From an optimization exercise on the open Yosys and OpenROAD flow, aimed at small area; shortcuts taken in it are not production practice.
At most, simulation tests tie the RTL to the original design; equivalence was not proved.
Not every run is shown, and edits may drop behaviour that the tests do not exercise.
Only the layout flow was run in runs 2 to 4; the RTL was not checked for function there.

### flow/run.sh
#!/bin/bash
# synth_recipe.tcl (not shown) runs the flow's synth.tcl, then flattens the netlist and writes it again
# the make line also repeats each setting of config.mk as NAME=value (left out here)
make -C /OpenROAD-flow-scripts/flow DESIGN_CONFIG=/design/flow/config.mk WORK_HOME=/design/flow/orfs CLKGATE_MAP_FILE= SYNTH_SCRIPT=/design/flow/synth_recipe.tcl finish
### flow/config.mk
export PLATFORM = sky130hd
export DESIGN_NAME = systolic_array
export DESIGN_NICKNAME = systolic_array
export VERILOG_FILES = /design/flow/design.v
export SDC_FILE = /design/flow/constraint.sdc
export NUM_CORES = 4
export LEC_CHECK = 0
export CAP_MARGIN = 20
export CORE_MARGIN = 2
export CORE_UTILIZATION = 40
export SLEW_MARGIN = 20
### flow/constraint.sdc
create_clock -name core_clock -period 6.5 [get_ports {clk}]
set_input_delay 1.3000 -clock core_clock [delete_from_list [all_inputs] [get_ports {clk}]]
set_output_delay 1.3000 -clock core_clock [all_outputs]
set_load 0.01 [all_outputs]
### flow/design.v
module processing_element #(parameter DATA_WIDTH = 8) (
    input clk,
    input rst,
    input signed [DATA_WIDTH-1:0] a_in, b_in,
    input signed [2*DATA_WIDTH-1:0] accum_in,
    output reg signed [2*DATA_WIDTH-1:0] accum_out,
    output reg signed [DATA_WIDTH-1:0] a_out, b_out
);
always @(posedge clk or posedge rst) begin
    if (rst) begin
        accum_out <= 0;
        a_out <= 0;
        b_out <= 0;
    end else begin
        accum_out <= accum_in + a_in * b_in;
        a_out <= a_in;
        b_out <= b_in;
    end
end
endmodule
module systolic_array #(parameter DATA_WIDTH = 8, SIZE = 4) (
    input clk,
    input rst,
    input signed [DATA_WIDTH*SIZE*SIZE-1:0] a_in,   
    input signed [DATA_WIDTH*SIZE*SIZE-1:0] b_in,   
    output signed [2*DATA_WIDTH*SIZE*SIZE-1:0] result   
);
wire signed [DATA_WIDTH-1:0] a [0:SIZE-1][0:SIZE-1];
wire signed [DATA_WIDTH-1:0] b [0:SIZE-1][0:SIZE-1];
wire signed [2*DATA_WIDTH-1:0] accum [0:SIZE-1][0:SIZE-1];
generate
    genvar i, j;
    for (i = 0; i < SIZE; i = i + 1) begin
        for (j = 0; j < SIZE; j = j + 1) begin
            assign a[i][j] = a_in[(i * SIZE + j) * DATA_WIDTH +: DATA_WIDTH];
            assign b[i][j] = b_in[(i * SIZE + j) * DATA_WIDTH +: DATA_WIDTH];
        end
    end
endgenerate
generate
    for (i = 0; i < SIZE; i = i + 1) begin
        for (j = 0; j < SIZE; j = j + 1) begin
            if (i == 0) begin
                processing_element #(.DATA_WIDTH(DATA_WIDTH)) pe (
                    .clk(clk), .rst(rst),
                    .a_in(a[i][j]), .b_in(b[i][j]),
                    .accum_in(0),   
                    .accum_out(accum[i][j])
                );
            end else begin
                processing_element #(.DATA_WIDTH(DATA_WIDTH)) pe (
                    .clk(clk), .rst(rst),
                    .a_in(a[i][j]), .b_in(b[i][j]),
                    .accum_in(accum[i-1][j]),   
                    .accum_out(accum[i][j])
                );
            end
        end
    end
endgenerate
generate
    for (i = 0; i < SIZE; i = i + 1) begin
        for (j = 0; j < SIZE; j = j + 1) begin
            assign result[(i * SIZE + j) * 2 * DATA_WIDTH +: 2 * DATA_WIDTH] = accum[i][j];
        end
    end
endgenerate
endmodule
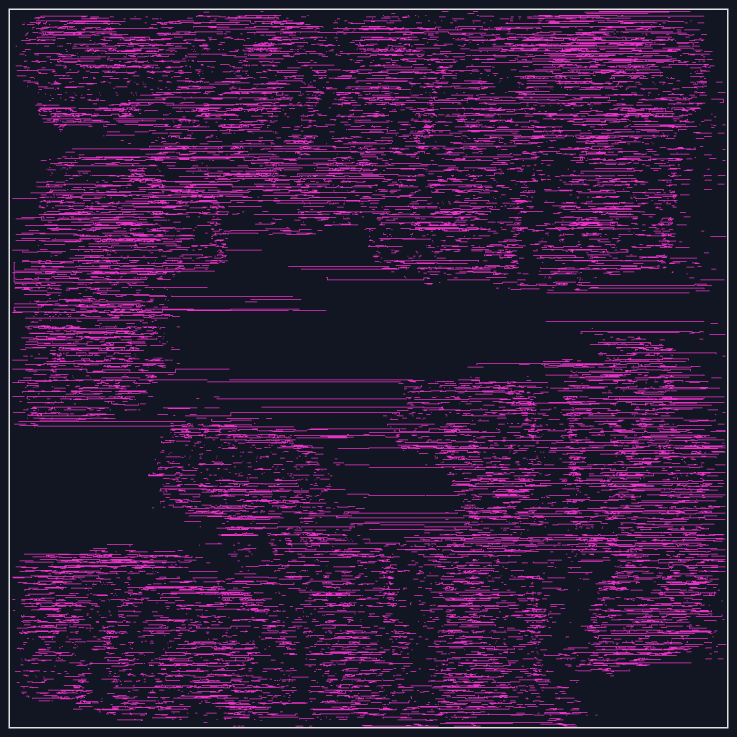
(run_1/met1.png)
Drawn at 2 px/µm.
- main direction: horizontal
- longest straight run: 96.6 µm
Vias: 33800
Routed WL: 122 mm
Global Route met1 Usage: 26.8%

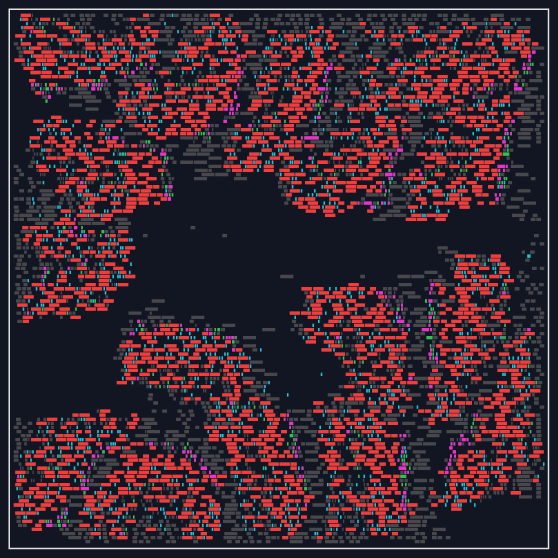
(run_1/gate_families.png)
Drawn at 1.5 px/µm.
- cyan: inverters (cells 1132; where all over the die)
- magenta: inverting AOI/OAI gates (cells 254; where all over the die)
- green: NOR gates (cells 222; where all over the die)
- red: adder and majority cells (cells 1632; where all over the die)

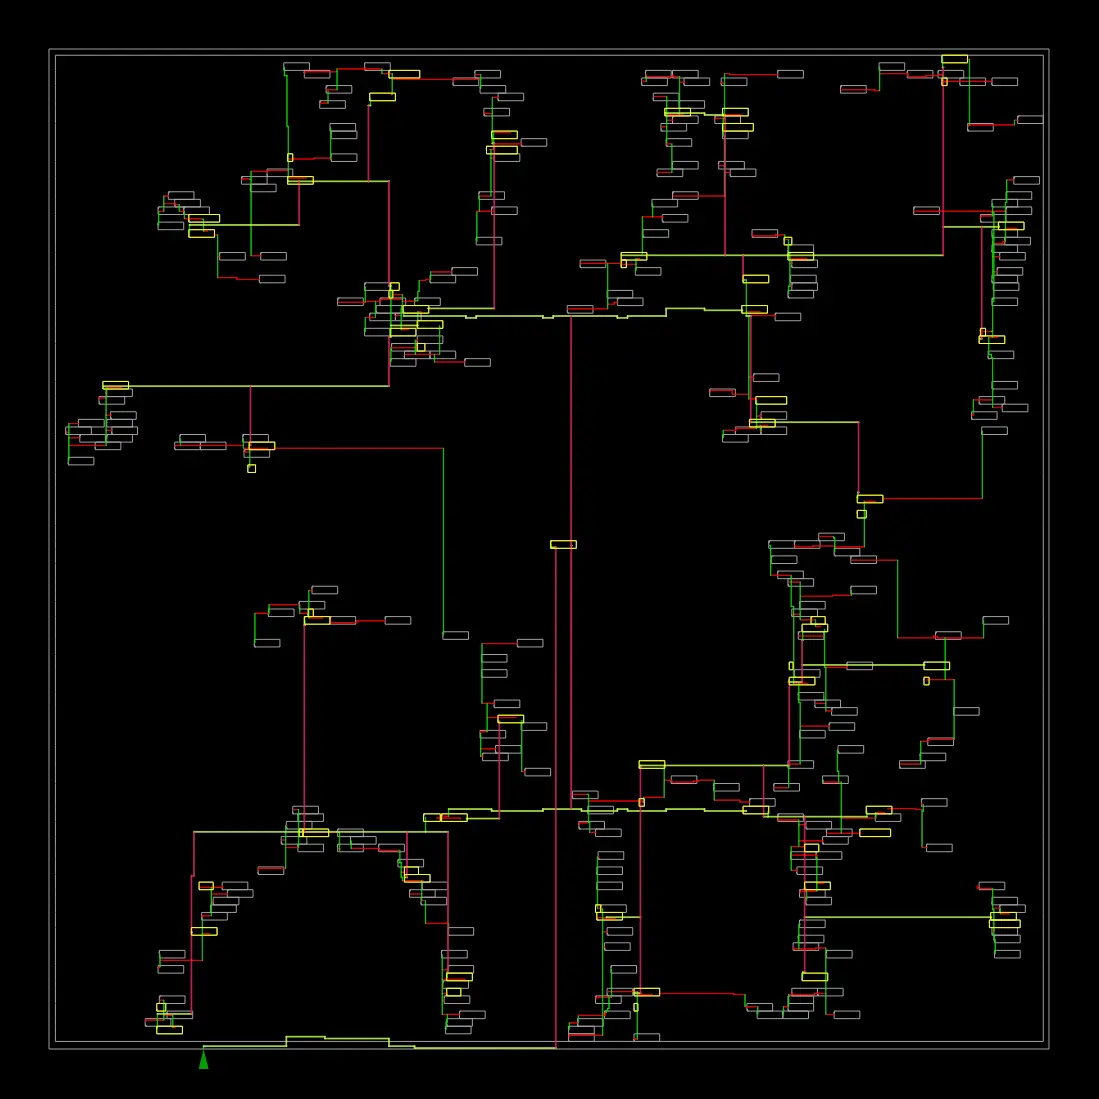
(run_1/final_clocks.png)
Seq Cell Count: 256
clk_skew: 23.7 ps
clk_buf instances: 49

==> qor.csv, run 1 <==
stage,metric,value,unit
global_routing,largest net degree at the start of global routing,98,
finish,Post-Layout Cell Count,7167,
finish,Largest cell class,multi-input gates,
timing,Max Slew Vio Count,0,
setup_path,kind of critical path,input port to register,
timing,endpoints failing setup,0,
logic_synthesis,"Avg Cell Area, Syn",10.3,µm²
floorplanning,num ports,514,
finish,fraction of area in multi-input gates,66.8,%
floorplanning,Die Span Y,359,µm
logic_synthesis,Ys Warns,2,
global_routing,Top Usage Layer GRT,met2,
finish,Reg with most FFs,genblk2.genblk1.genblk1.pe.accum_out,
floorplanning,Initial Utilization,40.1,%
logic_synthesis,Post-synth top cells,"1121 x inv_1, 1072 x fa_1, 560 x ha_1, 549 x and2_1, 381 x nand2_1",
logic_synthesis,Syn Nets,6768,
hold_path,hold_sp,genblk2[2].genblk1[1].genblk1.pe.accum_out[0],
setup_path,critical path depth,14,
clock_tree,clock insertion delay at the later pin of the skew report,590,ps
finish,fraction of area in registers,10.8,%
timing,final worst slack,809,ps
logic_synthesis,top_reg_cell synth,dfrtp_1,
finish,flip-flop and latch area,6410,µm²
finish,Non-clock buffering overhead,9.29,%
finish,Largest register FFs,256,
setup_path,worst setup path start,b_in[113],
finish,n_diodes,14,
floorplanning,tap cell count,1650,
setup_path,CP Cell Sequence,clkdlybuf4s50_1 > and2_1 > fa_1 > fa_1 > fa_1 > fa_1 > ha_1 > ha_1 > a2111oi_0 > o21ai_0 > nand2_1 > o21a_1 > o21ai_0 > xnor2_1,
logic_synthesis,cell taking the most area after synthesis,fa_1,
setup_path,worst-path maximum fanout,8,
detailed_routing,Avg Vias per Cell,4.71,
clock_tree,post-CTS setup buffers,0,
logic_synthesis,Cells after Synth,4878,
timing,TNS Setup,0,ps
finish,area of the multi-input gates,39600,µm²
logic_synthesis,Yosys reg bits,256,
timing,Fin Hold WS,521,ps
finish,Regs by FF count,genblk2.genblk1.genblk1.pe.accum_out x256,
setup_path,"Largest delay share family, worst path",adder cells,
finish,Finished Cell Area,59300,µm²
finish,Final clock-cell share,2.36,%
finish,most frequent cells in the layout,"1120 x inv_1, 1072 x fa_1, 560 x ha_1, 549 x and2_1, 513 x clkdlybuf4s50_1",
timing,post-layout minimum cycle time,5690,ps
finish,Util after Layout,47.3,%
logic_synthesis,top cell type's share of synthesized area,42.7,%
finish,Nets,7363,
global_routing,remaining global-route overflow,0,
setup_path,worst reg2reg startpoint,genblk2[1].genblk1[0].genblk1.pe.accum_out[4],
detailed_routing,Remaining DRCs,0,
clock_tree,H-tree depth,2,
logic_synthesis,Mapped Area,50300,µm²
floorplanning,row count,130,
flow_run,Max-cap violations,0,
setup_path,CP Capture Type,register,
logic_synthesis,Synth area leaders,"fa_1 43%, ha_1 14%, dfrtp_1 13%",
detailed_routing,routed length per instance,17.0,µm
floorplanning,core area,125000,µm²
timing,f_max,176,MHz
global_routing,GR Util met2,32.5,%
finish,#MultiIn Comb,3483,
timing,Slew @ Worst Pin,901,ps
detailed_routing,met3 routed WL,5.28,mm
logic_synthesis,XOR/XNOR Fraction of Synth Area,5.35,%
global_routing,number of global-route vias before repair,36600,
finish,inverters,1132,
detailed_routing,Highest Signal Layer,met5,
logic_synthesis,Post-Synth Simple-Gate Area,12.3,%
logic_synthesis,most common cell in the netlist,inv_1,
timing,Final period util,87.6,%
clock_tree,Clock Pin Slew Worst Setup and Hold Paths,60,ps
placed_design,port bufs,513,
setup_path,CP most frequent cell,fa_1,
global_routing,M3 GR Usage,2.70,%
hold_path,hold path cells,1,
placed_design,Final Wtd Congestion,0.891,
detailed_routing,Met2 Routed Length,58.2,mm
clock_tree,Num CTS Buffers,39,
clock_tree,Clock Sinks,256,
logic_synthesis,multiplexer share of the synthesized area,0,%
global_routing,first-pass GRT wire length,198,mm
global_routing,Tot GR Track Use,19.6,%
setup_path,CP max-delay cell,clkdlybuf4s50_1,
setup_path,Worst Reg-to-Reg Cells,17,
detailed_routing,WL met1,54.2,mm
timing,final hold vios,0,
hold_path,worst hold path endpoint,genblk2[3].genblk1[1].genblk1.pe.accum_out[0],
clock_tree,CTS tree,yes,
logic_synthesis,Netlist cell types,56,
outcome,status,"complete, no violations",
setup_path,CP Data Required Time,6960,ps
global_routing,initial antenna violation count,15,
setup_path,flop2flop setup slack,1800,ps
detailed_routing,first drt pass iteration count,7,
logic_synthesis,asr flop ratio synth,100,%
setup_path,startpoint type of the worst setup path,input port,
setup_path,Max stage delay on crit path,620,ps
logic_synthesis,Compound-Gate Fraction of Synth Area,4.45,%
==> run 2, diff against run 1 <==
==> flow/design.v (replaced) <==
module systolic_array #(parameter DATA_WIDTH = 8, SIZE = 4) (
    input clk,
    input rst,
    input [DATA_WIDTH*SIZE*SIZE-1:0] a_in,
    input [DATA_WIDTH*SIZE*SIZE-1:0] b_in,
    output [2*DATA_WIDTH*SIZE*SIZE-1:0] result
);
wire [2*DATA_WIDTH-1:0] accum [0:SIZE-1][0:SIZE-1];
generate
    genvar i, j;
    for (i = 0; i < SIZE; i = i + 1) begin : row
        for (j = 0; j < SIZE; j = j + 1) begin : col
            if (i == 0) begin : first
                pe_first pe (
                    .clk(clk), .rst(rst),
                    .a_in(a_in[(i * SIZE + j) * DATA_WIDTH +: DATA_WIDTH]),
                    .b_in(b_in[(i * SIZE + j) * DATA_WIDTH +: DATA_WIDTH]),
                    .accum_out(accum[i][j])
                );
            end else begin : rest
                pe_acc pe (
                    .clk(clk), .rst(rst),
                    .a_in(a_in[(i * SIZE + j) * DATA_WIDTH +: DATA_WIDTH]),
                    .b_in(b_in[(i * SIZE + j) * DATA_WIDTH +: DATA_WIDTH]),
                    .accum_in(accum[i-1][j]),
                    .accum_out(accum[i][j])
                );
            end
            assign result[(i * SIZE + j) * 2 * DATA_WIDTH +: 2 * DATA_WIDTH] = accum[i][j];
        end
    end
endgenerate
endmodule
==> flow/flow/run.sh (new file) <==
#!/bin/bash
# Layout flow: the standard ORFS flow (standard.sh), with
#  - the AOI21 gates that synthesis sized to drive strength 2 set back to
#    drive strength 1 (same function; timing repair may upsize them again),
#  - the port buffers made from the smallest buffer cell (buf_1) instead of
#    the default delay buffer, and
#  - clock tree synthesis with smaller clusters of clkbuf_8 and no dummy loads.
# Each tool's full output is in the ORFS logs under orfs/logs/; the make
# output is in synth.log and standard.log.
set -euo pipefail
export BUFFER_PORTS_ARGS="-buffer_cell sky130_fd_sc_hd__buf_1"
export CTS_ARGS="-sink_clustering_enable -repair_clock_nets -dont_use_dummy_load -sink_clustering_size 14 -sink_clustering_max_diameter 80 -buf_list {sky130_fd_sc_hd__clkbuf_4 sky130_fd_sc_hd__clkbuf_8}"
RES=orfs/results/sky130hd/systolic_array/base
bash standard.sh synth > synth.log 2>&1
sed -i 's/sky130_fd_sc_hd__a21oi_2 /sky130_fd_sc_hd__a21oi_1 /' $RES/1_2_yosys.v
rm -f $RES/1_synth.odb $RES/1_synth.sdc
bash standard.sh > standard.log 2>&1
==> flow/standard.sh (new file) <==
#!/bin/bash
# synth_recipe.tcl (not shown) runs the flow's synth.tcl, then flattens the netlist and writes it again
# the make line also repeats each setting of config.mk as NAME=value (left out here)
make -C /OpenROAD-flow-scripts/flow DESIGN_CONFIG=/design/flow/config.mk WORK_HOME=/design/flow/orfs CLKGATE_MAP_FILE= SYNTH_SCRIPT=/design/flow/synth_recipe.tcl "${@:-finish}"
--- a/flow/config.mk
+++ b/flow/config.mk
@@ -9,3 +9,5 @@
 export CORE_MARGIN = 2
 export CORE_UTILIZATION = 40
+export GPL_TIMING_DRIVEN = 0
 export SLEW_MARGIN = 20
+export SYNTH_HIERARCHICAL = 1
removed: flow/run.sh
==> run 2 against run 1 <==
The run now fails in Yosys front end.
==> qor.csv, run 2 <==
stage,metric,value,unit,change
outcome,Last stage,Yosys front end,,
outcome,first error,ERROR: Module `\pe_acc' referenced in module `\systolic_array' in cell `\row[3].col[3].rest.pe' is not part of the design.,,
logic_synthesis,Ys Warns,0,,-2
outcome,status,stopped before the end,,
## Run 3: files that changed since run 2, shown whole
==> flow/design.v <==
module pe_first (
    input clk,
    input rst,
    input [7:0] a_in,
    input [7:0] b_in,
    output reg [15:0] accum_out
);
  wire n1;
  wire ntwo3;
  wire ny0_0_5;
  wire ny0_1_7;
  wire ny0_2_9;
  wire ny0_3_11;
  wire ny0_4_13;
  wire ny0_5_15;
  wire ny0_6_17;
  wire ny0_7_19;
  wire n21;
  wire p0_0_23;
  wire p0_1_25;
  wire p0_2_27;
  wire p0_3_29;
  wire p0_4_31;
  wire p0_5_33;
  wire p0_6_35;
  wire p0_7_37;
  wire p0_8_39;
  wire none41;
  wire neq43;
  wire ntwo45;
  wire negc47;
  wire ny1_0_49;
  wire ny1_1_51;
  wire ny1_2_53;
  wire ny1_3_55;
  wire ny1_4_57;
  wire ny1_5_59;
  wire ny1_6_61;
  wire ny1_7_63;
  wire n65;
  wire p1_0_67;
  wire p1_1_69;
  wire p1_2_71;
  wire p1_3_73;
  wire p1_4_75;
  wire p1_5_77;
  wire p1_6_79;
  wire p1_7_81;
  wire p1_8_83;
  wire none85;
  wire neq87;
  wire ntwo89;
  wire negc91;
  wire ny2_0_93;
  wire ny2_1_95;
  wire ny2_2_97;
  wire ny2_3_99;
  wire ny2_4_101;
  wire ny2_5_103;
  wire ny2_6_105;
  wire ny2_7_107;
  wire n109;
  wire p2_0_111;
  wire p2_1_113;
  wire p2_2_115;
  wire p2_3_117;
  wire p2_4_119;
  wire p2_5_121;
  wire p2_6_123;
  wire p2_7_125;
  wire p2_8_127;
  wire none129;
  wire neq131;
  wire ntwo133;
  wire negc135;
  wire ny3_0_137;
  wire ny3_1_139;
  wire ny3_2_141;
  wire ny3_3_143;
  wire ny3_4_145;
  wire ny3_5_147;
  wire ny3_6_149;
  wire ny3_7_151;
  wire n153;
  wire p3_0_155;
  wire p3_1_157;
  wire p3_2_159;
  wire p3_3_161;
  wire p3_4_163;
  wire p3_5_165;
  wire p3_6_167;
  wire p3_7_169;
  wire p3_8_171;
  wire s173;
  wire c174;
  wire s176;
  wire c177;
  wire s179;
  wire c180;
  wire s182;
  wire c183;
  wire s185;
  wire c186;
  wire s188;
  wire c189;
  wire s191;
  wire c192;
  wire s194;
  wire c195;
  wire s197;
  wire c198;
  wire s200;
  wire c201;
  wire s203;
  wire c204;
  wire s206;
  wire k207;
  wire s210;
  wire c211;
  wire s213;
  wire c214;
  wire s216;
  wire c217;
  wire s219;
  wire k220;
  wire pn221;
  wire gn222;
  wire s227;
  wire c228;
  wire s230;
  wire c231;
  wire s233;
  wire c234;
  wire s236;
  wire k237;
  wire s240;
  wire c241;
  wire s243;
  wire c244;
  wire s246;
  wire c247;
  wire s250;
  wire k251;
  wire pn252;
  wire gn253;
  wire s258;
  wire c259;
  wire s261;
  wire c262;
  wire s264;
  wire c265;
  wire s268;
  wire k269;
  wire s272;
  wire c273;
  wire s275;
  wire c276;
  wire s278;
  wire k279;
  wire pn280;
  wire gn281;
  wire s286;
  wire c287;
  wire s289;
  wire c290;
  wire s293;
  wire k294;
  wire s297;
  wire c298;
  wire s300;
  wire k301;
  wire pn302;
  wire gn303;
  wire s308;
  wire c309;
  wire s312;
  wire k313;
  wire s316;
  wire k317;
  wire pn318;
  wire gn319;
  wire x324;
  c_inv g2 (.a(b_in[0]), .y(n1));
  c_nand2 g4 (.a(b_in[1]), .b(n1), .y(ntwo3));
  c_xnor2 g6 (.a(a_in[0]), .b(b_in[1]), .y(ny0_0_5));
  c_xnor2 g8 (.a(a_in[1]), .b(b_in[1]), .y(ny0_1_7));
  c_xnor2 g10 (.a(a_in[2]), .b(b_in[1]), .y(ny0_2_9));
  c_xnor2 g12 (.a(a_in[3]), .b(b_in[1]), .y(ny0_3_11));
  c_xnor2 g14 (.a(a_in[4]), .b(b_in[1]), .y(ny0_4_13));
  c_xnor2 g16 (.a(a_in[5]), .b(b_in[1]), .y(ny0_5_15));
  c_xnor2 g18 (.a(a_in[6]), .b(b_in[1]), .y(ny0_6_17));
  c_xnor2 g20 (.a(a_in[7]), .b(b_in[1]), .y(ny0_7_19));
  c_inv g22 (.a(b_in[1]), .y(n21));
  c_o22ai g24 (.a1(n1), .a2(ny0_0_5), .b1(ntwo3), .b2(n21), .y(p0_0_23));
  c_o22ai g26 (.a1(n1), .a2(ny0_1_7), .b1(ntwo3), .b2(ny0_0_5), .y(p0_1_25));
  c_o22ai g28 (.a1(n1), .a2(ny0_2_9), .b1(ntwo3), .b2(ny0_1_7), .y(p0_2_27));
  c_o22ai g30 (.a1(n1), .a2(ny0_3_11), .b1(ntwo3), .b2(ny0_2_9), .y(p0_3_29));
  c_o22ai g32 (.a1(n1), .a2(ny0_4_13), .b1(ntwo3), .b2(ny0_3_11), .y(p0_4_31));
  c_o22ai g34 (.a1(n1), .a2(ny0_5_15), .b1(ntwo3), .b2(ny0_4_13), .y(p0_5_33));
  c_o22ai g36 (.a1(n1), .a2(ny0_6_17), .b1(ntwo3), .b2(ny0_5_15), .y(p0_6_35));
  c_o22ai g38 (.a1(n1), .a2(ny0_7_19), .b1(ntwo3), .b2(ny0_6_17), .y(p0_7_37));
  c_a21o g40 (.a1(n1), .a2(ntwo3), .b1(ny0_7_19), .x(p0_8_39));
  c_xnor2 g42 (.a(b_in[2]), .b(b_in[1]), .y(none41));
  c_xor2 g44 (.a(b_in[3]), .b(b_in[2]), .y(neq43));
  c_nand2 g46 (.a(none41), .b(neq43), .y(ntwo45));
  c_a21boi g48 (.a1(b_in[2]), .a2(b_in[1]), .b1_n(b_in[3]), .y(negc47));
  c_xnor2 g50 (.a(a_in[0]), .b(b_in[3]), .y(ny1_0_49));
  c_xnor2 g52 (.a(a_in[1]), .b(b_in[3]), .y(ny1_1_51));
  c_xnor2 g54 (.a(a_in[2]), .b(b_in[3]), .y(ny1_2_53));
  c_xnor2 g56 (.a(a_in[3]), .b(b_in[3]), .y(ny1_3_55));
  c_xnor2 g58 (.a(a_in[4]), .b(b_in[3]), .y(ny1_4_57));
  c_xnor2 g60 (.a(a_in[5]), .b(b_in[3]), .y(ny1_5_59));
  c_xnor2 g62 (.a(a_in[6]), .b(b_in[3]), .y(ny1_6_61));
  c_xnor2 g64 (.a(a_in[7]), .b(b_in[3]), .y(ny1_7_63));
  c_inv g66 (.a(b_in[3]), .y(n65));
  c_o22ai g68 (.a1(none41), .a2(ny1_0_49), .b1(ntwo45), .b2(n65), .y(p1_0_67));
  c_o22ai g70 (.a1(none41), .a2(ny1_1_51), .b1(ntwo45), .b2(ny1_0_49), .y(p1_1_69));
  c_o22ai g72 (.a1(none41), .a2(ny1_2_53), .b1(ntwo45), .b2(ny1_1_51), .y(p1_2_71));
  c_o22ai g74 (.a1(none41), .a2(ny1_3_55), .b1(ntwo45), .b2(ny1_2_53), .y(p1_3_73));
  c_o22ai g76 (.a1(none41), .a2(ny1_4_57), .b1(ntwo45), .b2(ny1_3_55), .y(p1_4_75));
  c_o22ai g78 (.a1(none41), .a2(ny1_5_59), .b1(ntwo45), .b2(ny1_4_57), .y(p1_5_77));
  c_o22ai g80 (.a1(none41), .a2(ny1_6_61), .b1(ntwo45), .b2(ny1_5_59), .y(p1_6_79));
  c_o22ai g82 (.a1(none41), .a2(ny1_7_63), .b1(ntwo45), .b2(ny1_6_61), .y(p1_7_81));
  c_a21o g84 (.a1(none41), .a2(ntwo45), .b1(ny1_7_63), .x(p1_8_83));
  c_xnor2 g86 (.a(b_in[4]), .b(b_in[3]), .y(none85));
  c_xor2 g88 (.a(b_in[5]), .b(b_in[4]), .y(neq87));
  c_nand2 g90 (.a(none85), .b(neq87), .y(ntwo89));
  c_a21boi g92 (.a1(b_in[4]), .a2(b_in[3]), .b1_n(b_in[5]), .y(negc91));
  c_xnor2 g94 (.a(a_in[0]), .b(b_in[5]), .y(ny2_0_93));
  c_xnor2 g96 (.a(a_in[1]), .b(b_in[5]), .y(ny2_1_95));
  c_xnor2 g98 (.a(a_in[2]), .b(b_in[5]), .y(ny2_2_97));
  c_xnor2 g100 (.a(a_in[3]), .b(b_in[5]), .y(ny2_3_99));
  c_xnor2 g102 (.a(a_in[4]), .b(b_in[5]), .y(ny2_4_101));
  c_xnor2 g104 (.a(a_in[5]), .b(b_in[5]), .y(ny2_5_103));
  c_xnor2 g106 (.a(a_in[6]), .b(b_in[5]), .y(ny2_6_105));
  c_xnor2 g108 (.a(a_in[7]), .b(b_in[5]), .y(ny2_7_107));
  c_inv g110 (.a(b_in[5]), .y(n109));
  c_o22ai g112 (.a1(none85), .a2(ny2_0_93), .b1(ntwo89), .b2(n109), .y(p2_0_111));
  c_o22ai g114 (.a1(none85), .a2(ny2_1_95), .b1(ntwo89), .b2(ny2_0_93), .y(p2_1_113));
  c_o22ai g116 (.a1(none85), .a2(ny2_2_97), .b1(ntwo89), .b2(ny2_1_95), .y(p2_2_115));
  c_o22ai g118 (.a1(none85), .a2(ny2_3_99), .b1(ntwo89), .b2(ny2_2_97), .y(p2_3_117));
  c_o22ai g120 (.a1(none85), .a2(ny2_4_101), .b1(ntwo89), .b2(ny2_3_99), .y(p2_4_119));
  c_o22ai g122 (.a1(none85), .a2(ny2_5_103), .b1(ntwo89), .b2(ny2_4_101), .y(p2_5_121));
  c_o22ai g124 (.a1(none85), .a2(ny2_6_105), .b1(ntwo89), .b2(ny2_5_103), .y(p2_6_123));
  c_o22ai g126 (.a1(none85), .a2(ny2_7_107), .b1(ntwo89), .b2(ny2_6_105), .y(p2_7_125));
  c_a21o g128 (.a1(none85), .a2(ntwo89), .b1(ny2_7_107), .x(p2_8_127));
  c_xnor2 g130 (.a(b_in[6]), .b(b_in[5]), .y(none129));
  c_xor2 g132 (.a(b_in[7]), .b(b_in[6]), .y(neq131));
  c_nand2 g134 (.a(none129), .b(neq131), .y(ntwo133));
  c_a21boi g136 (.a1(b_in[6]), .a2(b_in[5]), .b1_n(b_in[7]), .y(negc135));
  c_xnor2 g138 (.a(a_in[0]), .b(b_in[7]), .y(ny3_0_137));
  c_xnor2 g140 (.a(a_in[1]), .b(b_in[7]), .y(ny3_1_139));
  c_xnor2 g142 (.a(a_in[2]), .b(b_in[7]), .y(ny3_2_141));
  c_xnor2 g144 (.a(a_in[3]), .b(b_in[7]), .y(ny3_3_143));
  c_xnor2 g146 (.a(a_in[4]), .b(b_in[7]), .y(ny3_4_145));
  c_xnor2 g148 (.a(a_in[5]), .b(b_in[7]), .y(ny3_5_147));
  c_xnor2 g150 (.a(a_in[6]), .b(b_in[7]), .y(ny3_6_149));
  c_xnor2 g152 (.a(a_in[7]), .b(b_in[7]), .y(ny3_7_151));
  c_inv g154 (.a(b_in[7]), .y(n153));
  c_o22ai g156 (.a1(none129), .a2(ny3_0_137), .b1(ntwo133), .b2(n153), .y(p3_0_155));
  c_o22ai g158 (.a1(none129), .a2(ny3_1_139), .b1(ntwo133), .b2(ny3_0_137), .y(p3_1_157));
  c_o22ai g160 (.a1(none129), .a2(ny3_2_141), .b1(ntwo133), .b2(ny3_1_139), .y(p3_2_159));
  c_o22ai g162 (.a1(none129), .a2(ny3_3_143), .b1(ntwo133), .b2(ny3_2_141), .y(p3_3_161));
  c_o22ai g164 (.a1(none129), .a2(ny3_4_145), .b1(ntwo133), .b2(ny3_3_143), .y(p3_4_163));
  c_o22ai g166 (.a1(none129), .a2(ny3_5_147), .b1(ntwo133), .b2(ny3_4_145), .y(p3_5_165));
  c_o22ai g168 (.a1(none129), .a2(ny3_6_149), .b1(ntwo133), .b2(ny3_5_147), .y(p3_6_167));
  c_o22ai g170 (.a1(none129), .a2(ny3_7_151), .b1(ntwo133), .b2(ny3_6_149), .y(p3_7_169));
  c_a21o g172 (.a1(none129), .a2(ntwo133), .b1(ny3_7_151), .x(p3_8_171));
  c_ha g175 (.a(b_in[1]), .b(p0_0_23), .s(s173), .c(c174));
  c_ha g178 (.a(p0_1_25), .b(c174), .s(s176), .c(c177));
  c_fa g181 (.a(negc47), .b(p0_2_27), .ci(p1_0_67), .s(s179), .c(c180));
  c_ha g184 (.a(c177), .b(s179), .s(s182), .c(c183));
  c_fa g187 (.a(p0_3_29), .b(p1_1_69), .ci(c180), .s(s185), .c(c186));
  c_ha g190 (.a(c183), .b(s185), .s(s188), .c(c189));
  c_fa g193 (.a(negc91), .b(p0_4_31), .ci(p1_2_71), .s(s191), .c(c192));
  c_fa g196 (.a(p2_0_111), .b(s191), .ci(c186), .s(s194), .c(c195));
  c_ha g199 (.a(c189), .b(s194), .s(s197), .c(c198));
  c_fa g202 (.a(p0_5_33), .b(p1_3_73), .ci(p2_1_113), .s(s200), .c(c201));
  c_fa g205 (.a(c192), .b(s200), .ci(c195), .s(s203), .c(c204));
  c_xor2 g208 (.a(s203), .b(c198), .y(s206));
  c_nand2 g209 (.a(s203), .b(c198), .y(k207));
  c_ha g212 (.a(negc135), .b(p0_6_35), .s(s210), .c(c211));
  c_fa g215 (.a(p1_4_75), .b(p2_2_115), .ci(p3_0_155), .s(s213), .c(c214));
  c_fa g218 (.a(s210), .b(c201), .ci(s213), .s(s216), .c(c217));
  c_xnor2 g223 (.a(s216), .b(c204), .y(pn221));
  c_nand2 g224 (.a(s216), .b(c204), .y(gn222));
  c_xor2 g225 (.a(pn221), .b(k207), .y(s219));
  c_o21ai g226 (.a1(pn221), .a2(k207), .b1(gn222), .y(k220));
  c_fa g229 (.a(p0_7_37), .b(c211), .ci(p1_5_77), .s(s227), .c(c228));
  c_fa g232 (.a(p2_3_117), .b(p3_1_157), .ci(c214), .s(s230), .c(c231));
  c_fa g235 (.a(s227), .b(c217), .ci(s230), .s(s233), .c(c234));
  c_xor2 g238 (.a(s233), .b(k220), .y(s236));
  c_nand2 g239 (.a(s233), .b(k220), .y(k237));
  c_fa g242 (.a(p0_8_39), .b(p1_6_79), .ci(p2_4_119), .s(s240), .c(c241));
  c_fa g245 (.a(p3_2_159), .b(c228), .ci(s240), .s(s243), .c(c244));
  c_xnor2 g248 (.a(c231), .b(s243), .y(s246));
  c_or2 g249 (.a(c231), .b(s243), .y(c247));
  c_xnor2 g254 (.a(s246), .b(c234), .y(pn252));
  c_nand2 g255 (.a(s246), .b(c234), .y(gn253));
  c_xor2 g256 (.a(pn252), .b(k237), .y(s250));
  c_o21ai g257 (.a1(pn252), .a2(k237), .b1(gn253), .y(k251));
  c_fa g260 (.a(p1_7_81), .b(p2_5_121), .ci(p3_3_161), .s(s258), .c(c259));
  c_fa g263 (.a(c241), .b(s258), .ci(c244), .s(s261), .c(c262));
  c_xnor2 g266 (.a(c247), .b(s261), .y(s264));
  c_or2 g267 (.a(c247), .b(s261), .y(c265));
  c_xor2 g270 (.a(s264), .b(k251), .y(s268));
  c_nand2 g271 (.a(s264), .b(k251), .y(k269));
  c_fa g274 (.a(p1_8_83), .b(p2_6_123), .ci(p3_4_163), .s(s272), .c(c273));
  c_fa g277 (.a(c259), .b(s272), .ci(c262), .s(s275), .c(c276));
  c_xnor2 g282 (.a(c265), .b(s275), .y(pn280));
  c_nand2 g283 (.a(c265), .b(s275), .y(gn281));
  c_xor2 g284 (.a(pn280), .b(k269), .y(s278));
  c_o21ai g285 (.a1(pn280), .a2(k269), .b1(gn281), .y(k279));
  c_fa g288 (.a(p2_7_125), .b(p3_5_165), .ci(c273), .s(s286), .c(c287));
  c_xnor2 g291 (.a(s286), .b(c276), .y(s289));
  c_or2 g292 (.a(s286), .b(c276), .y(c290));
  c_xor2 g295 (.a(s289), .b(k279), .y(s293));
  c_nand2 g296 (.a(s289), .b(k279), .y(k294));
  c_fa g299 (.a(p2_8_127), .b(p3_6_167), .ci(c287), .s(s297), .c(c298));
  c_xnor2 g304 (.a(s297), .b(c290), .y(pn302));
  c_nand2 g305 (.a(s297), .b(c290), .y(gn303));
  c_xor2 g306 (.a(pn302), .b(k294), .y(s300));
  c_o21ai g307 (.a1(pn302), .a2(k294), .b1(gn303), .y(k301));
  c_xnor2 g310 (.a(p3_7_169), .b(c298), .y(s308));
  c_or2 g311 (.a(p3_7_169), .b(c298), .y(c309));
  c_xor2 g314 (.a(s308), .b(k301), .y(s312));
  c_nand2 g315 (.a(s308), .b(k301), .y(k313));
  c_xnor2 g320 (.a(p3_8_171), .b(c309), .y(pn318));
  c_nand2 g321 (.a(p3_8_171), .b(c309), .y(gn319));
  c_xor2 g322 (.a(pn318), .b(k313), .y(s316));
  c_o21ai g323 (.a1(pn318), .a2(k313), .b1(gn319), .y(k317));
  c_inv g325 (.a(k317), .y(x324));
  wire [15:0] sum = {x324, s316, s312, s300, s293, s278, s268, s250, s236, s219, s206, s197, s188, s182, s176, s173};
  always @(posedge clk or posedge rst) begin
    if (rst)
      accum_out <= 16'd0;
    else
      accum_out <= sum;
  end
endmodule
module pe_acc (
    input clk,
    input rst,
    input [7:0] a_in,
    input [7:0] b_in,
    input [15:0] accum_in,
    output reg [15:0] accum_out
);
  wire n1;
  wire ntwo3;
  wire ny0_0_5;
  wire ny0_1_7;
  wire ny0_2_9;
  wire ny0_3_11;
  wire ny0_4_13;
  wire ny0_5_15;
  wire ny0_6_17;
  wire ny0_7_19;
  wire n21;
  wire p0_0_23;
  wire p0_1_25;
  wire p0_2_27;
  wire p0_3_29;
  wire p0_4_31;
  wire p0_5_33;
  wire p0_6_35;
  wire p0_7_37;
  wire p0_8_39;
  wire none41;
  wire neq43;
  wire ntwo45;
  wire negc47;
  wire ny1_0_49;
  wire ny1_1_51;
  wire ny1_2_53;
  wire ny1_3_55;
  wire ny1_4_57;
  wire ny1_5_59;
  wire ny1_6_61;
  wire ny1_7_63;
  wire n65;
  wire p1_0_67;
  wire p1_1_69;
  wire p1_2_71;
  wire p1_3_73;
  wire p1_4_75;
  wire p1_5_77;
  wire p1_6_79;
  wire p1_7_81;
  wire p1_8_83;
  wire none85;
  wire neq87;
  wire ntwo89;
  wire negc91;
  wire ny2_0_93;
  wire ny2_1_95;
  wire ny2_2_97;
  wire ny2_3_99;
  wire ny2_4_101;
  wire ny2_5_103;
  wire ny2_6_105;
  wire ny2_7_107;
  wire n109;
  wire p2_0_111;
  wire p2_1_113;
  wire p2_2_115;
  wire p2_3_117;
  wire p2_4_119;
  wire p2_5_121;
  wire p2_6_123;
  wire p2_7_125;
  wire p2_8_127;
  wire none129;
  wire neq131;
  wire ntwo133;
  wire negc135;
  wire ny3_0_137;
  wire ny3_1_139;
  wire ny3_2_141;
  wire ny3_3_143;
  wire ny3_4_145;
  wire ny3_5_147;
  wire ny3_6_149;
  wire ny3_7_151;
  wire n153;
  wire p3_0_155;
  wire p3_1_157;
  wire p3_2_159;
  wire p3_3_161;
  wire p3_4_163;
  wire p3_5_165;
  wire p3_6_167;
  wire p3_7_169;
  wire p3_8_171;
  wire s173;
  wire c174;
  wire s176;
  wire c177;
  wire s179;
  wire c180;
  wire s182;
  wire c183;
  wire s185;
  wire c186;
  wire s188;
  wire c189;
  wire s191;
  wire c192;
  wire s194;
  wire c195;
  wire s197;
  wire c198;
  wire s200;
  wire c201;
  wire s203;
  wire c204;
  wire s206;
  wire k207;
  wire p208;
  wire g209;
  wire s213;
  wire c214;
  wire s216;
  wire c217;
  wire s219;
  wire c220;
  wire s222;
  wire k223;
  wire pn224;
  wire gn225;
  wire s230;
  wire c231;
  wire s233;
  wire c234;
  wire s236;
  wire c237;
  wire s239;
  wire k240;
  wire p241;
  wire g242;
  wire s246;
  wire c247;
  wire s249;
  wire c250;
  wire s252;
  wire c253;
  wire s255;
  wire s257;
  wire k258;
  wire pn259;
  wire gn260;
  wire s265;
  wire c266;
  wire s268;
  wire c269;
  wire s271;
  wire c272;
  wire s274;
  wire c275;
  wire s278;
  wire k279;
  wire s282;
  wire c283;
  wire s285;
  wire c286;
  wire s288;
  wire c289;
  wire s291;
  wire k292;
  wire pn293;
  wire gn294;
  wire s299;
  wire c300;
  wire s302;
  wire c303;
  wire s305;
  wire c306;
  wire s309;
  wire k310;
  wire s313;
  wire c314;
  wire s316;
  wire c317;
  wire s319;
  wire k320;
  wire pn321;
  wire gn322;
  wire s327;
  wire c328;
  wire s330;
  wire c331;
  wire s334;
  wire k335;
  wire s338;
  wire c339;
  wire s341;
  wire k342;
  wire pn343;
  wire gn344;
  wire x349;
  wire x351;
  c_inv g2 (.a(b_in[0]), .y(n1));
  c_nand2 g4 (.a(b_in[1]), .b(n1), .y(ntwo3));
  c_xnor2 g6 (.a(a_in[0]), .b(b_in[1]), .y(ny0_0_5));
  c_xnor2 g8 (.a(a_in[1]), .b(b_in[1]), .y(ny0_1_7));
  c_xnor2 g10 (.a(a_in[2]), .b(b_in[1]), .y(ny0_2_9));
  c_xnor2 g12 (.a(a_in[3]), .b(b_in[1]), .y(ny0_3_11));
  c_xnor2 g14 (.a(a_in[4]), .b(b_in[1]), .y(ny0_4_13));
  c_xnor2 g16 (.a(a_in[5]), .b(b_in[1]), .y(ny0_5_15));
  c_xnor2 g18 (.a(a_in[6]), .b(b_in[1]), .y(ny0_6_17));
  c_xnor2 g20 (.a(a_in[7]), .b(b_in[1]), .y(ny0_7_19));
  c_inv g22 (.a(b_in[1]), .y(n21));
  c_o22ai g24 (.a1(n1), .a2(ny0_0_5), .b1(ntwo3), .b2(n21), .y(p0_0_23));
  c_o22ai g26 (.a1(n1), .a2(ny0_1_7), .b1(ntwo3), .b2(ny0_0_5), .y(p0_1_25));
  c_o22ai g28 (.a1(n1), .a2(ny0_2_9), .b1(ntwo3), .b2(ny0_1_7), .y(p0_2_27));
  c_o22ai g30 (.a1(n1), .a2(ny0_3_11), .b1(ntwo3), .b2(ny0_2_9), .y(p0_3_29));
  c_o22ai g32 (.a1(n1), .a2(ny0_4_13), .b1(ntwo3), .b2(ny0_3_11), .y(p0_4_31));
  c_o22ai g34 (.a1(n1), .a2(ny0_5_15), .b1(ntwo3), .b2(ny0_4_13), .y(p0_5_33));
  c_o22ai g36 (.a1(n1), .a2(ny0_6_17), .b1(ntwo3), .b2(ny0_5_15), .y(p0_6_35));
  c_o22ai g38 (.a1(n1), .a2(ny0_7_19), .b1(ntwo3), .b2(ny0_6_17), .y(p0_7_37));
  c_a21o g40 (.a1(n1), .a2(ntwo3), .b1(ny0_7_19), .x(p0_8_39));
  c_xnor2 g42 (.a(b_in[2]), .b(b_in[1]), .y(none41));
  c_xor2 g44 (.a(b_in[3]), .b(b_in[2]), .y(neq43));
  c_nand2 g46 (.a(none41), .b(neq43), .y(ntwo45));
  c_a21boi g48 (.a1(b_in[2]), .a2(b_in[1]), .b1_n(b_in[3]), .y(negc47));
  c_xnor2 g50 (.a(a_in[0]), .b(b_in[3]), .y(ny1_0_49));
  c_xnor2 g52 (.a(a_in[1]), .b(b_in[3]), .y(ny1_1_51));
  c_xnor2 g54 (.a(a_in[2]), .b(b_in[3]), .y(ny1_2_53));
  c_xnor2 g56 (.a(a_in[3]), .b(b_in[3]), .y(ny1_3_55));
  c_xnor2 g58 (.a(a_in[4]), .b(b_in[3]), .y(ny1_4_57));
  c_xnor2 g60 (.a(a_in[5]), .b(b_in[3]), .y(ny1_5_59));
  c_xnor2 g62 (.a(a_in[6]), .b(b_in[3]), .y(ny1_6_61));
  c_xnor2 g64 (.a(a_in[7]), .b(b_in[3]), .y(ny1_7_63));
  c_inv g66 (.a(b_in[3]), .y(n65));
  c_o22ai g68 (.a1(none41), .a2(ny1_0_49), .b1(ntwo45), .b2(n65), .y(p1_0_67));
  c_o22ai g70 (.a1(none41), .a2(ny1_1_51), .b1(ntwo45), .b2(ny1_0_49), .y(p1_1_69));
  c_o22ai g72 (.a1(none41), .a2(ny1_2_53), .b1(ntwo45), .b2(ny1_1_51), .y(p1_2_71));
  c_o22ai g74 (.a1(none41), .a2(ny1_3_55), .b1(ntwo45), .b2(ny1_2_53), .y(p1_3_73));
  c_o22ai g76 (.a1(none41), .a2(ny1_4_57), .b1(ntwo45), .b2(ny1_3_55), .y(p1_4_75));
  c_o22ai g78 (.a1(none41), .a2(ny1_5_59), .b1(ntwo45), .b2(ny1_4_57), .y(p1_5_77));
  c_o22ai g80 (.a1(none41), .a2(ny1_6_61), .b1(ntwo45), .b2(ny1_5_59), .y(p1_6_79));
  c_o22ai g82 (.a1(none41), .a2(ny1_7_63), .b1(ntwo45), .b2(ny1_6_61), .y(p1_7_81));
  c_a21o g84 (.a1(none41), .a2(ntwo45), .b1(ny1_7_63), .x(p1_8_83));
  c_xnor2 g86 (.a(b_in[4]), .b(b_in[3]), .y(none85));
  c_xor2 g88 (.a(b_in[5]), .b(b_in[4]), .y(neq87));
  c_nand2 g90 (.a(none85), .b(neq87), .y(ntwo89));
  c_a21boi g92 (.a1(b_in[4]), .a2(b_in[3]), .b1_n(b_in[5]), .y(negc91));
  c_xnor2 g94 (.a(a_in[0]), .b(b_in[5]), .y(ny2_0_93));
  c_xnor2 g96 (.a(a_in[1]), .b(b_in[5]), .y(ny2_1_95));
  c_xnor2 g98 (.a(a_in[2]), .b(b_in[5]), .y(ny2_2_97));
  c_xnor2 g100 (.a(a_in[3]), .b(b_in[5]), .y(ny2_3_99));
  c_xnor2 g102 (.a(a_in[4]), .b(b_in[5]), .y(ny2_4_101));
  c_xnor2 g104 (.a(a_in[5]), .b(b_in[5]), .y(ny2_5_103));
  c_xnor2 g106 (.a(a_in[6]), .b(b_in[5]), .y(ny2_6_105));
  c_xnor2 g108 (.a(a_in[7]), .b(b_in[5]), .y(ny2_7_107));
  c_inv g110 (.a(b_in[5]), .y(n109));
  c_o22ai g112 (.a1(none85), .a2(ny2_0_93), .b1(ntwo89), .b2(n109), .y(p2_0_111));
  c_o22ai g114 (.a1(none85), .a2(ny2_1_95), .b1(ntwo89), .b2(ny2_0_93), .y(p2_1_113));
  c_o22ai g116 (.a1(none85), .a2(ny2_2_97), .b1(ntwo89), .b2(ny2_1_95), .y(p2_2_115));
  c_o22ai g118 (.a1(none85), .a2(ny2_3_99), .b1(ntwo89), .b2(ny2_2_97), .y(p2_3_117));
  c_o22ai g120 (.a1(none85), .a2(ny2_4_101), .b1(ntwo89), .b2(ny2_3_99), .y(p2_4_119));
  c_o22ai g122 (.a1(none85), .a2(ny2_5_103), .b1(ntwo89), .b2(ny2_4_101), .y(p2_5_121));
  c_o22ai g124 (.a1(none85), .a2(ny2_6_105), .b1(ntwo89), .b2(ny2_5_103), .y(p2_6_123));
  c_o22ai g126 (.a1(none85), .a2(ny2_7_107), .b1(ntwo89), .b2(ny2_6_105), .y(p2_7_125));
  c_a21o g128 (.a1(none85), .a2(ntwo89), .b1(ny2_7_107), .x(p2_8_127));
  c_xnor2 g130 (.a(b_in[6]), .b(b_in[5]), .y(none129));
  c_xor2 g132 (.a(b_in[7]), .b(b_in[6]), .y(neq131));
  c_nand2 g134 (.a(none129), .b(neq131), .y(ntwo133));
  c_a21boi g136 (.a1(b_in[6]), .a2(b_in[5]), .b1_n(b_in[7]), .y(negc135));
  c_xnor2 g138 (.a(a_in[0]), .b(b_in[7]), .y(ny3_0_137));
  c_xnor2 g140 (.a(a_in[1]), .b(b_in[7]), .y(ny3_1_139));
  c_xnor2 g142 (.a(a_in[2]), .b(b_in[7]), .y(ny3_2_141));
  c_xnor2 g144 (.a(a_in[3]), .b(b_in[7]), .y(ny3_3_143));
  c_xnor2 g146 (.a(a_in[4]), .b(b_in[7]), .y(ny3_4_145));
  c_xnor2 g148 (.a(a_in[5]), .b(b_in[7]), .y(ny3_5_147));
  c_xnor2 g150 (.a(a_in[6]), .b(b_in[7]), .y(ny3_6_149));
  c_xnor2 g152 (.a(a_in[7]), .b(b_in[7]), .y(ny3_7_151));
  c_inv g154 (.a(b_in[7]), .y(n153));
  c_o22ai g156 (.a1(none129), .a2(ny3_0_137), .b1(ntwo133), .b2(n153), .y(p3_0_155));
  c_o22ai g158 (.a1(none129), .a2(ny3_1_139), .b1(ntwo133), .b2(ny3_0_137), .y(p3_1_157));
  c_o22ai g160 (.a1(none129), .a2(ny3_2_141), .b1(ntwo133), .b2(ny3_1_139), .y(p3_2_159));
  c_o22ai g162 (.a1(none129), .a2(ny3_3_143), .b1(ntwo133), .b2(ny3_2_141), .y(p3_3_161));
  c_o22ai g164 (.a1(none129), .a2(ny3_4_145), .b1(ntwo133), .b2(ny3_3_143), .y(p3_4_163));
  c_o22ai g166 (.a1(none129), .a2(ny3_5_147), .b1(ntwo133), .b2(ny3_4_145), .y(p3_5_165));
  c_o22ai g168 (.a1(none129), .a2(ny3_6_149), .b1(ntwo133), .b2(ny3_5_147), .y(p3_6_167));
  c_o22ai g170 (.a1(none129), .a2(ny3_7_151), .b1(ntwo133), .b2(ny3_6_149), .y(p3_7_169));
  c_a21o g172 (.a1(none129), .a2(ntwo133), .b1(ny3_7_151), .x(p3_8_171));
  c_fa g175 (.a(accum_in[0]), .b(b_in[1]), .ci(p0_0_23), .s(s173), .c(c174));
  c_fa g178 (.a(accum_in[1]), .b(p0_1_25), .ci(c174), .s(s176), .c(c177));
  c_fa g181 (.a(accum_in[2]), .b(negc47), .ci(p0_2_27), .s(s179), .c(c180));
  c_fa g184 (.a(p1_0_67), .b(s179), .ci(c177), .s(s182), .c(c183));
  c_fa g187 (.a(accum_in[3]), .b(p0_3_29), .ci(p1_1_69), .s(s185), .c(c186));
  c_fa g190 (.a(c180), .b(s185), .ci(c183), .s(s188), .c(c189));
  c_fa g193 (.a(accum_in[4]), .b(negc91), .ci(p0_4_31), .s(s191), .c(c192));
  c_fa g196 (.a(p1_2_71), .b(p2_0_111), .ci(s191), .s(s194), .c(c195));
  c_fa g199 (.a(c186), .b(s194), .ci(c189), .s(s197), .c(c198));
  c_fa g202 (.a(accum_in[5]), .b(p0_5_33), .ci(p1_3_73), .s(s200), .c(c201));
  c_fa g205 (.a(p2_1_113), .b(c192), .ci(s200), .s(s203), .c(c204));
  c_ha g210 (.a(c195), .b(s203), .s(p208), .c(g209));
  c_xor2 g211 (.a(p208), .b(c198), .y(s206));
  c_a21oi g212 (.a1(p208), .a2(c198), .b1(g209), .y(k207));
  c_fa g215 (.a(accum_in[6]), .b(negc135), .ci(p0_6_35), .s(s213), .c(c214));
  c_fa g218 (.a(p1_4_75), .b(p2_2_115), .ci(p3_0_155), .s(s216), .c(c217));
  c_fa g221 (.a(s213), .b(c201), .ci(s216), .s(s219), .c(c220));
  c_xnor2 g226 (.a(c204), .b(s219), .y(pn224));
  c_nand2 g227 (.a(c204), .b(s219), .y(gn225));
  c_xor2 g228 (.a(pn224), .b(k207), .y(s222));
  c_o21ai g229 (.a1(pn224), .a2(k207), .b1(gn225), .y(k223));
  c_fa g232 (.a(accum_in[7]), .b(p0_7_37), .ci(p1_5_77), .s(s230), .c(c231));
  c_fa g235 (.a(p2_3_117), .b(p3_1_157), .ci(c214), .s(s233), .c(c234));
  c_fa g238 (.a(c217), .b(s230), .ci(s233), .s(s236), .c(c237));
  c_ha g243 (.a(c220), .b(s236), .s(p241), .c(g242));
  c_xor2 g244 (.a(p241), .b(k223), .y(s239));
  c_a21oi g245 (.a1(p241), .a2(k223), .b1(g242), .y(k240));
  c_fa g248 (.a(accum_in[8]), .b(p0_8_39), .ci(p1_6_79), .s(s246), .c(c247));
  c_fa g251 (.a(p2_4_119), .b(p3_2_159), .ci(c231), .s(s249), .c(c250));
  c_fa g254 (.a(s246), .b(c234), .ci(s249), .s(s252), .c(c253));
  c_inv g256 (.a(s252), .y(s255));
  c_xnor2 g261 (.a(c237), .b(s255), .y(pn259));
  c_nand2 g262 (.a(c237), .b(s255), .y(gn260));
  c_xor2 g263 (.a(pn259), .b(k240), .y(s257));
  c_o21ai g264 (.a1(pn259), .a2(k240), .b1(gn260), .y(k258));
  c_fa g267 (.a(accum_in[9]), .b(p1_7_81), .ci(p2_5_121), .s(s265), .c(c266));
  c_fa g270 (.a(p3_3_161), .b(c247), .ci(s265), .s(s268), .c(c269));
  c_fa g273 (.a(c250), .b(s268), .ci(c253), .s(s271), .c(c272));
  c_xnor2 g276 (.a(s252), .b(s271), .y(s274));
  c_or2 g277 (.a(s252), .b(s271), .y(c275));
  c_xor2 g280 (.a(s274), .b(k258), .y(s278));
  c_nand2 g281 (.a(s274), .b(k258), .y(k279));
  c_fa g284 (.a(accum_in[10]), .b(p1_8_83), .ci(p2_6_123), .s(s282), .c(c283));
  c_fa g287 (.a(p3_4_163), .b(c266), .ci(s282), .s(s285), .c(c286));
  c_fa g290 (.a(c269), .b(s285), .ci(c272), .s(s288), .c(c289));
  c_xnor2 g295 (.a(c275), .b(s288), .y(pn293));
  c_nand2 g296 (.a(c275), .b(s288), .y(gn294));
  c_xor2 g297 (.a(pn293), .b(k279), .y(s291));
  c_o21ai g298 (.a1(pn293), .a2(k279), .b1(gn294), .y(k292));
  c_fa g301 (.a(accum_in[11]), .b(p2_7_125), .ci(p3_5_165), .s(s299), .c(c300));
  c_fa g304 (.a(c283), .b(s299), .ci(c286), .s(s302), .c(c303));
  c_xnor2 g307 (.a(s302), .b(c289), .y(s305));
  c_or2 g308 (.a(s302), .b(c289), .y(c306));
  c_xor2 g311 (.a(s305), .b(k292), .y(s309));
  c_nand2 g312 (.a(s305), .b(k292), .y(k310));
  c_fa g315 (.a(accum_in[12]), .b(p2_8_127), .ci(p3_6_167), .s(s313), .c(c314));
  c_fa g318 (.a(c300), .b(s313), .ci(c303), .s(s316), .c(c317));
  c_xnor2 g323 (.a(s316), .b(c306), .y(pn321));
  c_nand2 g324 (.a(s316), .b(c306), .y(gn322));
  c_xor2 g325 (.a(pn321), .b(k310), .y(s319));
  c_o21ai g326 (.a1(pn321), .a2(k310), .b1(gn322), .y(k320));
  c_fa g329 (.a(accum_in[13]), .b(p3_7_169), .ci(c314), .s(s327), .c(c328));
  c_xnor2 g332 (.a(s327), .b(c317), .y(s330));
  c_or2 g333 (.a(s327), .b(c317), .y(c331));
  c_xor2 g336 (.a(s330), .b(k320), .y(s334));
  c_nand2 g337 (.a(s330), .b(k320), .y(k335));
  c_fa g340 (.a(accum_in[14]), .b(p3_8_171), .ci(c328), .s(s338), .c(c339));
  c_xnor2 g345 (.a(s338), .b(c331), .y(pn343));
  c_nand2 g346 (.a(s338), .b(c331), .y(gn344));
  c_xor2 g347 (.a(pn343), .b(k335), .y(s341));
  c_o21ai g348 (.a1(pn343), .a2(k335), .b1(gn344), .y(k342));
  c_xnor2 g350 (.a(accum_in[15]), .b(c339), .y(x349));
  c_xor2 g352 (.a(x349), .b(k342), .y(x351));
  wire [15:0] sum = {x351, s341, s334, s319, s309, s291, s278, s257, s239, s222, s206, s197, s188, s182, s176, s173};
  always @(posedge clk or posedge rst) begin
    if (rst)
      accum_out <= 16'd0;
    else
      accum_out <= sum;
  end
endmodule
module c_inv (input a, output y);
  assign y = ~a;
endmodule
module c_and2 (input a, input b, output y);
  assign y = a & b;
endmodule
module c_nand2 (input a, input b, output y);
  assign y = ~(a & b);
endmodule
module c_nor2 (input a, input b, output y);
  assign y = ~(a | b);
endmodule
module c_or2 (input a, input b, output y);
  assign y = a | b;
endmodule
module c_xor2 (input a, input b, output y);
  assign y = a ^ b;
endmodule
module c_xnor2 (input a, input b, output y);
  assign y = ~(a ^ b);
endmodule
module c_a21oi (input a1, input a2, input b1, output y);
  assign y = ~((a1 & a2) | b1);
endmodule
module c_o21ai (input a1, input a2, input b1, output y);
  assign y = ~((a1 | a2) & b1);
endmodule
module c_a22oi (input a1, input a2, input b1, input b2, output y);
  assign y = ~((a1 & a2) | (b1 & b2));
endmodule
module c_o22ai (input a1, input a2, input b1, input b2, output y);
  assign y = ~((a1 | a2) & (b1 | b2));
endmodule
module c_a21o (input a1, input a2, input b1, output x);
  assign x = (a1 & a2) | b1;
endmodule
module c_a21boi (input a1, input a2, input b1_n, output y);
  assign y = ~((a1 & a2) | ~b1_n);
endmodule
module c_ha (input a, input b, output s, output c);
  assign s = a ^ b;
  assign c = a & b;
endmodule
module c_fa (input a, input b, input ci, output s, output c);
  assign s = a ^ b ^ ci;
  assign c = (a & b) | (a & ci) | (b & ci);
endmodule
module systolic_array #(parameter DATA_WIDTH = 8, SIZE = 4) (
    input clk,
    input rst,
    input [DATA_WIDTH*SIZE*SIZE-1:0] a_in,
    input [DATA_WIDTH*SIZE*SIZE-1:0] b_in,
    output [2*DATA_WIDTH*SIZE*SIZE-1:0] result
);
wire [2*DATA_WIDTH-1:0] accum [0:SIZE-1][0:SIZE-1];
generate
    genvar i, j;
    for (i = 0; i < SIZE; i = i + 1) begin : row
        for (j = 0; j < SIZE; j = j + 1) begin : col
            if (i == 0) begin : first
                pe_first pe (
                    .clk(clk), .rst(rst),
                    .a_in(a_in[(i * SIZE + j) * DATA_WIDTH +: DATA_WIDTH]),
                    .b_in(b_in[(i * SIZE + j) * DATA_WIDTH +: DATA_WIDTH]),
                    .accum_out(accum[i][j])
                );
            end else begin : rest
                pe_acc pe (
                    .clk(clk), .rst(rst),
                    .a_in(a_in[(i * SIZE + j) * DATA_WIDTH +: DATA_WIDTH]),
                    .b_in(b_in[(i * SIZE + j) * DATA_WIDTH +: DATA_WIDTH]),
                    .accum_in(accum[i-1][j]),
                    .accum_out(accum[i][j])
                );
            end
            assign result[(i * SIZE + j) * 2 * DATA_WIDTH +: 2 * DATA_WIDTH] = accum[i][j];
        end
    end
endgenerate
endmodule
==> flow/flow/run.sh <==
#!/bin/bash
# Layout flow: the standard ORFS flow (standard.sh), with
#  - the AOI21, AOI22 and AOI21B gates that synthesis sized to drive strength 2 set back to
#    the smallest drive strength (same function; timing repair may upsize them again),
#  - the port buffers made from the smallest buffer cell (buf_1) instead of
#    the default delay buffer, and
#  - clock tree synthesis with small clusters of clkbuf_4 and no dummy loads.
# Each tool's full output is in the ORFS logs under orfs/logs/; the make
# output is in synth.log and standard.log.
set -euo pipefail
export BUFFER_PORTS_ARGS="-buffer_cell sky130_fd_sc_hd__buf_1"
export CTS_ARGS="-sink_clustering_enable -repair_clock_nets -dont_use_dummy_load -sink_clustering_size 10 -sink_clustering_max_diameter 60 -buf_list {sky130_fd_sc_hd__clkbuf_4}"
RES=orfs/results/sky130hd/systolic_array/base
bash standard.sh synth > synth.log 2>&1
sed -i -e "s/sky130_fd_sc_hd__a21oi_2 /sky130_fd_sc_hd__a21oi_1 /" -e "s/sky130_fd_sc_hd__a22oi_2 /sky130_fd_sc_hd__a22oi_1 /" -e "s/sky130_fd_sc_hd__a21boi_2 /sky130_fd_sc_hd__a21boi_0 /" $RES/1_2_yosys.v
rm -f $RES/1_synth.odb $RES/1_synth.sdc
bash standard.sh > standard.log 2>&1
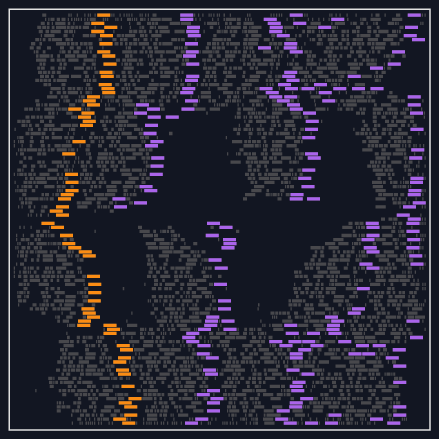
(run_3/registers.png)
Drawn at 1.5 px/µm.
- orange: row.col.first.pe.accum_out (flops 64; where a column on the left)
- purple: row.col.rest.pe.accum_out (flops 192)
Util after Layout: 44.8%
flip-flop and latch area: 6410 µm²
fraction of area in registers: 18.9%

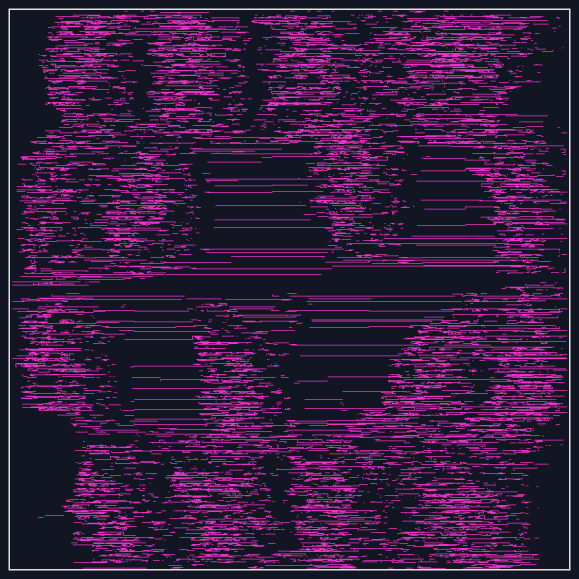
(run_3/met1.png)
Drawn at 2 px/µm.
- wire length on this layer: 37.1 mm
- main direction: horizontal

==> run 3 against run 2 <==
Now clean on timing, DRC and antenna.
==> qor.csv, run 3 <==
stage,metric,value,unit,change
outcome,status,"complete, no violations",,
global_routing,remaining global-route overflow,0,,
logic_synthesis,cell taking the most area after synthesis,fa_1,,
detailed_routing,Post-DRT Antenna Nets,0,,
clock_tree,Num CTS Buffers,38,,
global_routing,number of global-route vias before repair,22500,,
global_routing,Top Usage Layer GRT,met2,,
global_routing,Global Route met1 Usage,28.4,%,
setup_path,Crit path buffers/inverters,1,,
setup_path,CP Capture Type,register,,
timing,final worst slack,789,ps,
setup_path,WP data arrival,6340,ps,
timing,Max Slew Vio Count,0,,
placed_design,port bufs,513,,
logic_synthesis,Post-synth top cells,"704 x xnor2_1, 512 x o22ai_1, 460 x fa_1, 256 x dfrtp_1, 220 x xor2_1",,
placed_design,placed inst area,33500,µm²,
hold_path,hold path cells,1,,
detailed_routing,Highest Signal Layer,met5,,
logic_synthesis,most common cell in the netlist,xnor2_1,,
floorplanning,tap cell count,978,,
global_routing,initial antenna violation count,19,,
finish,Non-clk bufs,514,,
setup_path,critical path depth,16,,
clock_tree,H-tree depth,2,,
timing,Fin Hold WS,582,ps,
floorplanning,Die Footprint,78100,µm²,
detailed_routing,Remaining DRCs,0,,
clock_tree,clock buffer depth,3,,
setup_path,worst r2r dst,row[3].col[2].rest.pe.accum_out[15],,
finish,Reg with most FFs,row.col.rest.pe.accum_out,,
logic_synthesis,Compound-Gate Fraction of Synth Area,15.8,%,
detailed_routing,Met2 Routed Length,36.8,mm,
setup_path,flop2flop setup slack,2220,ps,
setup_path,kind of critical path,input port to register,,
floorplanning,num ports,514,,
detailed_routing,routed length per instance,18.7,µm,
finish,Non-clock buffering overhead,5.77,%,
setup_path,CP most frequent cell,fa_1,,
finish,fraction of area in multi-input gates,69.5,%,
finish,n_diodes,18,,
logic_synthesis,asr flop ratio synth,100,%,
logic_synthesis,"Seq/Total Area, Yosys",20.9,%,
setup_path,CP Data Required Time,7130,ps,
detailed_routing,met3 routed WL,3.72,mm,
timing,endpoints failing setup,0,,
finish,clk_buf instances,38,,
placed_design,hpwl dp,69.6,mm,
clock_tree,Clock Sinks,256,,
detailed_routing,WL met1,37.1,mm,
logic_synthesis,Post-Synth Simple-Gate Area,3.51,%,
finish,Nets,4100,,
detailed_routing,Vias,22400,,
timing,final hold vios,0,,
detailed_routing,Avg Vias per Cell,5.18,,
finish,Regs by FF count,"row.col.rest.pe.accum_out x192, row.col.first.pe.accum_out x64",,
finish,Largest register FFs,192,,
setup_path,"Largest delay share family, worst path",adder cells,,
global_routing,GR Util met2,32.2,%,
logic_synthesis,Mapped Area,30400,µm²,
detailed_routing,first drt pass iteration count,5,,
logic_synthesis,combinational family with the most area after synthesis,adder cells,,
global_routing,first-pass GRT wire length,125,mm,
logic_synthesis,Ys Warns,9,,+9
hold_path,worst min-delay path category,register to register,,
setup_path,worst setup path start,b_in[73],,
logic_synthesis,XOR/XNOR Fraction of Synth Area,26.4,%,
clock_tree,hold buffers post-CTS,0,,
finish,fill cell count,7370,,
setup_path,startpoint type of the worst setup path,input port,,
finish,layout cells sized above 1,1.20,%,
logic_synthesis,post-synthesis adder-cell area fraction,32.0,%,
logic_synthesis,"Chip Area, Yosys",30600,µm²,
global_routing,Tot GR Track Use,20.4,%,
finish,"commonest non-fill, non-tap cell in the layout",xnor2_1,,
timing,Final period util,87.9,%,
setup_path,worst reg2reg startpoint,row[2].col[2].rest.pe.accum_out[0],,
logic_synthesis,Synth area leaders,"fa_1 30%, dfrtp_1 21%, xnor2_1 20%",,
timing,post-layout minimum cycle time,5710,ps,
logic_synthesis,"Avg Cell Area, Syn",10.9,µm²,
global_routing,M3 GR Usage,2.90,%,
placed_design,Final Wtd Congestion,0.939,,
finish,Largest cell class,multi-input gates,,
detailed_routing,Routed WL,80.8,mm,
clock_tree,post-CTS setup buffers,0,,
logic_synthesis,top cell type's share of synthesized area,30.1,%,
finish,Finished Cell Area,33900,µm²,
timing,TNS Setup,0,ps,
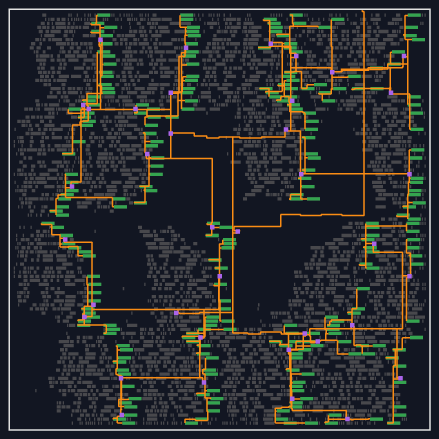
(run_3/clock_map.png)
Drawn at 1.5 px/µm.
- green: flip-flops (count 256)
- orange: clock wires (length 4050 µm)
- purple: cells driving clock nets (count 38)
- routed clock nets: 39
clock insertion delay at the later pin of the skew report: 730 ps
clk_skew: 57.2 ps

==> run_3/final_clocks.png <==
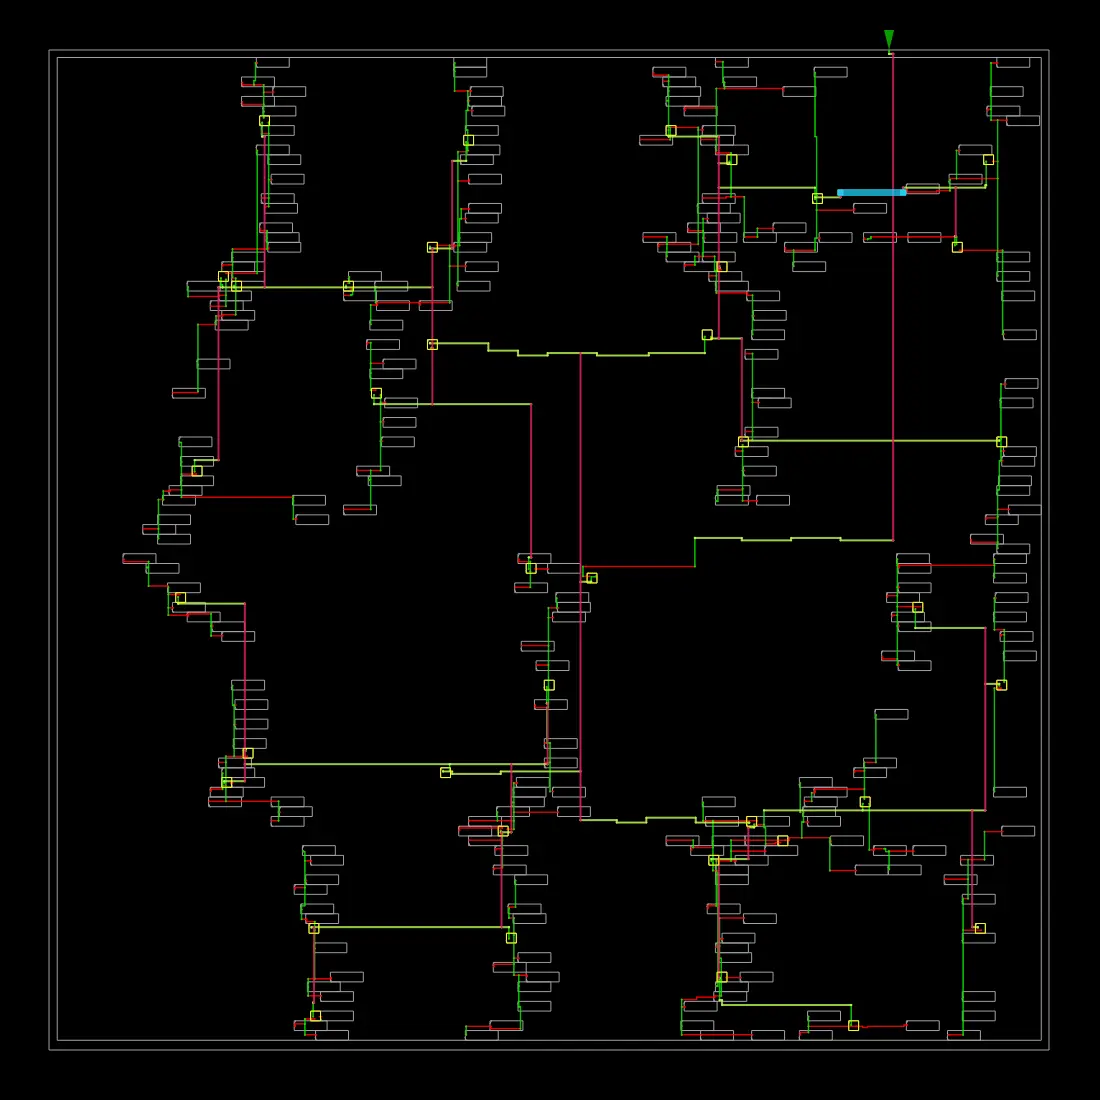

--- run 4: outline of the changes from run 3 ---
flow/design.v: 788 -> 794 lines; modules unchanged: 10
  pe_first: edited, 340 -> 342 lines
  pe_acc: edited, 368 -> 390 lines
  removed: c_a21oi, c_o21ai, c_a22oi, c_o22ai, c_a21o, c_a21boi
==> module pe_first as of run 4 <==
module pe_first (
    input clk,
    input rst,
    input [7:0] a_in,
    input [7:0] b_in,
    output reg [15:0] accum_out
);
  wire na1;
  wire nb3;
  wire na5;
  wire nb7;
  wire na9;
  wire nb11;
  wire na13;
  wire nb15;
  wire na17;
  wire nb19;
  wire na21;
  wire nb23;
  wire na25;
  wire nb27;
  wire pp0_0_29;
  wire pp0_1_31;
  wire pp0_2_33;
  wire pp0_3_35;
  wire pp0_4_37;
  wire pp0_5_39;
  wire pp0_6_41;
  wire pp0_7_43;
  wire pp1_0_45;
  wire pp1_1_47;
  wire pp1_2_49;
  wire pp1_3_51;
  wire pp1_4_53;
  wire pp1_5_55;
  wire pp1_6_57;
  wire pp1_7_59;
  wire pp2_0_61;
  wire pp2_1_63;
  wire pp2_2_65;
  wire pp2_3_67;
  wire pp2_4_69;
  wire pp2_5_71;
  wire pp2_6_73;
  wire pp2_7_75;
  wire pp3_0_77;
  wire pp3_1_79;
  wire pp3_2_81;
  wire pp3_3_83;
  wire pp3_4_85;
  wire pp3_5_87;
  wire pp3_6_89;
  wire pp3_7_91;
  wire pp4_0_93;
  wire pp4_1_95;
  wire pp4_2_97;
  wire pp4_3_99;
  wire pp4_4_101;
  wire pp4_5_103;
  wire pp4_6_105;
  wire pp4_7_107;
  wire pp5_0_109;
  wire pp5_1_111;
  wire pp5_2_113;
  wire pp5_3_115;
  wire pp5_4_117;
  wire pp5_5_119;
  wire pp5_6_121;
  wire pp5_7_123;
  wire pp6_0_125;
  wire pp6_1_127;
  wire pp6_2_129;
  wire pp6_3_131;
  wire pp6_4_133;
  wire pp6_5_135;
  wire pp6_6_137;
  wire pp6_7_139;
  wire pp7_0_141;
  wire pp7_1_143;
  wire pp7_2_145;
  wire pp7_3_147;
  wire pp7_4_149;
  wire pp7_5_151;
  wire pp7_6_153;
  wire pp7_7_155;
  wire s157;
  wire c158;
  wire s160;
  wire c161;
  wire s163;
  wire c164;
  wire s166;
  wire c167;
  wire s169;
  wire c170;
  wire s172;
  wire c173;
  wire s175;
  wire c176;
  wire s178;
  wire c179;
  wire s181;
  wire c182;
  wire s184;
  wire c185;
  wire s187;
  wire c188;
  wire s190;
  wire c191;
  wire s193;
  wire c194;
  wire s196;
  wire c197;
  wire s199;
  wire c200;
  wire s202;
  wire c203;
  wire s205;
  wire c206;
  wire s208;
  wire c209;
  wire s211;
  wire c212;
  wire s214;
  wire c215;
  wire s217;
  wire c218;
  wire s220;
  wire c221;
  wire s223;
  wire c224;
  wire s226;
  wire c227;
  wire s229;
  wire c230;
  wire s232;
  wire c233;
  wire s235;
  wire c236;
  wire s238;
  wire c239;
  wire s241;
  wire c242;
  wire s244;
  wire c245;
  wire s247;
  wire c248;
  wire s250;
  wire c251;
  wire s253;
  wire c254;
  wire s256;
  wire c257;
  wire s259;
  wire c260;
  wire s263;
  wire c264;
  wire s266;
  wire c267;
  wire s269;
  wire c270;
  wire s272;
  wire c273;
  wire s275;
  wire c276;
  wire s278;
  wire c279;
  wire s281;
  wire c282;
  wire s284;
  wire c285;
  wire s287;
  wire c288;
  wire s290;
  wire c291;
  wire s293;
  wire c294;
  wire s296;
  wire c297;
  wire s299;
  wire c300;
  wire s302;
  wire c303;
  wire s305;
  wire c306;
  wire s308;
  wire c309;
  wire s311;
  wire c312;
  wire s314;
  wire c315;
  wire s317;
  wire c318;
  wire s320;
  wire c321;
  wire s323;
  wire c324;
  wire x326;
  c_inv g2 (.a(a_in[0]), .y(na1));
  c_inv g4 (.a(b_in[0]), .y(nb3));
  c_inv g6 (.a(a_in[1]), .y(na5));
  c_inv g8 (.a(b_in[1]), .y(nb7));
  c_inv g10 (.a(a_in[2]), .y(na9));
  c_inv g12 (.a(b_in[2]), .y(nb11));
  c_inv g14 (.a(a_in[3]), .y(na13));
  c_inv g16 (.a(b_in[3]), .y(nb15));
  c_inv g18 (.a(a_in[4]), .y(na17));
  c_inv g20 (.a(b_in[4]), .y(nb19));
  c_inv g22 (.a(a_in[5]), .y(na21));
  c_inv g24 (.a(b_in[5]), .y(nb23));
  c_inv g26 (.a(a_in[6]), .y(na25));
  c_inv g28 (.a(b_in[6]), .y(nb27));
  c_nor2 g30 (.a(na1), .b(nb3), .y(pp0_0_29));
  c_nor2 g32 (.a(na1), .b(nb7), .y(pp0_1_31));
  c_nor2 g34 (.a(na1), .b(nb11), .y(pp0_2_33));
  c_nor2 g36 (.a(na1), .b(nb15), .y(pp0_3_35));
  c_nor2 g38 (.a(na1), .b(nb19), .y(pp0_4_37));
  c_nor2 g40 (.a(na1), .b(nb23), .y(pp0_5_39));
  c_nor2 g42 (.a(na1), .b(nb27), .y(pp0_6_41));
  c_nand2 g44 (.a(a_in[0]), .b(b_in[7]), .y(pp0_7_43));
  c_nor2 g46 (.a(na5), .b(nb3), .y(pp1_0_45));
  c_nor2 g48 (.a(na5), .b(nb7), .y(pp1_1_47));
  c_nor2 g50 (.a(na5), .b(nb11), .y(pp1_2_49));
  c_nor2 g52 (.a(na5), .b(nb15), .y(pp1_3_51));
  c_nor2 g54 (.a(na5), .b(nb19), .y(pp1_4_53));
  c_nor2 g56 (.a(na5), .b(nb23), .y(pp1_5_55));
  c_nor2 g58 (.a(na5), .b(nb27), .y(pp1_6_57));
  c_nand2 g60 (.a(a_in[1]), .b(b_in[7]), .y(pp1_7_59));
  c_nor2 g62 (.a(na9), .b(nb3), .y(pp2_0_61));
  c_nor2 g64 (.a(na9), .b(nb7), .y(pp2_1_63));
  c_nor2 g66 (.a(na9), .b(nb11), .y(pp2_2_65));
  c_nor2 g68 (.a(na9), .b(nb15), .y(pp2_3_67));
  c_nor2 g70 (.a(na9), .b(nb19), .y(pp2_4_69));
  c_nor2 g72 (.a(na9), .b(nb23), .y(pp2_5_71));
  c_nor2 g74 (.a(na9), .b(nb27), .y(pp2_6_73));
  c_nand2 g76 (.a(a_in[2]), .b(b_in[7]), .y(pp2_7_75));
  c_nor2 g78 (.a(na13), .b(nb3), .y(pp3_0_77));
  c_nor2 g80 (.a(na13), .b(nb7), .y(pp3_1_79));
  c_nor2 g82 (.a(na13), .b(nb11), .y(pp3_2_81));
  c_nor2 g84 (.a(na13), .b(nb15), .y(pp3_3_83));
  c_nor2 g86 (.a(na13), .b(nb19), .y(pp3_4_85));
  c_nor2 g88 (.a(na13), .b(nb23), .y(pp3_5_87));
  c_nor2 g90 (.a(na13), .b(nb27), .y(pp3_6_89));
  c_nand2 g92 (.a(a_in[3]), .b(b_in[7]), .y(pp3_7_91));
  c_nor2 g94 (.a(na17), .b(nb3), .y(pp4_0_93));
  c_nor2 g96 (.a(na17), .b(nb7), .y(pp4_1_95));
  c_nor2 g98 (.a(na17), .b(nb11), .y(pp4_2_97));
  c_nor2 g100 (.a(na17), .b(nb15), .y(pp4_3_99));
  c_nor2 g102 (.a(na17), .b(nb19), .y(pp4_4_101));
  c_nor2 g104 (.a(na17), .b(nb23), .y(pp4_5_103));
  c_nor2 g106 (.a(na17), .b(nb27), .y(pp4_6_105));
  c_nand2 g108 (.a(a_in[4]), .b(b_in[7]), .y(pp4_7_107));
  c_nor2 g110 (.a(na21), .b(nb3), .y(pp5_0_109));
  c_nor2 g112 (.a(na21), .b(nb7), .y(pp5_1_111));
  c_nor2 g114 (.a(na21), .b(nb11), .y(pp5_2_113));
  c_nor2 g116 (.a(na21), .b(nb15), .y(pp5_3_115));
  c_nor2 g118 (.a(na21), .b(nb19), .y(pp5_4_117));
  c_nor2 g120 (.a(na21), .b(nb23), .y(pp5_5_119));
  c_nor2 g122 (.a(na21), .b(nb27), .y(pp5_6_121));
  c_nand2 g124 (.a(a_in[5]), .b(b_in[7]), .y(pp5_7_123));
  c_nor2 g126 (.a(na25), .b(nb3), .y(pp6_0_125));
  c_nor2 g128 (.a(na25), .b(nb7), .y(pp6_1_127));
  c_nor2 g130 (.a(na25), .b(nb11), .y(pp6_2_129));
  c_nor2 g132 (.a(na25), .b(nb15), .y(pp6_3_131));
  c_nor2 g134 (.a(na25), .b(nb19), .y(pp6_4_133));
  c_nor2 g136 (.a(na25), .b(nb23), .y(pp6_5_135));
  c_nor2 g138 (.a(na25), .b(nb27), .y(pp6_6_137));
  c_nand2 g140 (.a(a_in[6]), .b(b_in[7]), .y(pp6_7_139));
  c_nand2 g142 (.a(a_in[7]), .b(b_in[0]), .y(pp7_0_141));
  c_nand2 g144 (.a(a_in[7]), .b(b_in[1]), .y(pp7_1_143));
  c_nand2 g146 (.a(a_in[7]), .b(b_in[2]), .y(pp7_2_145));
  c_nand2 g148 (.a(a_in[7]), .b(b_in[3]), .y(pp7_3_147));
  c_nand2 g150 (.a(a_in[7]), .b(b_in[4]), .y(pp7_4_149));
  c_nand2 g152 (.a(a_in[7]), .b(b_in[5]), .y(pp7_5_151));
  c_nand2 g154 (.a(a_in[7]), .b(b_in[6]), .y(pp7_6_153));
  c_and2 g156 (.a(a_in[7]), .b(b_in[7]), .y(pp7_7_155));
  c_ha g159 (.a(pp0_1_31), .b(pp1_0_45), .s(s157), .c(c158));
  c_fa g162 (.a(pp0_2_33), .b(pp1_1_47), .ci(pp2_0_61), .s(s160), .c(c161));
  c_ha g165 (.a(c158), .b(s160), .s(s163), .c(c164));
  c_fa g168 (.a(pp0_3_35), .b(pp1_2_49), .ci(pp2_1_63), .s(s166), .c(c167));
  c_fa g171 (.a(pp3_0_77), .b(c161), .ci(s166), .s(s169), .c(c170));
  c_ha g174 (.a(c164), .b(s169), .s(s172), .c(c173));
  c_fa g177 (.a(pp0_4_37), .b(pp1_3_51), .ci(pp2_2_65), .s(s175), .c(c176));
  c_fa g180 (.a(pp3_1_79), .b(pp4_0_93), .ci(c167), .s(s178), .c(c179));
  c_fa g183 (.a(s175), .b(c170), .ci(s178), .s(s181), .c(c182));
  c_ha g186 (.a(c173), .b(s181), .s(s184), .c(c185));
  c_fa g189 (.a(pp0_5_39), .b(pp1_4_53), .ci(pp2_3_67), .s(s187), .c(c188));
  c_fa g192 (.a(pp3_2_81), .b(pp4_1_95), .ci(pp5_0_109), .s(s190), .c(c191));
  c_fa g195 (.a(c176), .b(s187), .ci(s190), .s(s193), .c(c194));
  c_fa g198 (.a(c179), .b(s193), .ci(c182), .s(s196), .c(c197));
  c_ha g201 (.a(c185), .b(s196), .s(s199), .c(c200));
  c_fa g204 (.a(pp0_6_41), .b(pp1_5_55), .ci(pp2_4_69), .s(s202), .c(c203));
  c_fa g207 (.a(pp3_3_83), .b(pp4_2_97), .ci(pp5_1_111), .s(s205), .c(c206));
  c_fa g210 (.a(pp6_0_125), .b(c188), .ci(c191), .s(s208), .c(c209));
  c_fa g213 (.a(s202), .b(s205), .ci(c194), .s(s211), .c(c212));
  c_fa g216 (.a(s208), .b(s211), .ci(c197), .s(s214), .c(c215));
  c_ha g219 (.a(c200), .b(s214), .s(s217), .c(c218));
  c_fa g222 (.a(pp0_7_43), .b(pp7_0_141), .ci(pp1_6_57), .s(s220), .c(c221));
  c_fa g225 (.a(pp2_5_71), .b(pp3_4_85), .ci(pp4_3_99), .s(s223), .c(c224));
  c_fa g228 (.a(pp5_2_113), .b(pp6_1_127), .ci(c203), .s(s226), .c(c227));
  c_fa g231 (.a(c206), .b(s220), .ci(s223), .s(s229), .c(c230));
  c_fa g234 (.a(c209), .b(s226), .ci(s229), .s(s232), .c(c233));
  c_fa g237 (.a(c212), .b(s232), .ci(c215), .s(s235), .c(c236));
  c_ha g240 (.a(c218), .b(s235), .s(s238), .c(c239));
  c_fa g243 (.a(pp1_7_59), .b(pp7_1_143), .ci(pp2_6_73), .s(s241), .c(c242));
  c_fa g246 (.a(pp3_5_87), .b(pp4_4_101), .ci(pp5_3_115), .s(s244), .c(c245));
  c_fa g249 (.a(pp6_2_129), .b(c221), .ci(c224), .s(s247), .c(c248));
  c_fa g252 (.a(s241), .b(s244), .ci(c227), .s(s250), .c(c251));
  c_fa g255 (.a(c230), .b(s247), .ci(s250), .s(s253), .c(c254));
  c_fa g258 (.a(c233), .b(s253), .ci(c236), .s(s256), .c(c257));
  c_xnor2 g261 (.a(c239), .b(s256), .y(s259));
  c_or2 g262 (.a(c239), .b(s256), .y(c260));
  c_fa g265 (.a(pp2_7_75), .b(pp7_2_145), .ci(pp3_6_89), .s(s263), .c(c264));
  c_fa g268 (.a(pp4_5_103), .b(pp5_4_117), .ci(pp6_3_131), .s(s266), .c(c267));
  c_fa g271 (.a(c242), .b(c245), .ci(s263), .s(s269), .c(c270));
  c_fa g274 (.a(s266), .b(c248), .ci(s269), .s(s272), .c(c273));
  c_fa g277 (.a(c251), .b(s272), .ci(c254), .s(s275), .c(c276));
  c_fa g280 (.a(s275), .b(c257), .ci(c260), .s(s278), .c(c279));
  c_fa g283 (.a(pp3_7_91), .b(pp7_3_147), .ci(pp4_6_105), .s(s281), .c(c282));
  c_fa g286 (.a(pp5_5_119), .b(pp6_4_133), .ci(c264), .s(s284), .c(c285));
  c_fa g289 (.a(c267), .b(s281), .ci(c270), .s(s287), .c(c288));
  c_fa g292 (.a(s284), .b(c273), .ci(s287), .s(s290), .c(c291));
  c_fa g295 (.a(s290), .b(c276), .ci(c279), .s(s293), .c(c294));
  c_fa g298 (.a(pp4_7_107), .b(pp7_4_149), .ci(pp5_6_121), .s(s296), .c(c297));
  c_fa g301 (.a(pp6_5_135), .b(c282), .ci(s296), .s(s299), .c(c300));
  c_fa g304 (.a(c285), .b(s299), .ci(c288), .s(s302), .c(c303));
  c_fa g307 (.a(c291), .b(s302), .ci(c294), .s(s305), .c(c306));
  c_fa g310 (.a(pp5_7_123), .b(pp7_5_151), .ci(pp6_6_137), .s(s308), .c(c309));
  c_fa g313 (.a(c297), .b(s308), .ci(c300), .s(s311), .c(c312));
  c_fa g316 (.a(s311), .b(c303), .ci(c306), .s(s314), .c(c315));
  c_fa g319 (.a(pp6_7_139), .b(pp7_6_153), .ci(c309), .s(s317), .c(c318));
  c_fa g322 (.a(s317), .b(c312), .ci(c315), .s(s320), .c(c321));
  c_fa g325 (.a(pp7_7_155), .b(c318), .ci(c321), .s(s323), .c(c324));
  c_inv g327 (.a(c324), .y(x326));
  wire [15:0] sum = {x326, s323, s320, s314, s305, s293, s278, s259, s238, s217, s199, s184, s172, s163, s157, pp0_0_29};
  always @(posedge clk or posedge rst) begin
    if (rst)
      accum_out <= 16'd0;
    else
      accum_out <= sum;
  end
endmodule
==> flow/run.sh (new file) <==
#!/bin/bash
# synth_recipe.tcl (not shown) runs the flow's synth.tcl, then flattens the netlist and writes it again
# the make line also repeats each setting of config.mk as NAME=value (left out here)
make -C /OpenROAD-flow-scripts/flow DESIGN_CONFIG=/design/flow/config.mk WORK_HOME=/design/flow/orfs CLKGATE_MAP_FILE= SYNTH_SCRIPT=/design/flow/synth_recipe.tcl finish
--- a/flow/config.mk
+++ b/flow/config.mk
@@ -9,5 +9,4 @@
 export CORE_MARGIN = 2
 export CORE_UTILIZATION = 40
-export GPL_TIMING_DRIVEN = 0
 export SLEW_MARGIN = 20
 export SYNTH_HIERARCHICAL = 1
removed: flow/flow/run.sh
removed: flow/standard.sh
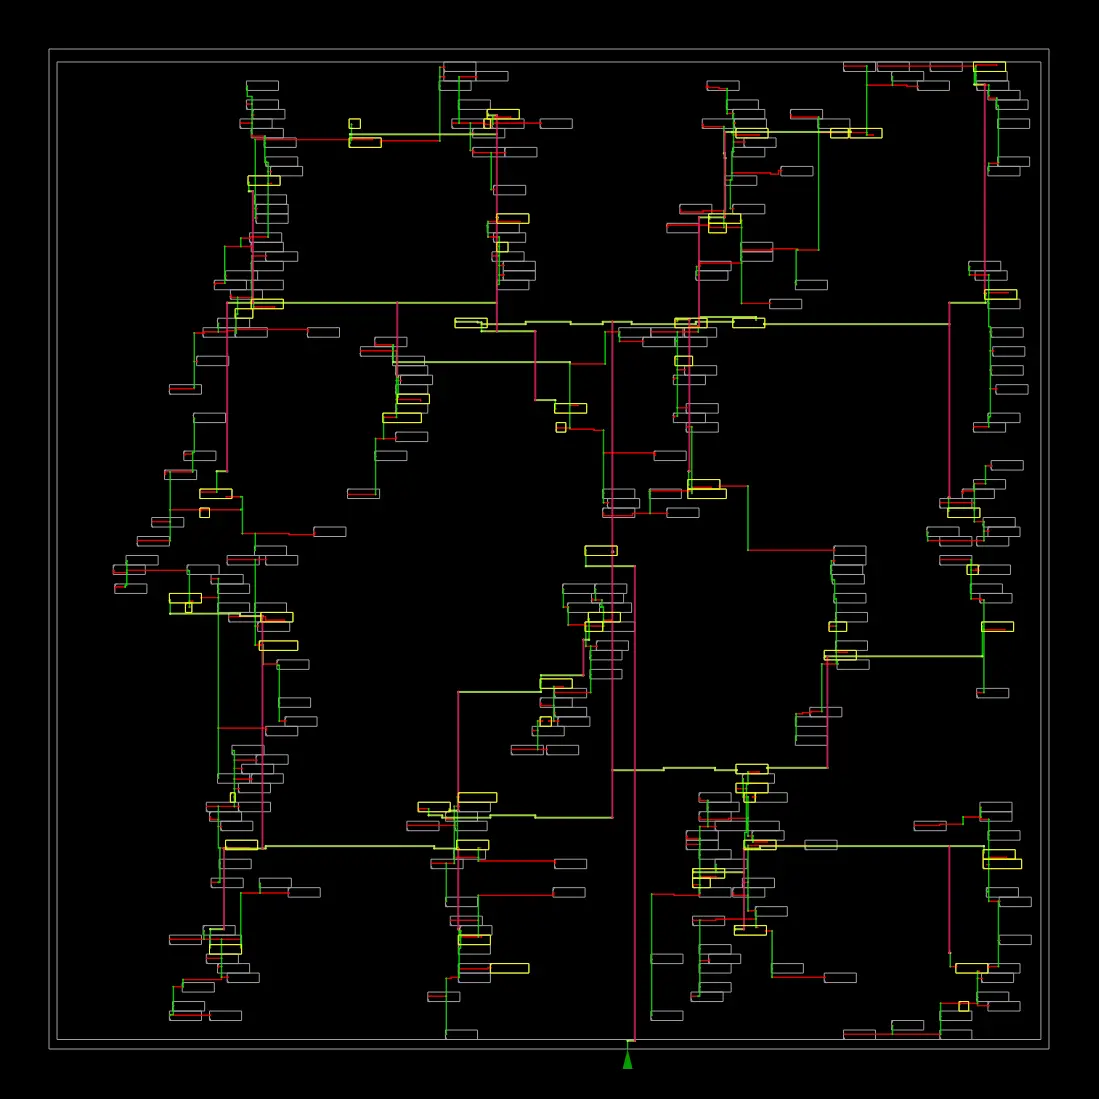
(run_4/final_clocks.png)
clock insertion delay at the later pin of the skew report: 560 ps
Clock Sinks: 256
clk_skew: 19.5 ps
clk_buf instances: 45

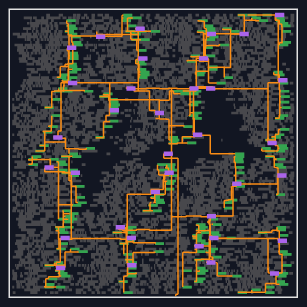
(run_4/clock_map.png)
Drawn at 1 px/µm.
- green: flip-flops (count 256)
- orange: clock wires (length 4540 µm)
- purple: cells driving clock nets (count 36)
- flops lie: all over the die
- routed clock nets: 37

==> run 4 against run 3 <==
The layout now fails its checks (negative setup slack). Count of clock-buffer cells in the layout up 7. Highest routed layer unchanged. Final cell count increased by 10%. Largest cell class unchanged. Critical endpoint is now row[3].col[0].rest.pe.accum_out[15].
==> qor.csv, run 4 <==
stage,metric,value,unit,change
finish,n_diodes,12,,-6
placed_design,hpwl dp,87.5,mm,+26%
timing,Final period util,104,%,+16 points
detailed_routing,Remaining DRCs,0,,unchanged
setup_path,CP max-delay cell,fa_2,,
finish,Non-clk bufs,1002,,+95%
finish,"commonest non-fill, non-tap cell in the layout",fa_1,,
clock_tree,post-CTS setup buffers,38,,+38
finish,Util after Layout,56.9,%,+12 points
setup_path,flop2flop setup slack,250,ps,-1970 ps
hold_path,worst min-delay path category,register to register,,
detailed_routing,Vias,22800,,+1.6%
finish,Reg with most FFs,row.col.rest.pe.accum_out,,
timing,Fin Hold WS,544,ps,-38.5 ps
clock_tree,hold buffers post-CTS,0,,unchanged
timing,TNS Setup,-4510,ps,-4510 ps
detailed_routing,Highest Signal Layer,met5,,
logic_synthesis,asr flop ratio synth,100,%,unchanged
global_routing,Top Usage Layer GRT,met2,,
placed_design,placed inst area,42400,µm²,+26%
detailed_routing,Routed WL,98.2,mm,+22%
outcome,SO Viols,negative setup slack,,
finish,flip-flop and latch area,6410,µm²,unchanged
global_routing,Tot GR Track Use,24.6,%,+4.2 points
detailed_routing,Post-DRT Antenna Nets,0,,unchanged
setup_path,WP data arrival,7170,ps,+830 ps
timing,endpoints failing setup,25,,+25
finish,Largest register FFs,192,,unchanged
floorplanning,Die Footprint,82100,µm²,+5.1%
outcome,status,"complete, but fails checks",,
logic_synthesis,"Avg Cell Area, Syn",12.1,µm²,+11%
logic_synthesis,Post-Synth Simple-Gate Area,12.5,%,+9.0 points
detailed_routing,routed length per instance,20.6,µm,+10%
hold_path,hold path cells,1,,unchanged
detailed_routing,Avg Vias per Cell,4.78,,-7.7%
setup_path,CP Data Required Time,6920,ps,-210 ps
detailed_routing,Met2 Routed Length,49.7,mm,+35%
setup_path,worst reg2reg startpoint,row[0].col[3].first.pe.accum_out[2],,
setup_path,Crit path buffers/inverters,2,,+1
placed_design,Final Wtd Congestion,0.966,,+2.8%
clock_tree,H-tree depth,2,,unchanged
finish,Largest cell class,multi-input gates,,
detailed_routing,WL met1,40.2,mm,+8.3%
finish,Non-clock buffering overhead,19.8,%,+14 points
logic_synthesis,top cell type's share of synthesized area,58.7,%,+29 points
floorplanning,num ports,514,,unchanged
global_routing,remaining global-route overflow,0,,unchanged
logic_synthesis,Compound-Gate Fraction of Synth Area,0,%,-16 points
finish,Nets,4998,,+22%
finish,layout cells sized above 1,32.5,%,+31 points
timing,Max Slew Vio Count,0,,unchanged
logic_synthesis,Post-synth top cells,"936 x fa_1, 784 x nor2_1, 256 x dfrtp_1, 244 x inv_1, 224 x nand2_1",,
logic_synthesis,post-synthesis adder-cell area fraction,63.5,%,+31 points
setup_path,CP Capture Type,register,,
finish,Regs by FF count,"row.col.rest.pe.accum_out x192, row.col.first.pe.accum_out x64",,
global_routing,GR Util met2,41.9,%,+9.8 points
placed_design,dpl cells,4635,,
clock_tree,Num CTS Buffers,36,,-5.3%
logic_synthesis,most common cell in the netlist,fa_1,,
detailed_routing,first drt pass iteration count,5,,unchanged
setup_path,"Largest delay share family, worst path",adder cells,,
detailed_routing,DRT iter0 DRCs,1185,,
logic_synthesis,Ys Warns,9,,unchanged
setup_path,critical path depth,19,,+3
global_routing,number of global-route vias before repair,26900,,+19%
finish,fraction of area in multi-input gates,57.6,%,-12 points
setup_path,Max stage delay on crit path,470,ps,
setup_path,CP most frequent cell,fa_2,,
floorplanning,Die Span Y,287,µm,
logic_synthesis,Synth area leaders,"fa_1 59%, dfrtp_1 20%, nor2_1 9.2%",,
finish,fraction of area in registers,14.2,%,-4.7 points
timing,final hold vios,0,,unchanged
global_routing,Global Route met1 Usage,32.4,%,+4.0 points
setup_path,startpoint type of the worst setup path,input port,,
logic_synthesis,combinational family with the most area after synthesis,adder cells,,
setup_path,kind of critical path,input port to register,,
finish,Finished Cell Area,45000,µm²,+33%
global_routing,initial antenna violation count,27,,+8
logic_synthesis,"Seq/Total Area, Yosys",20.1,%,-0.85 points
setup_path,worst setup path start,a_in[96],,
setup_path,worst r2r dst,row[1].col[3].rest.pe.accum_out[15],,
clock_tree,clock buffer depth,3,,unchanged
logic_synthesis,cell taking the most area after synthesis,fa_1,,
timing,final worst slack,-253,ps,-1040 ps
timing,post-layout minimum cycle time,6750,ps,+1040 ps
logic_synthesis,Mapped Area,31900,µm²,+5.2%
finish,fill cell count,6628,,-10%
floorplanning,tap cell count,1050,,+7.4%
logic_synthesis,XOR/XNOR Fraction of Synth Area,1.10,%,-25 points
detailed_routing,met3 routed WL,5.15,mm,+38%
placed_design,port bufs,513,,unchanged
global_routing,first-pass GRT wire length,153,mm,+22%
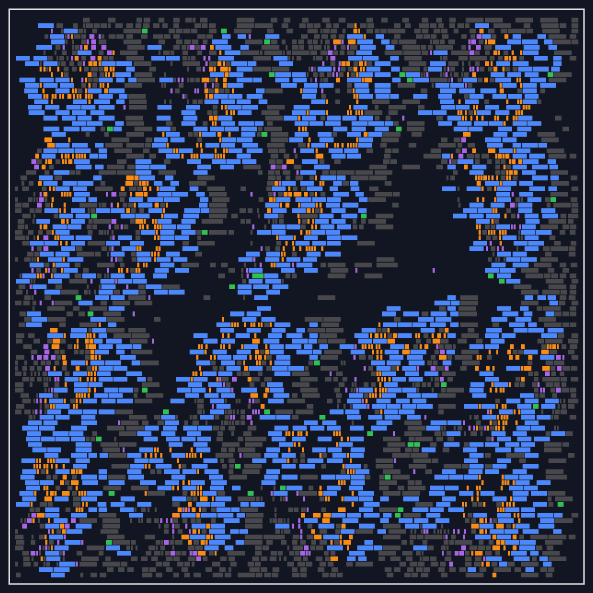
(run_4/gate_families.png)
Drawn at 2 px/µm.
- green: XOR/XNOR gates (cells 40; where all over the die)
- blue: adder and majority cells (cells 1060; where all over the die)
- purple: inverters (cells 244; where all over the die)
- orange: NOR gates (cells 784; where all over the die)

==> run_4/met1.png <==
Drawn at 2 px/µm.
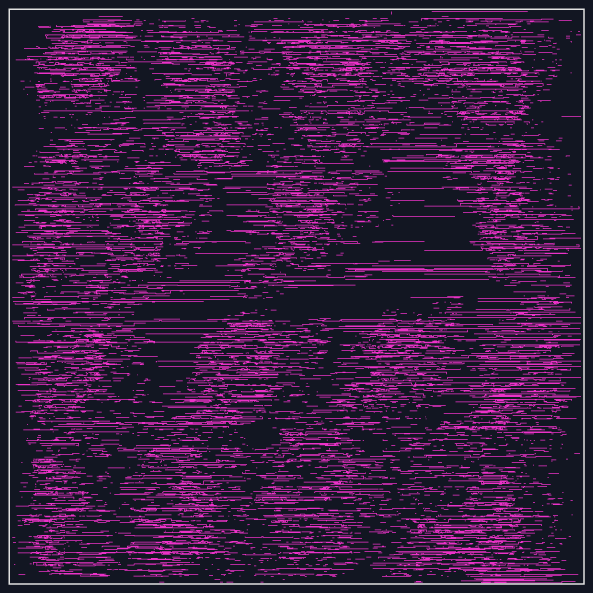

==> run 5, diff against run 4 <==
--- a/flow/design.v
+++ b/flow/design.v
@@ -175,19 +175,17 @@
   wire c291;
   wire s293;
-  wire c294;
-  wire s296;
-  wire c297;
-  wire s299;
-  wire c300;
-  wire s302;
-  wire c303;
-  wire s305;
-  wire c306;
-  wire s308;
-  wire c309;
-  wire s311;
-  wire c312;
-  wire s314;
-  wire c315;
+  wire k294;
+  wire p295;
+  wire g296;
+  wire s300;
+  wire c301;
+  wire s303;
+  wire c304;
+  wire s306;
+  wire c307;
+  wire s309;
+  wire k310;
+  wire pn311;
+  wire gn312;
   wire s317;
   wire c318;
@@ -195,6 +193,17 @@
   wire c321;
   wire s323;
-  wire c324;
-  wire x326;
+  wire k324;
+  wire p325;
+  wire g326;
+  wire s330;
+  wire c331;
+  wire s333;
+  wire k334;
+  wire pn335;
+  wire gn336;
+  wire s341;
+  wire k342;
+  wire p343;
+  wire g344;
   c_inv g2 (.a(a_in[0]), .y(na1));
   c_inv g4 (.a(b_in[0]), .y(nb3));
@@ -321,17 +330,28 @@
   c_fa g289 (.a(c267), .b(s281), .ci(c270), .s(s287), .c(c288));
   c_fa g292 (.a(s284), .b(c273), .ci(s287), .s(s290), .c(c291));
-  c_fa g295 (.a(s290), .b(c276), .ci(c279), .s(s293), .c(c294));
-  c_fa g298 (.a(pp4_7_107), .b(pp7_4_149), .ci(pp5_6_121), .s(s296), .c(c297));
-  c_fa g301 (.a(pp6_5_135), .b(c282), .ci(s296), .s(s299), .c(c300));
-  c_fa g304 (.a(c285), .b(s299), .ci(c288), .s(s302), .c(c303));
-  c_fa g307 (.a(c291), .b(s302), .ci(c294), .s(s305), .c(c306));
-  c_fa g310 (.a(pp5_7_123), .b(pp7_5_151), .ci(pp6_6_137), .s(s308), .c(c309));
-  c_fa g313 (.a(c297), .b(s308), .ci(c300), .s(s311), .c(c312));
-  c_fa g316 (.a(s311), .b(c303), .ci(c306), .s(s314), .c(c315));
-  c_fa g319 (.a(pp6_7_139), .b(pp7_6_153), .ci(c309), .s(s317), .c(c318));
-  c_fa g322 (.a(s317), .b(c312), .ci(c315), .s(s320), .c(c321));
-  c_fa g325 (.a(pp7_7_155), .b(c318), .ci(c321), .s(s323), .c(c324));
-  c_inv g327 (.a(c324), .y(x326));
-  wire [15:0] sum = {x326, s323, s320, s314, s305, s293, s278, s259, s238, s217, s199, s184, s172, s163, s157, pp0_0_29};
+  c_ha g297 (.a(s290), .b(c276), .s(p295), .c(g296));
+  c_xor2 g298 (.a(p295), .b(c279), .y(s293));
+  c_a21oi g299 (.a1(p295), .a2(c279), .b1(g296), .y(k294));
+  c_fa g302 (.a(pp4_7_107), .b(pp7_4_149), .ci(pp5_6_121), .s(s300), .c(c301));
+  c_fa g305 (.a(pp6_5_135), .b(c282), .ci(s300), .s(s303), .c(c304));
+  c_fa g308 (.a(c285), .b(s303), .ci(c288), .s(s306), .c(c307));
+  c_xnor2 g313 (.a(c291), .b(s306), .y(pn311));
+  c_nand2 g314 (.a(c291), .b(s306), .y(gn312));
+  c_xor2 g315 (.a(pn311), .b(k294), .y(s309));
+  c_o21ai g316 (.a1(pn311), .a2(k294), .b1(gn312), .y(k310));
+  c_fa g319 (.a(pp5_7_123), .b(pp7_5_151), .ci(pp6_6_137), .s(s317), .c(c318));
+  c_fa g322 (.a(c301), .b(s317), .ci(c304), .s(s320), .c(c321));
+  c_ha g327 (.a(s320), .b(c307), .s(p325), .c(g326));
+  c_xor2 g328 (.a(p325), .b(k310), .y(s323));
+  c_a21oi g329 (.a1(p325), .a2(k310), .b1(g326), .y(k324));
+  c_fa g332 (.a(pp6_7_139), .b(pp7_6_153), .ci(c318), .s(s330), .c(c331));
+  c_xnor2 g337 (.a(s330), .b(c321), .y(pn335));
+  c_nand2 g338 (.a(s330), .b(c321), .y(gn336));
+  c_xor2 g339 (.a(pn335), .b(k324), .y(s333));
+  c_o21ai g340 (.a1(pn335), .a2(k324), .b1(gn336), .y(k334));
+  c_ha g345 (.a(pp7_7_155), .b(c331), .s(p343), .c(g344));
+  c_xor2 g346 (.a(p343), .b(k334), .y(s341));
+  c_a21oi g347 (.a1(p343), .a2(k334), .b1(g344), .y(k342));
+  wire [15:0] sum = {k342, s341, s333, s323, s309, s293, s278, s259, s238, s217, s199, s184, s172, s163, s157, pp0_0_29};
   always @(posedge clk or posedge rst) begin
     if (rst)
@@ -513,26 +533,24 @@
   wire s283;
   wire c284;
-  wire s286;
-  wire c287;
-  wire s290;
-  wire c291;
-  wire s293;
-  wire c294;
-  wire s296;
-  wire c297;
-  wire s299;
-  wire c300;
-  wire s302;
-  wire c303;
-  wire s305;
-  wire c306;
-  wire s308;
-  wire c309;
-  wire s311;
-  wire c312;
-  wire s314;
-  wire c315;
-  wire s317;
-  wire c318;
+  wire s287;
+  wire k288;
+  wire p289;
+  wire g290;
+  wire s294;
+  wire c295;
+  wire s297;
+  wire c298;
+  wire s300;
+  wire c301;
+  wire s303;
+  wire c304;
+  wire s306;
+  wire c307;
+  wire s309;
+  wire c310;
+  wire s312;
+  wire k313;
+  wire pn314;
+  wire gn315;
   wire s320;
   wire c321;
@@ -546,21 +564,19 @@
   wire c333;
   wire s335;
-  wire c336;
-  wire s338;
-  wire c339;
-  wire s341;
-  wire c342;
-  wire s344;
-  wire c345;
-  wire s347;
-  wire c348;
-  wire s350;
-  wire c351;
-  wire s353;
-  wire c354;
-  wire s356;
-  wire c357;
-  wire s359;
-  wire c360;
+  wire k336;
+  wire p337;
+  wire g338;
+  wire s342;
+  wire c343;
+  wire s345;
+  wire c346;
+  wire s348;
+  wire c349;
+  wire s351;
+  wire c352;
+  wire s354;
+  wire k355;
+  wire pn356;
+  wire gn357;
   wire s362;
   wire c363;
@@ -569,6 +585,24 @@
   wire s368;
   wire c369;
-  wire x371;
-  wire x373;
+  wire s371;
+  wire k372;
+  wire p373;
+  wire g374;
+  wire s378;
+  wire c379;
+  wire s381;
+  wire c382;
+  wire s384;
+  wire k385;
+  wire pn386;
+  wire gn387;
+  wire s392;
+  wire c393;
+  wire s395;
+  wire k396;
+  wire p397;
+  wire g398;
+  wire x402;
+  wire x404;
   c_inv g2 (.a(a_in[0]), .y(na1));
   c_inv g4 (.a(b_in[0]), .y(nb3));
@@ -691,37 +725,54 @@
   c_fa g279 (.a(s268), .b(s271), .ci(c251), .s(s277), .c(c278));
   c_fa g282 (.a(s274), .b(c254), .ci(s277), .s(s280), .c(c281));
-  c_fa g285 (.a(c257), .b(s280), .ci(c260), .s(s283), .c(c284));
-  c_xnor2 g288 (.a(c263), .b(s283), .y(s286));
-  c_or2 g289 (.a(c263), .b(s283), .y(c287));
-  c_fa g292 (.a(accum_in[9]), .b(pp2_7_75), .ci(pp7_2_145), .s(s290), .c(c291));
-  c_fa g295 (.a(pp3_6_89), .b(pp4_5_103), .ci(pp5_4_117), .s(s293), .c(c294));
-  c_fa g298 (.a(pp6_3_131), .b(c266), .ci(s290), .s(s296), .c(c297));
-  c_fa g301 (.a(c269), .b(s293), .ci(c272), .s(s299), .c(c300));
-  c_fa g304 (.a(c275), .b(s296), .ci(s299), .s(s302), .c(c303));
-  c_fa g307 (.a(c278), .b(s302), .ci(c281), .s(s305), .c(c306));
-  c_fa g310 (.a(s305), .b(c284), .ci(c287), .s(s308), .c(c309));
-  c_fa g313 (.a(accum_in[10]), .b(pp3_7_91), .ci(pp7_3_147), .s(s311), .c(c312));
-  c_fa g316 (.a(pp4_6_105), .b(pp5_5_119), .ci(pp6_4_133), .s(s314), .c(c315));
-  c_fa g319 (.a(c291), .b(s311), .ci(c294), .s(s317), .c(c318));
-  c_fa g322 (.a(s314), .b(c297), .ci(s317), .s(s320), .c(c321));
-  c_fa g325 (.a(c300), .b(s320), .ci(c303), .s(s323), .c(c324));
-  c_fa g328 (.a(s323), .b(c306), .ci(c309), .s(s326), .c(c327));
-  c_fa g331 (.a(accum_in[11]), .b(pp4_7_107), .ci(pp7_4_149), .s(s329), .c(c330));
-  c_fa g334 (.a(pp5_6_121), .b(pp6_5_135), .ci(c312), .s(s332), .c(c333));
-  c_fa g337 (.a(s329), .b(c315), .ci(s332), .s(s335), .c(c336));
-  c_fa g340 (.a(c318), .b(s335), .ci(c321), .s(s338), .c(c339));
-  c_fa g343 (.a(s338), .b(c324), .ci(c327), .s(s341), .c(c342));
-  c_fa g346 (.a(accum_in[12]), .b(pp5_7_123), .ci(pp7_5_151), .s(s344), .c(c345));
-  c_fa g349 (.a(pp6_6_137), .b(c330), .ci(s344), .s(s347), .c(c348));
-  c_fa g352 (.a(c333), .b(s347), .ci(c336), .s(s350), .c(c351));
-  c_fa g355 (.a(s350), .b(c339), .ci(c342), .s(s353), .c(c354));
-  c_fa g358 (.a(accum_in[13]), .b(pp6_7_139), .ci(pp7_6_153), .s(s356), .c(c357));
-  c_fa g361 (.a(c345), .b(s356), .ci(c348), .s(s359), .c(c360));
-  c_fa g364 (.a(s359), .b(c351), .ci(c354), .s(s362), .c(c363));
-  c_fa g367 (.a(accum_in[14]), .b(pp7_7_155), .ci(c357), .s(s365), .c(c366));
-  c_fa g370 (.a(s365), .b(c360), .ci(c363), .s(s368), .c(c369));
-  c_xnor2 g372 (.a(accum_in[15]), .b(c366), .y(x371));
-  c_xor2 g374 (.a(x371), .b(c369), .y(x373));
-  wire [15:0] sum = {x373, s368, s362, s353, s341, s326, s308, s286, s262, s238, s217, s199, s184, s172, s163, s157};
+  c_xnor2 g285 (.a(c257), .b(s280), .y(s283));
+  c_or2 g286 (.a(c257), .b(s280), .y(c284));
+  c_ha g291 (.a(s283), .b(c260), .s(p289), .c(g290));
+  c_xor2 g292 (.a(p289), .b(c263), .y(s287));
+  c_a21oi g293 (.a1(p289), .a2(c263), .b1(g290), .y(k288));
+  c_fa g296 (.a(accum_in[9]), .b(pp2_7_75), .ci(pp7_2_145), .s(s294), .c(c295));
+  c_fa g299 (.a(pp3_6_89), .b(pp4_5_103), .ci(pp5_4_117), .s(s297), .c(c298));
+  c_fa g302 (.a(pp6_3_131), .b(c266), .ci(s294), .s(s300), .c(c301));
+  c_fa g305 (.a(c269), .b(s297), .ci(c272), .s(s303), .c(c304));
+  c_fa g308 (.a(c275), .b(s300), .ci(s303), .s(s306), .c(c307));
+  c_fa g311 (.a(c278), .b(s306), .ci(c281), .s(s309), .c(c310));
+  c_xnor2 g316 (.a(c284), .b(s309), .y(pn314));
+  c_nand2 g317 (.a(c284), .b(s309), .y(gn315));
+  c_xor2 g318 (.a(pn314), .b(k288), .y(s312));
+  c_o21ai g319 (.a1(pn314), .a2(k288), .b1(gn315), .y(k313));
+  c_fa g322 (.a(accum_in[10]), .b(pp3_7_91), .ci(pp7_3_147), .s(s320), .c(c321));
+  c_fa g325 (.a(pp4_6_105), .b(pp5_5_119), .ci(pp6_4_133), .s(s323), .c(c324));
+  c_fa g328 (.a(c295), .b(s320), .ci(c298), .s(s326), .c(c327));
+  c_fa g331 (.a(s323), .b(c301), .ci(s326), .s(s329), .c(c330));
+  c_fa g334 (.a(c304), .b(s329), .ci(c307), .s(s332), .c(c333));
+  c_ha g339 (.a(s332), .b(c310), .s(p337), .c(g338));
+  c_xor2 g340 (.a(p337), .b(k313), .y(s335));
+  c_a21oi g341 (.a1(p337), .a2(k313), .b1(g338), .y(k336));
+  c_fa g344 (.a(accum_in[11]), .b(pp4_7_107), .ci(pp7_4_149), .s(s342), .c(c343));
+  c_fa g347 (.a(pp5_6_121), .b(pp6_5_135), .ci(c321), .s(s345), .c(c346));
+  c_fa g350 (.a(s342), .b(c324), .ci(s345), .s(s348), .c(c349));
+  c_fa g353 (.a(c327), .b(s348), .ci(c330), .s(s351), .c(c352));
+  c_xnor2 g358 (.a(s351), .b(c333), .y(pn356));
+  c_nand2 g359 (.a(s351), .b(c333), .y(gn357));
+  c_xor2 g360 (.a(pn356), .b(k336), .y(s354));
+  c_o21ai g361 (.a1(pn356), .a2(k336), .b1(gn357), .y(k355));
+  c_fa g364 (.a(accum_in[12]), .b(pp5_7_123), .ci(pp7_5_151), .s(s362), .c(c363));
+  c_fa g367 (.a(pp6_6_137), .b(c343), .ci(s362), .s(s365), .c(c366));
+  c_fa g370 (.a(c346), .b(s365), .ci(c349), .s(s368), .c(c369));
+  c_ha g375 (.a(s368), .b(c352), .s(p373), .c(g374));
+  c_xor2 g376 (.a(p373), .b(k355), .y(s371));
+  c_a21oi g377 (.a1(p373), .a2(k355), .b1(g374), .y(k372));
+  c_fa g380 (.a(accum_in[13]), .b(pp6_7_139), .ci(pp7_6_153), .s(s378), .c(c379));
+  c_fa g383 (.a(c363), .b(s378), .ci(c366), .s(s381), .c(c382));
+  c_xnor2 g388 (.a(s381), .b(c369), .y(pn386));
+  c_nand2 g389 (.a(s381), .b(c369), .y(gn387));
+  c_xor2 g390 (.a(pn386), .b(k372), .y(s384));
+  c_o21ai g391 (.a1(pn386), .a2(k372), .b1(gn387), .y(k385));
+  c_fa g394 (.a(accum_in[14]), .b(pp7_7_155), .ci(c379), .s(s392), .c(c393));
+  c_ha g399 (.a(s392), .b(c382), .s(p397), .c(g398));
+  c_xor2 g400 (.a(p397), .b(k385), .y(s395));
+  c_a21oi g401 (.a1(p397), .a2(k385), .b1(g398), .y(k396));
+  c_xor2 g403 (.a(accum_in[15]), .b(c393), .y(x402));
+  c_xor2 g405 (.a(x402), .b(k396), .y(x404));
+  wire [15:0] sum = {x404, s395, s384, s371, s354, s335, s312, s287, s262, s238, s217, s199, s184, s172, s163, s157};
   always @(posedge clk or posedge rst) begin
     if (rst)
@@ -752,4 +803,10 @@
   assign y = ~(a ^ b);
 endmodule
+module c_a21oi (input a1, input a2, input b1, output y);
+  assign y = ~((a1 & a2) | b1);
+endmodule
+module c_o21ai (input a1, input a2, input b1, output y);
+  assign y = ~((a1 | a2) & b1);
+endmodule
 module c_ha (input a, input b, output s, output c);
   assign s = a ^ b;
==> flow/flow/run.sh (new file) <==
#!/bin/bash
# Layout flow: the standard ORFS flow (standard.sh), with
#  - the port buffers made from the smallest buffer cell (buf_1) instead of
#    the default delay buffer, and
#  - clock tree synthesis using small clock buffers and no dummy loads.
# Each tool's full output is in the ORFS logs under orfs/logs/; the make output
# is in standard.log.
set -euo pipefail
export BUFFER_PORTS_ARGS="-buffer_cell sky130_fd_sc_hd__buf_1"
export CTS_ARGS="-sink_clustering_enable -repair_clock_nets -dont_use_dummy_load -buf_list {sky130_fd_sc_hd__clkbuf_4 sky130_fd_sc_hd__clkbuf_8}"
bash standard.sh > standard.log 2>&1
==> flow/standard.sh (new file) <==
#!/bin/bash
# synth_recipe.tcl (not shown) runs the flow's synth.tcl, then flattens the netlist and writes it again
# the make line also repeats each setting of config.mk as NAME=value (left out here)
make -C /OpenROAD-flow-scripts/flow DESIGN_CONFIG=/design/flow/config.mk WORK_HOME=/design/flow/orfs CLKGATE_MAP_FILE= SYNTH_SCRIPT=/design/flow/synth_recipe.tcl "${@:-finish}"
removed: flow/run.sh
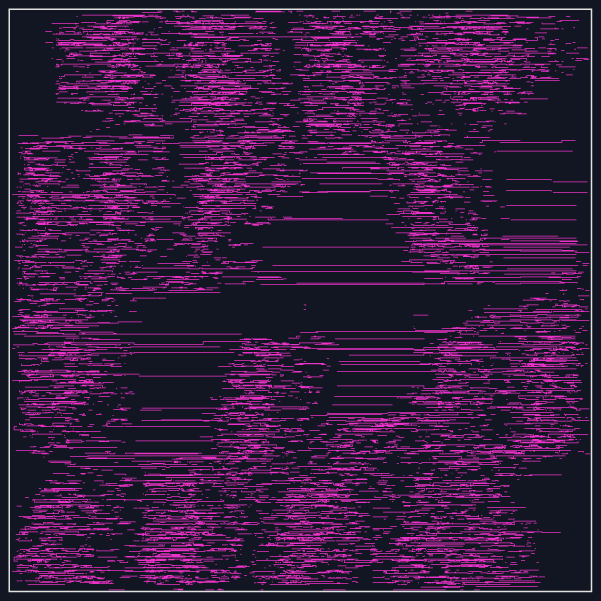
(run_5/met1.png)
Drawn at 2 px/µm.
- main direction: horizontal
- wire length on this layer: 38.6 mm
- nets with wire on the layer: 4257
- longest straight run: 98.0 µm
- share of all routed wire: 43%
Global Route met1 Usage: 29.7%
Routed WL: 88.8 mm
Vias: 22500

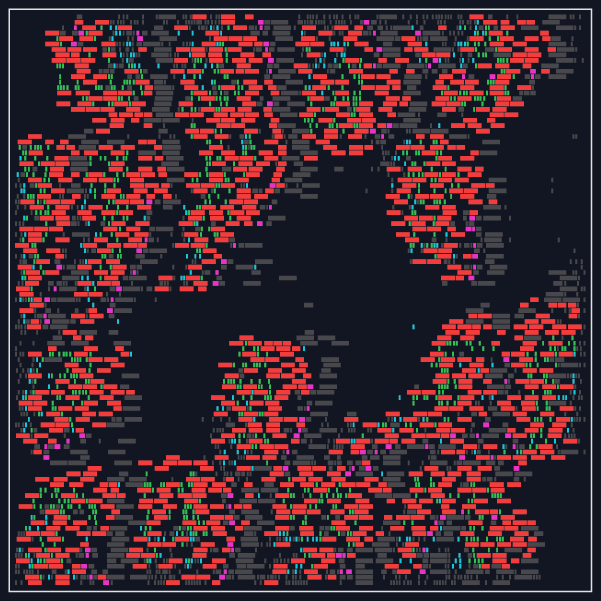
(run_5/gate_families.png)
Drawn at 2 px/µm.
- magenta: inverting AOI/OAI gates (cells 104; where all over the die)
- green: NOR gates (cells 784; where all over the die)
- red: adder and majority cells (cells 1016; where all over the die)
- cyan: inverters (cells 240; where all over the die)

==> run 5 against run 4 <==
Now clean on timing, DRC and antenna. Final cell count decreased by 3.1%. Count of clock-buffer cells in the layout is 8 higher. Area after synthesis up 2.7%. Die area rose by 2.7%. Clock skew grew 44 ps. Utilization decreased by 11 points. Hold slack worse by 25 ps. Routed wire length is 9.6% lower. Synthesized cell count rose by 9.4%. Critical endpoint is now row[3].col[1].rest.pe.accum_out[15]. Largest cell class unchanged.
==> qor.csv, run 5 <==
stage,metric,value,unit,change
global_routing,Top Usage Layer GRT,met2,,
finish,layout cells sized above 1,5.46,%,-27 points
finish,"commonest non-fill, non-tap cell in the layout",fa_1,,
finish,fill cell count,7738,,+17%
detailed_routing,DRT iter0 DRCs,1030,,-13%
finish,Reg with most FFs,row.col.rest.pe.accum_out,,
detailed_routing,Remaining DRCs,0,,unchanged
setup_path,WP data arrival,6230,ps,-940 ps
finish,flip-flop and latch area,6410,µm²,unchanged
timing,Fin Hold WS,518,ps,-25.4 ps
timing,TNS Setup,0,ps,+4510 ps
detailed_routing,Highest Signal Layer,met5,,
timing,Final period util,88.3,%,-16 points
logic_synthesis,most common cell in the netlist,fa_1,,
detailed_routing,met3 routed WL,5.46,mm,+6.1%
setup_path,worst setup path start,a_in[104],,
clock_tree,post-CTS setup buffers,0,,-100%
finish,Largest cell class,multi-input gates,,
setup_path,startpoint type of the worst setup path,input port,,
finish,Nets,4809,,-3.8%
placed_design,placed inst area,36700,µm²,-13%
finish,fraction of area in registers,17.1,%,+2.9 points
setup_path,CP max-delay cell,fa_1,,
floorplanning,Die Span Y,290,µm,+1.3%
setup_path,"Largest delay share family, worst path",adder cells,,
detailed_routing,routed length per instance,19.2,µm,-6.7%
placed_design,hpwl dp,78.1,mm,-11%
setup_path,CP Data Required Time,6990,ps,+70 ps
clock_tree,Clock Sinks,256,,unchanged
timing,Max Slew Vio Count,0,,unchanged
finish,n_diodes,13,,+1
outcome,status,"complete, no violations",,
timing,final worst slack,762,ps,+1010 ps
logic_synthesis,Synth area leaders,"fa_1 51%, dfrtp_1 20%, nor2_1 9.0%",,
hold_path,worst min-delay path category,register to register,,
finish,Util after Layout,45.9,%,-11 points
setup_path,CP most frequent cell,fa_1,,
logic_synthesis,Post-Synth Simple-Gate Area,12.6,%,+0.18 points
finish,Finished Cell Area,37400,µm²,-17%
logic_synthesis,Mapped Area,32800,µm²,+2.7%
setup_path,flop2flop setup slack,1340,ps,+1090 ps
logic_synthesis,cell taking the most area after synthesis,fa_1,,
setup_path,worst r2r dst,row[3].col[1].rest.pe.accum_out[15],,
clock_tree,hold buffers post-CTS,0,,unchanged
setup_path,Max stage delay on crit path,450,ps,-20 ps
logic_synthesis,post-synthesis adder-cell area fraction,57.8,%,-5.7 points
setup_path,CP Capture Type,register,,
logic_synthesis,Post-synth top cells,"832 x fa_1, 784 x nor2_1, 268 x nand2_1, 256 x dfrtp_1, 240 x inv_1",,
global_routing,GR Util met2,34.4,%,-7.5 points
setup_path,Crit path buffers/inverters,2,,unchanged
timing,final hold vios,0,,unchanged
clock_tree,clock buffer depth,3,,unchanged
placed_design,dpl cells,4550,,-1.8%
floorplanning,Die Footprint,84300,µm²,+2.7%
setup_path,kind of critical path,input port to register,,
logic_synthesis,asr flop ratio synth,100,%,unchanged
placed_design,port bufs,513,,unchanged
timing,endpoints failing setup,0,,-100%
detailed_routing,WL met1,38.6,mm,-4.0%
global_routing,initial antenna violation count,22,,-19%
clock_tree,H-tree depth,2,,unchanged
global_routing,number of global-route vias before repair,25200,,-6.2%
detailed_routing,Met2 Routed Length,41.3,mm,-17%
detailed_routing,first drt pass iteration count,5,,unchanged
logic_synthesis,"Avg Cell Area, Syn",11.4,µm²,-6.1%
floorplanning,num ports,514,,unchanged
timing,post-layout minimum cycle time,5740,ps,-1010 ps
logic_synthesis,top cell type's share of synthesized area,50.8,%,-7.9 points
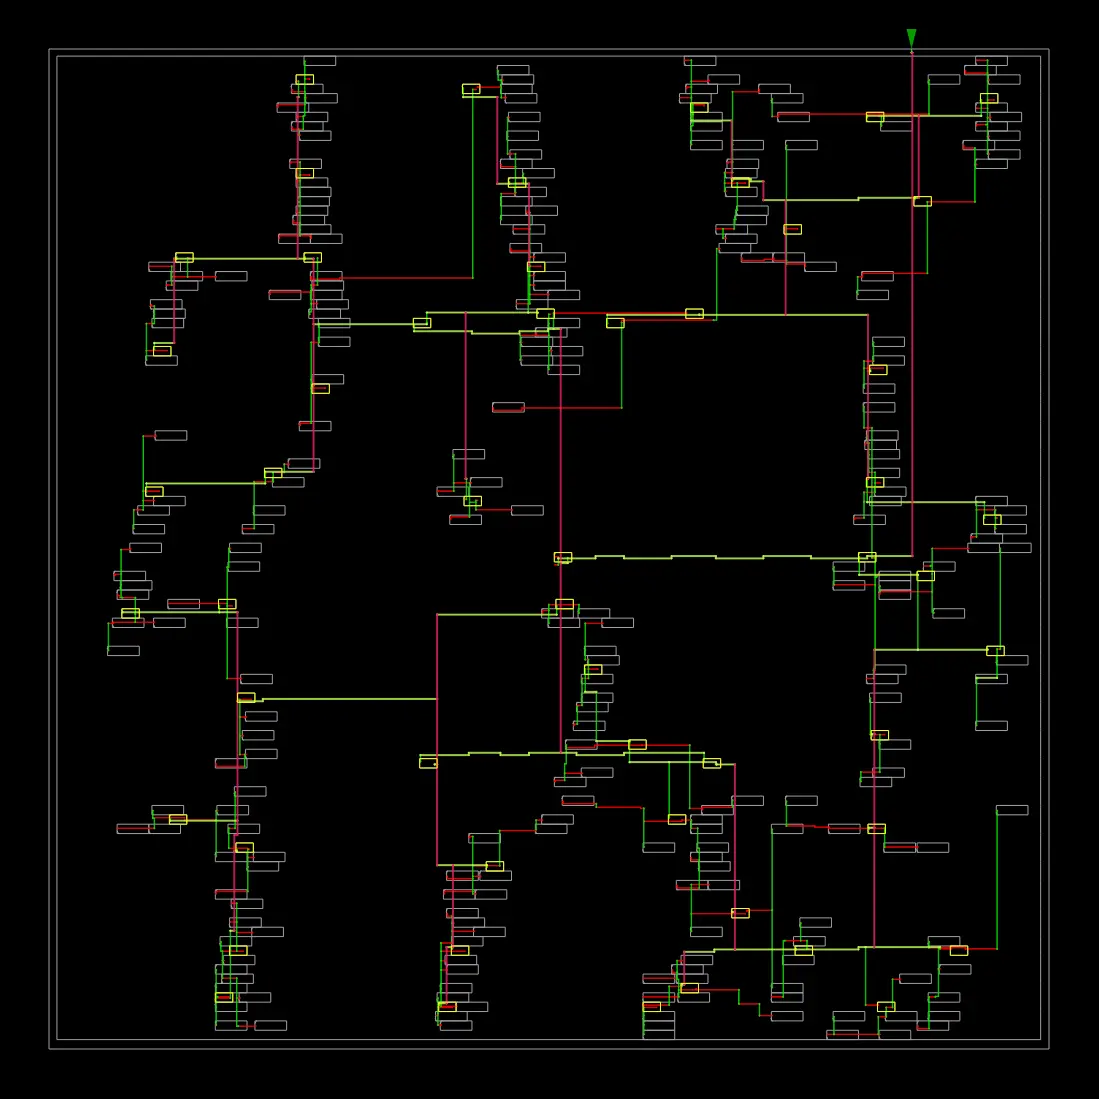
(run_5/final_clocks.png)
clk_buf instances: 53
clock insertion delay at the later pin of the skew report: 640 ps
Num CTS Buffers: 53
clk_skew: 63.7 ps

-- what the ideal ports hide --
Ports are ideal in the flow. The routed layouts listed here were re-timed in OpenROAD. Step 1: set_driving_cell puts a clkbuf_16 on clk and a buf_2 on each other input, an assumption about the parent block. Step 2 also shifts input and output timing later by t, the mid clock arrival at the registers, as if the neighbouring blocks saw the same clock. Three values: ideal, step 1, step 2; two values: the first two.
run | t (ns) | slack for setup (ns) | worst setup path at the end | cell pins on the clock port's net
run 1 | 0.646 | 0.809 / 0.762 / 0.116 | input to register | 1
run 3 | 0.764 | 0.789 / 0.789 / 0.025 | input to register | 1
run 4 | 0.597 | -0.253 / -0.282 / -0.879 | input to register | 1
run 5 | 0.668 | 0.762 / 0.786 / 0.118 | input to register | 1
For run 3, which loses most, drivers alone change the setup slack by 0.000 ns; drivers and shift together by -0.764 ns.
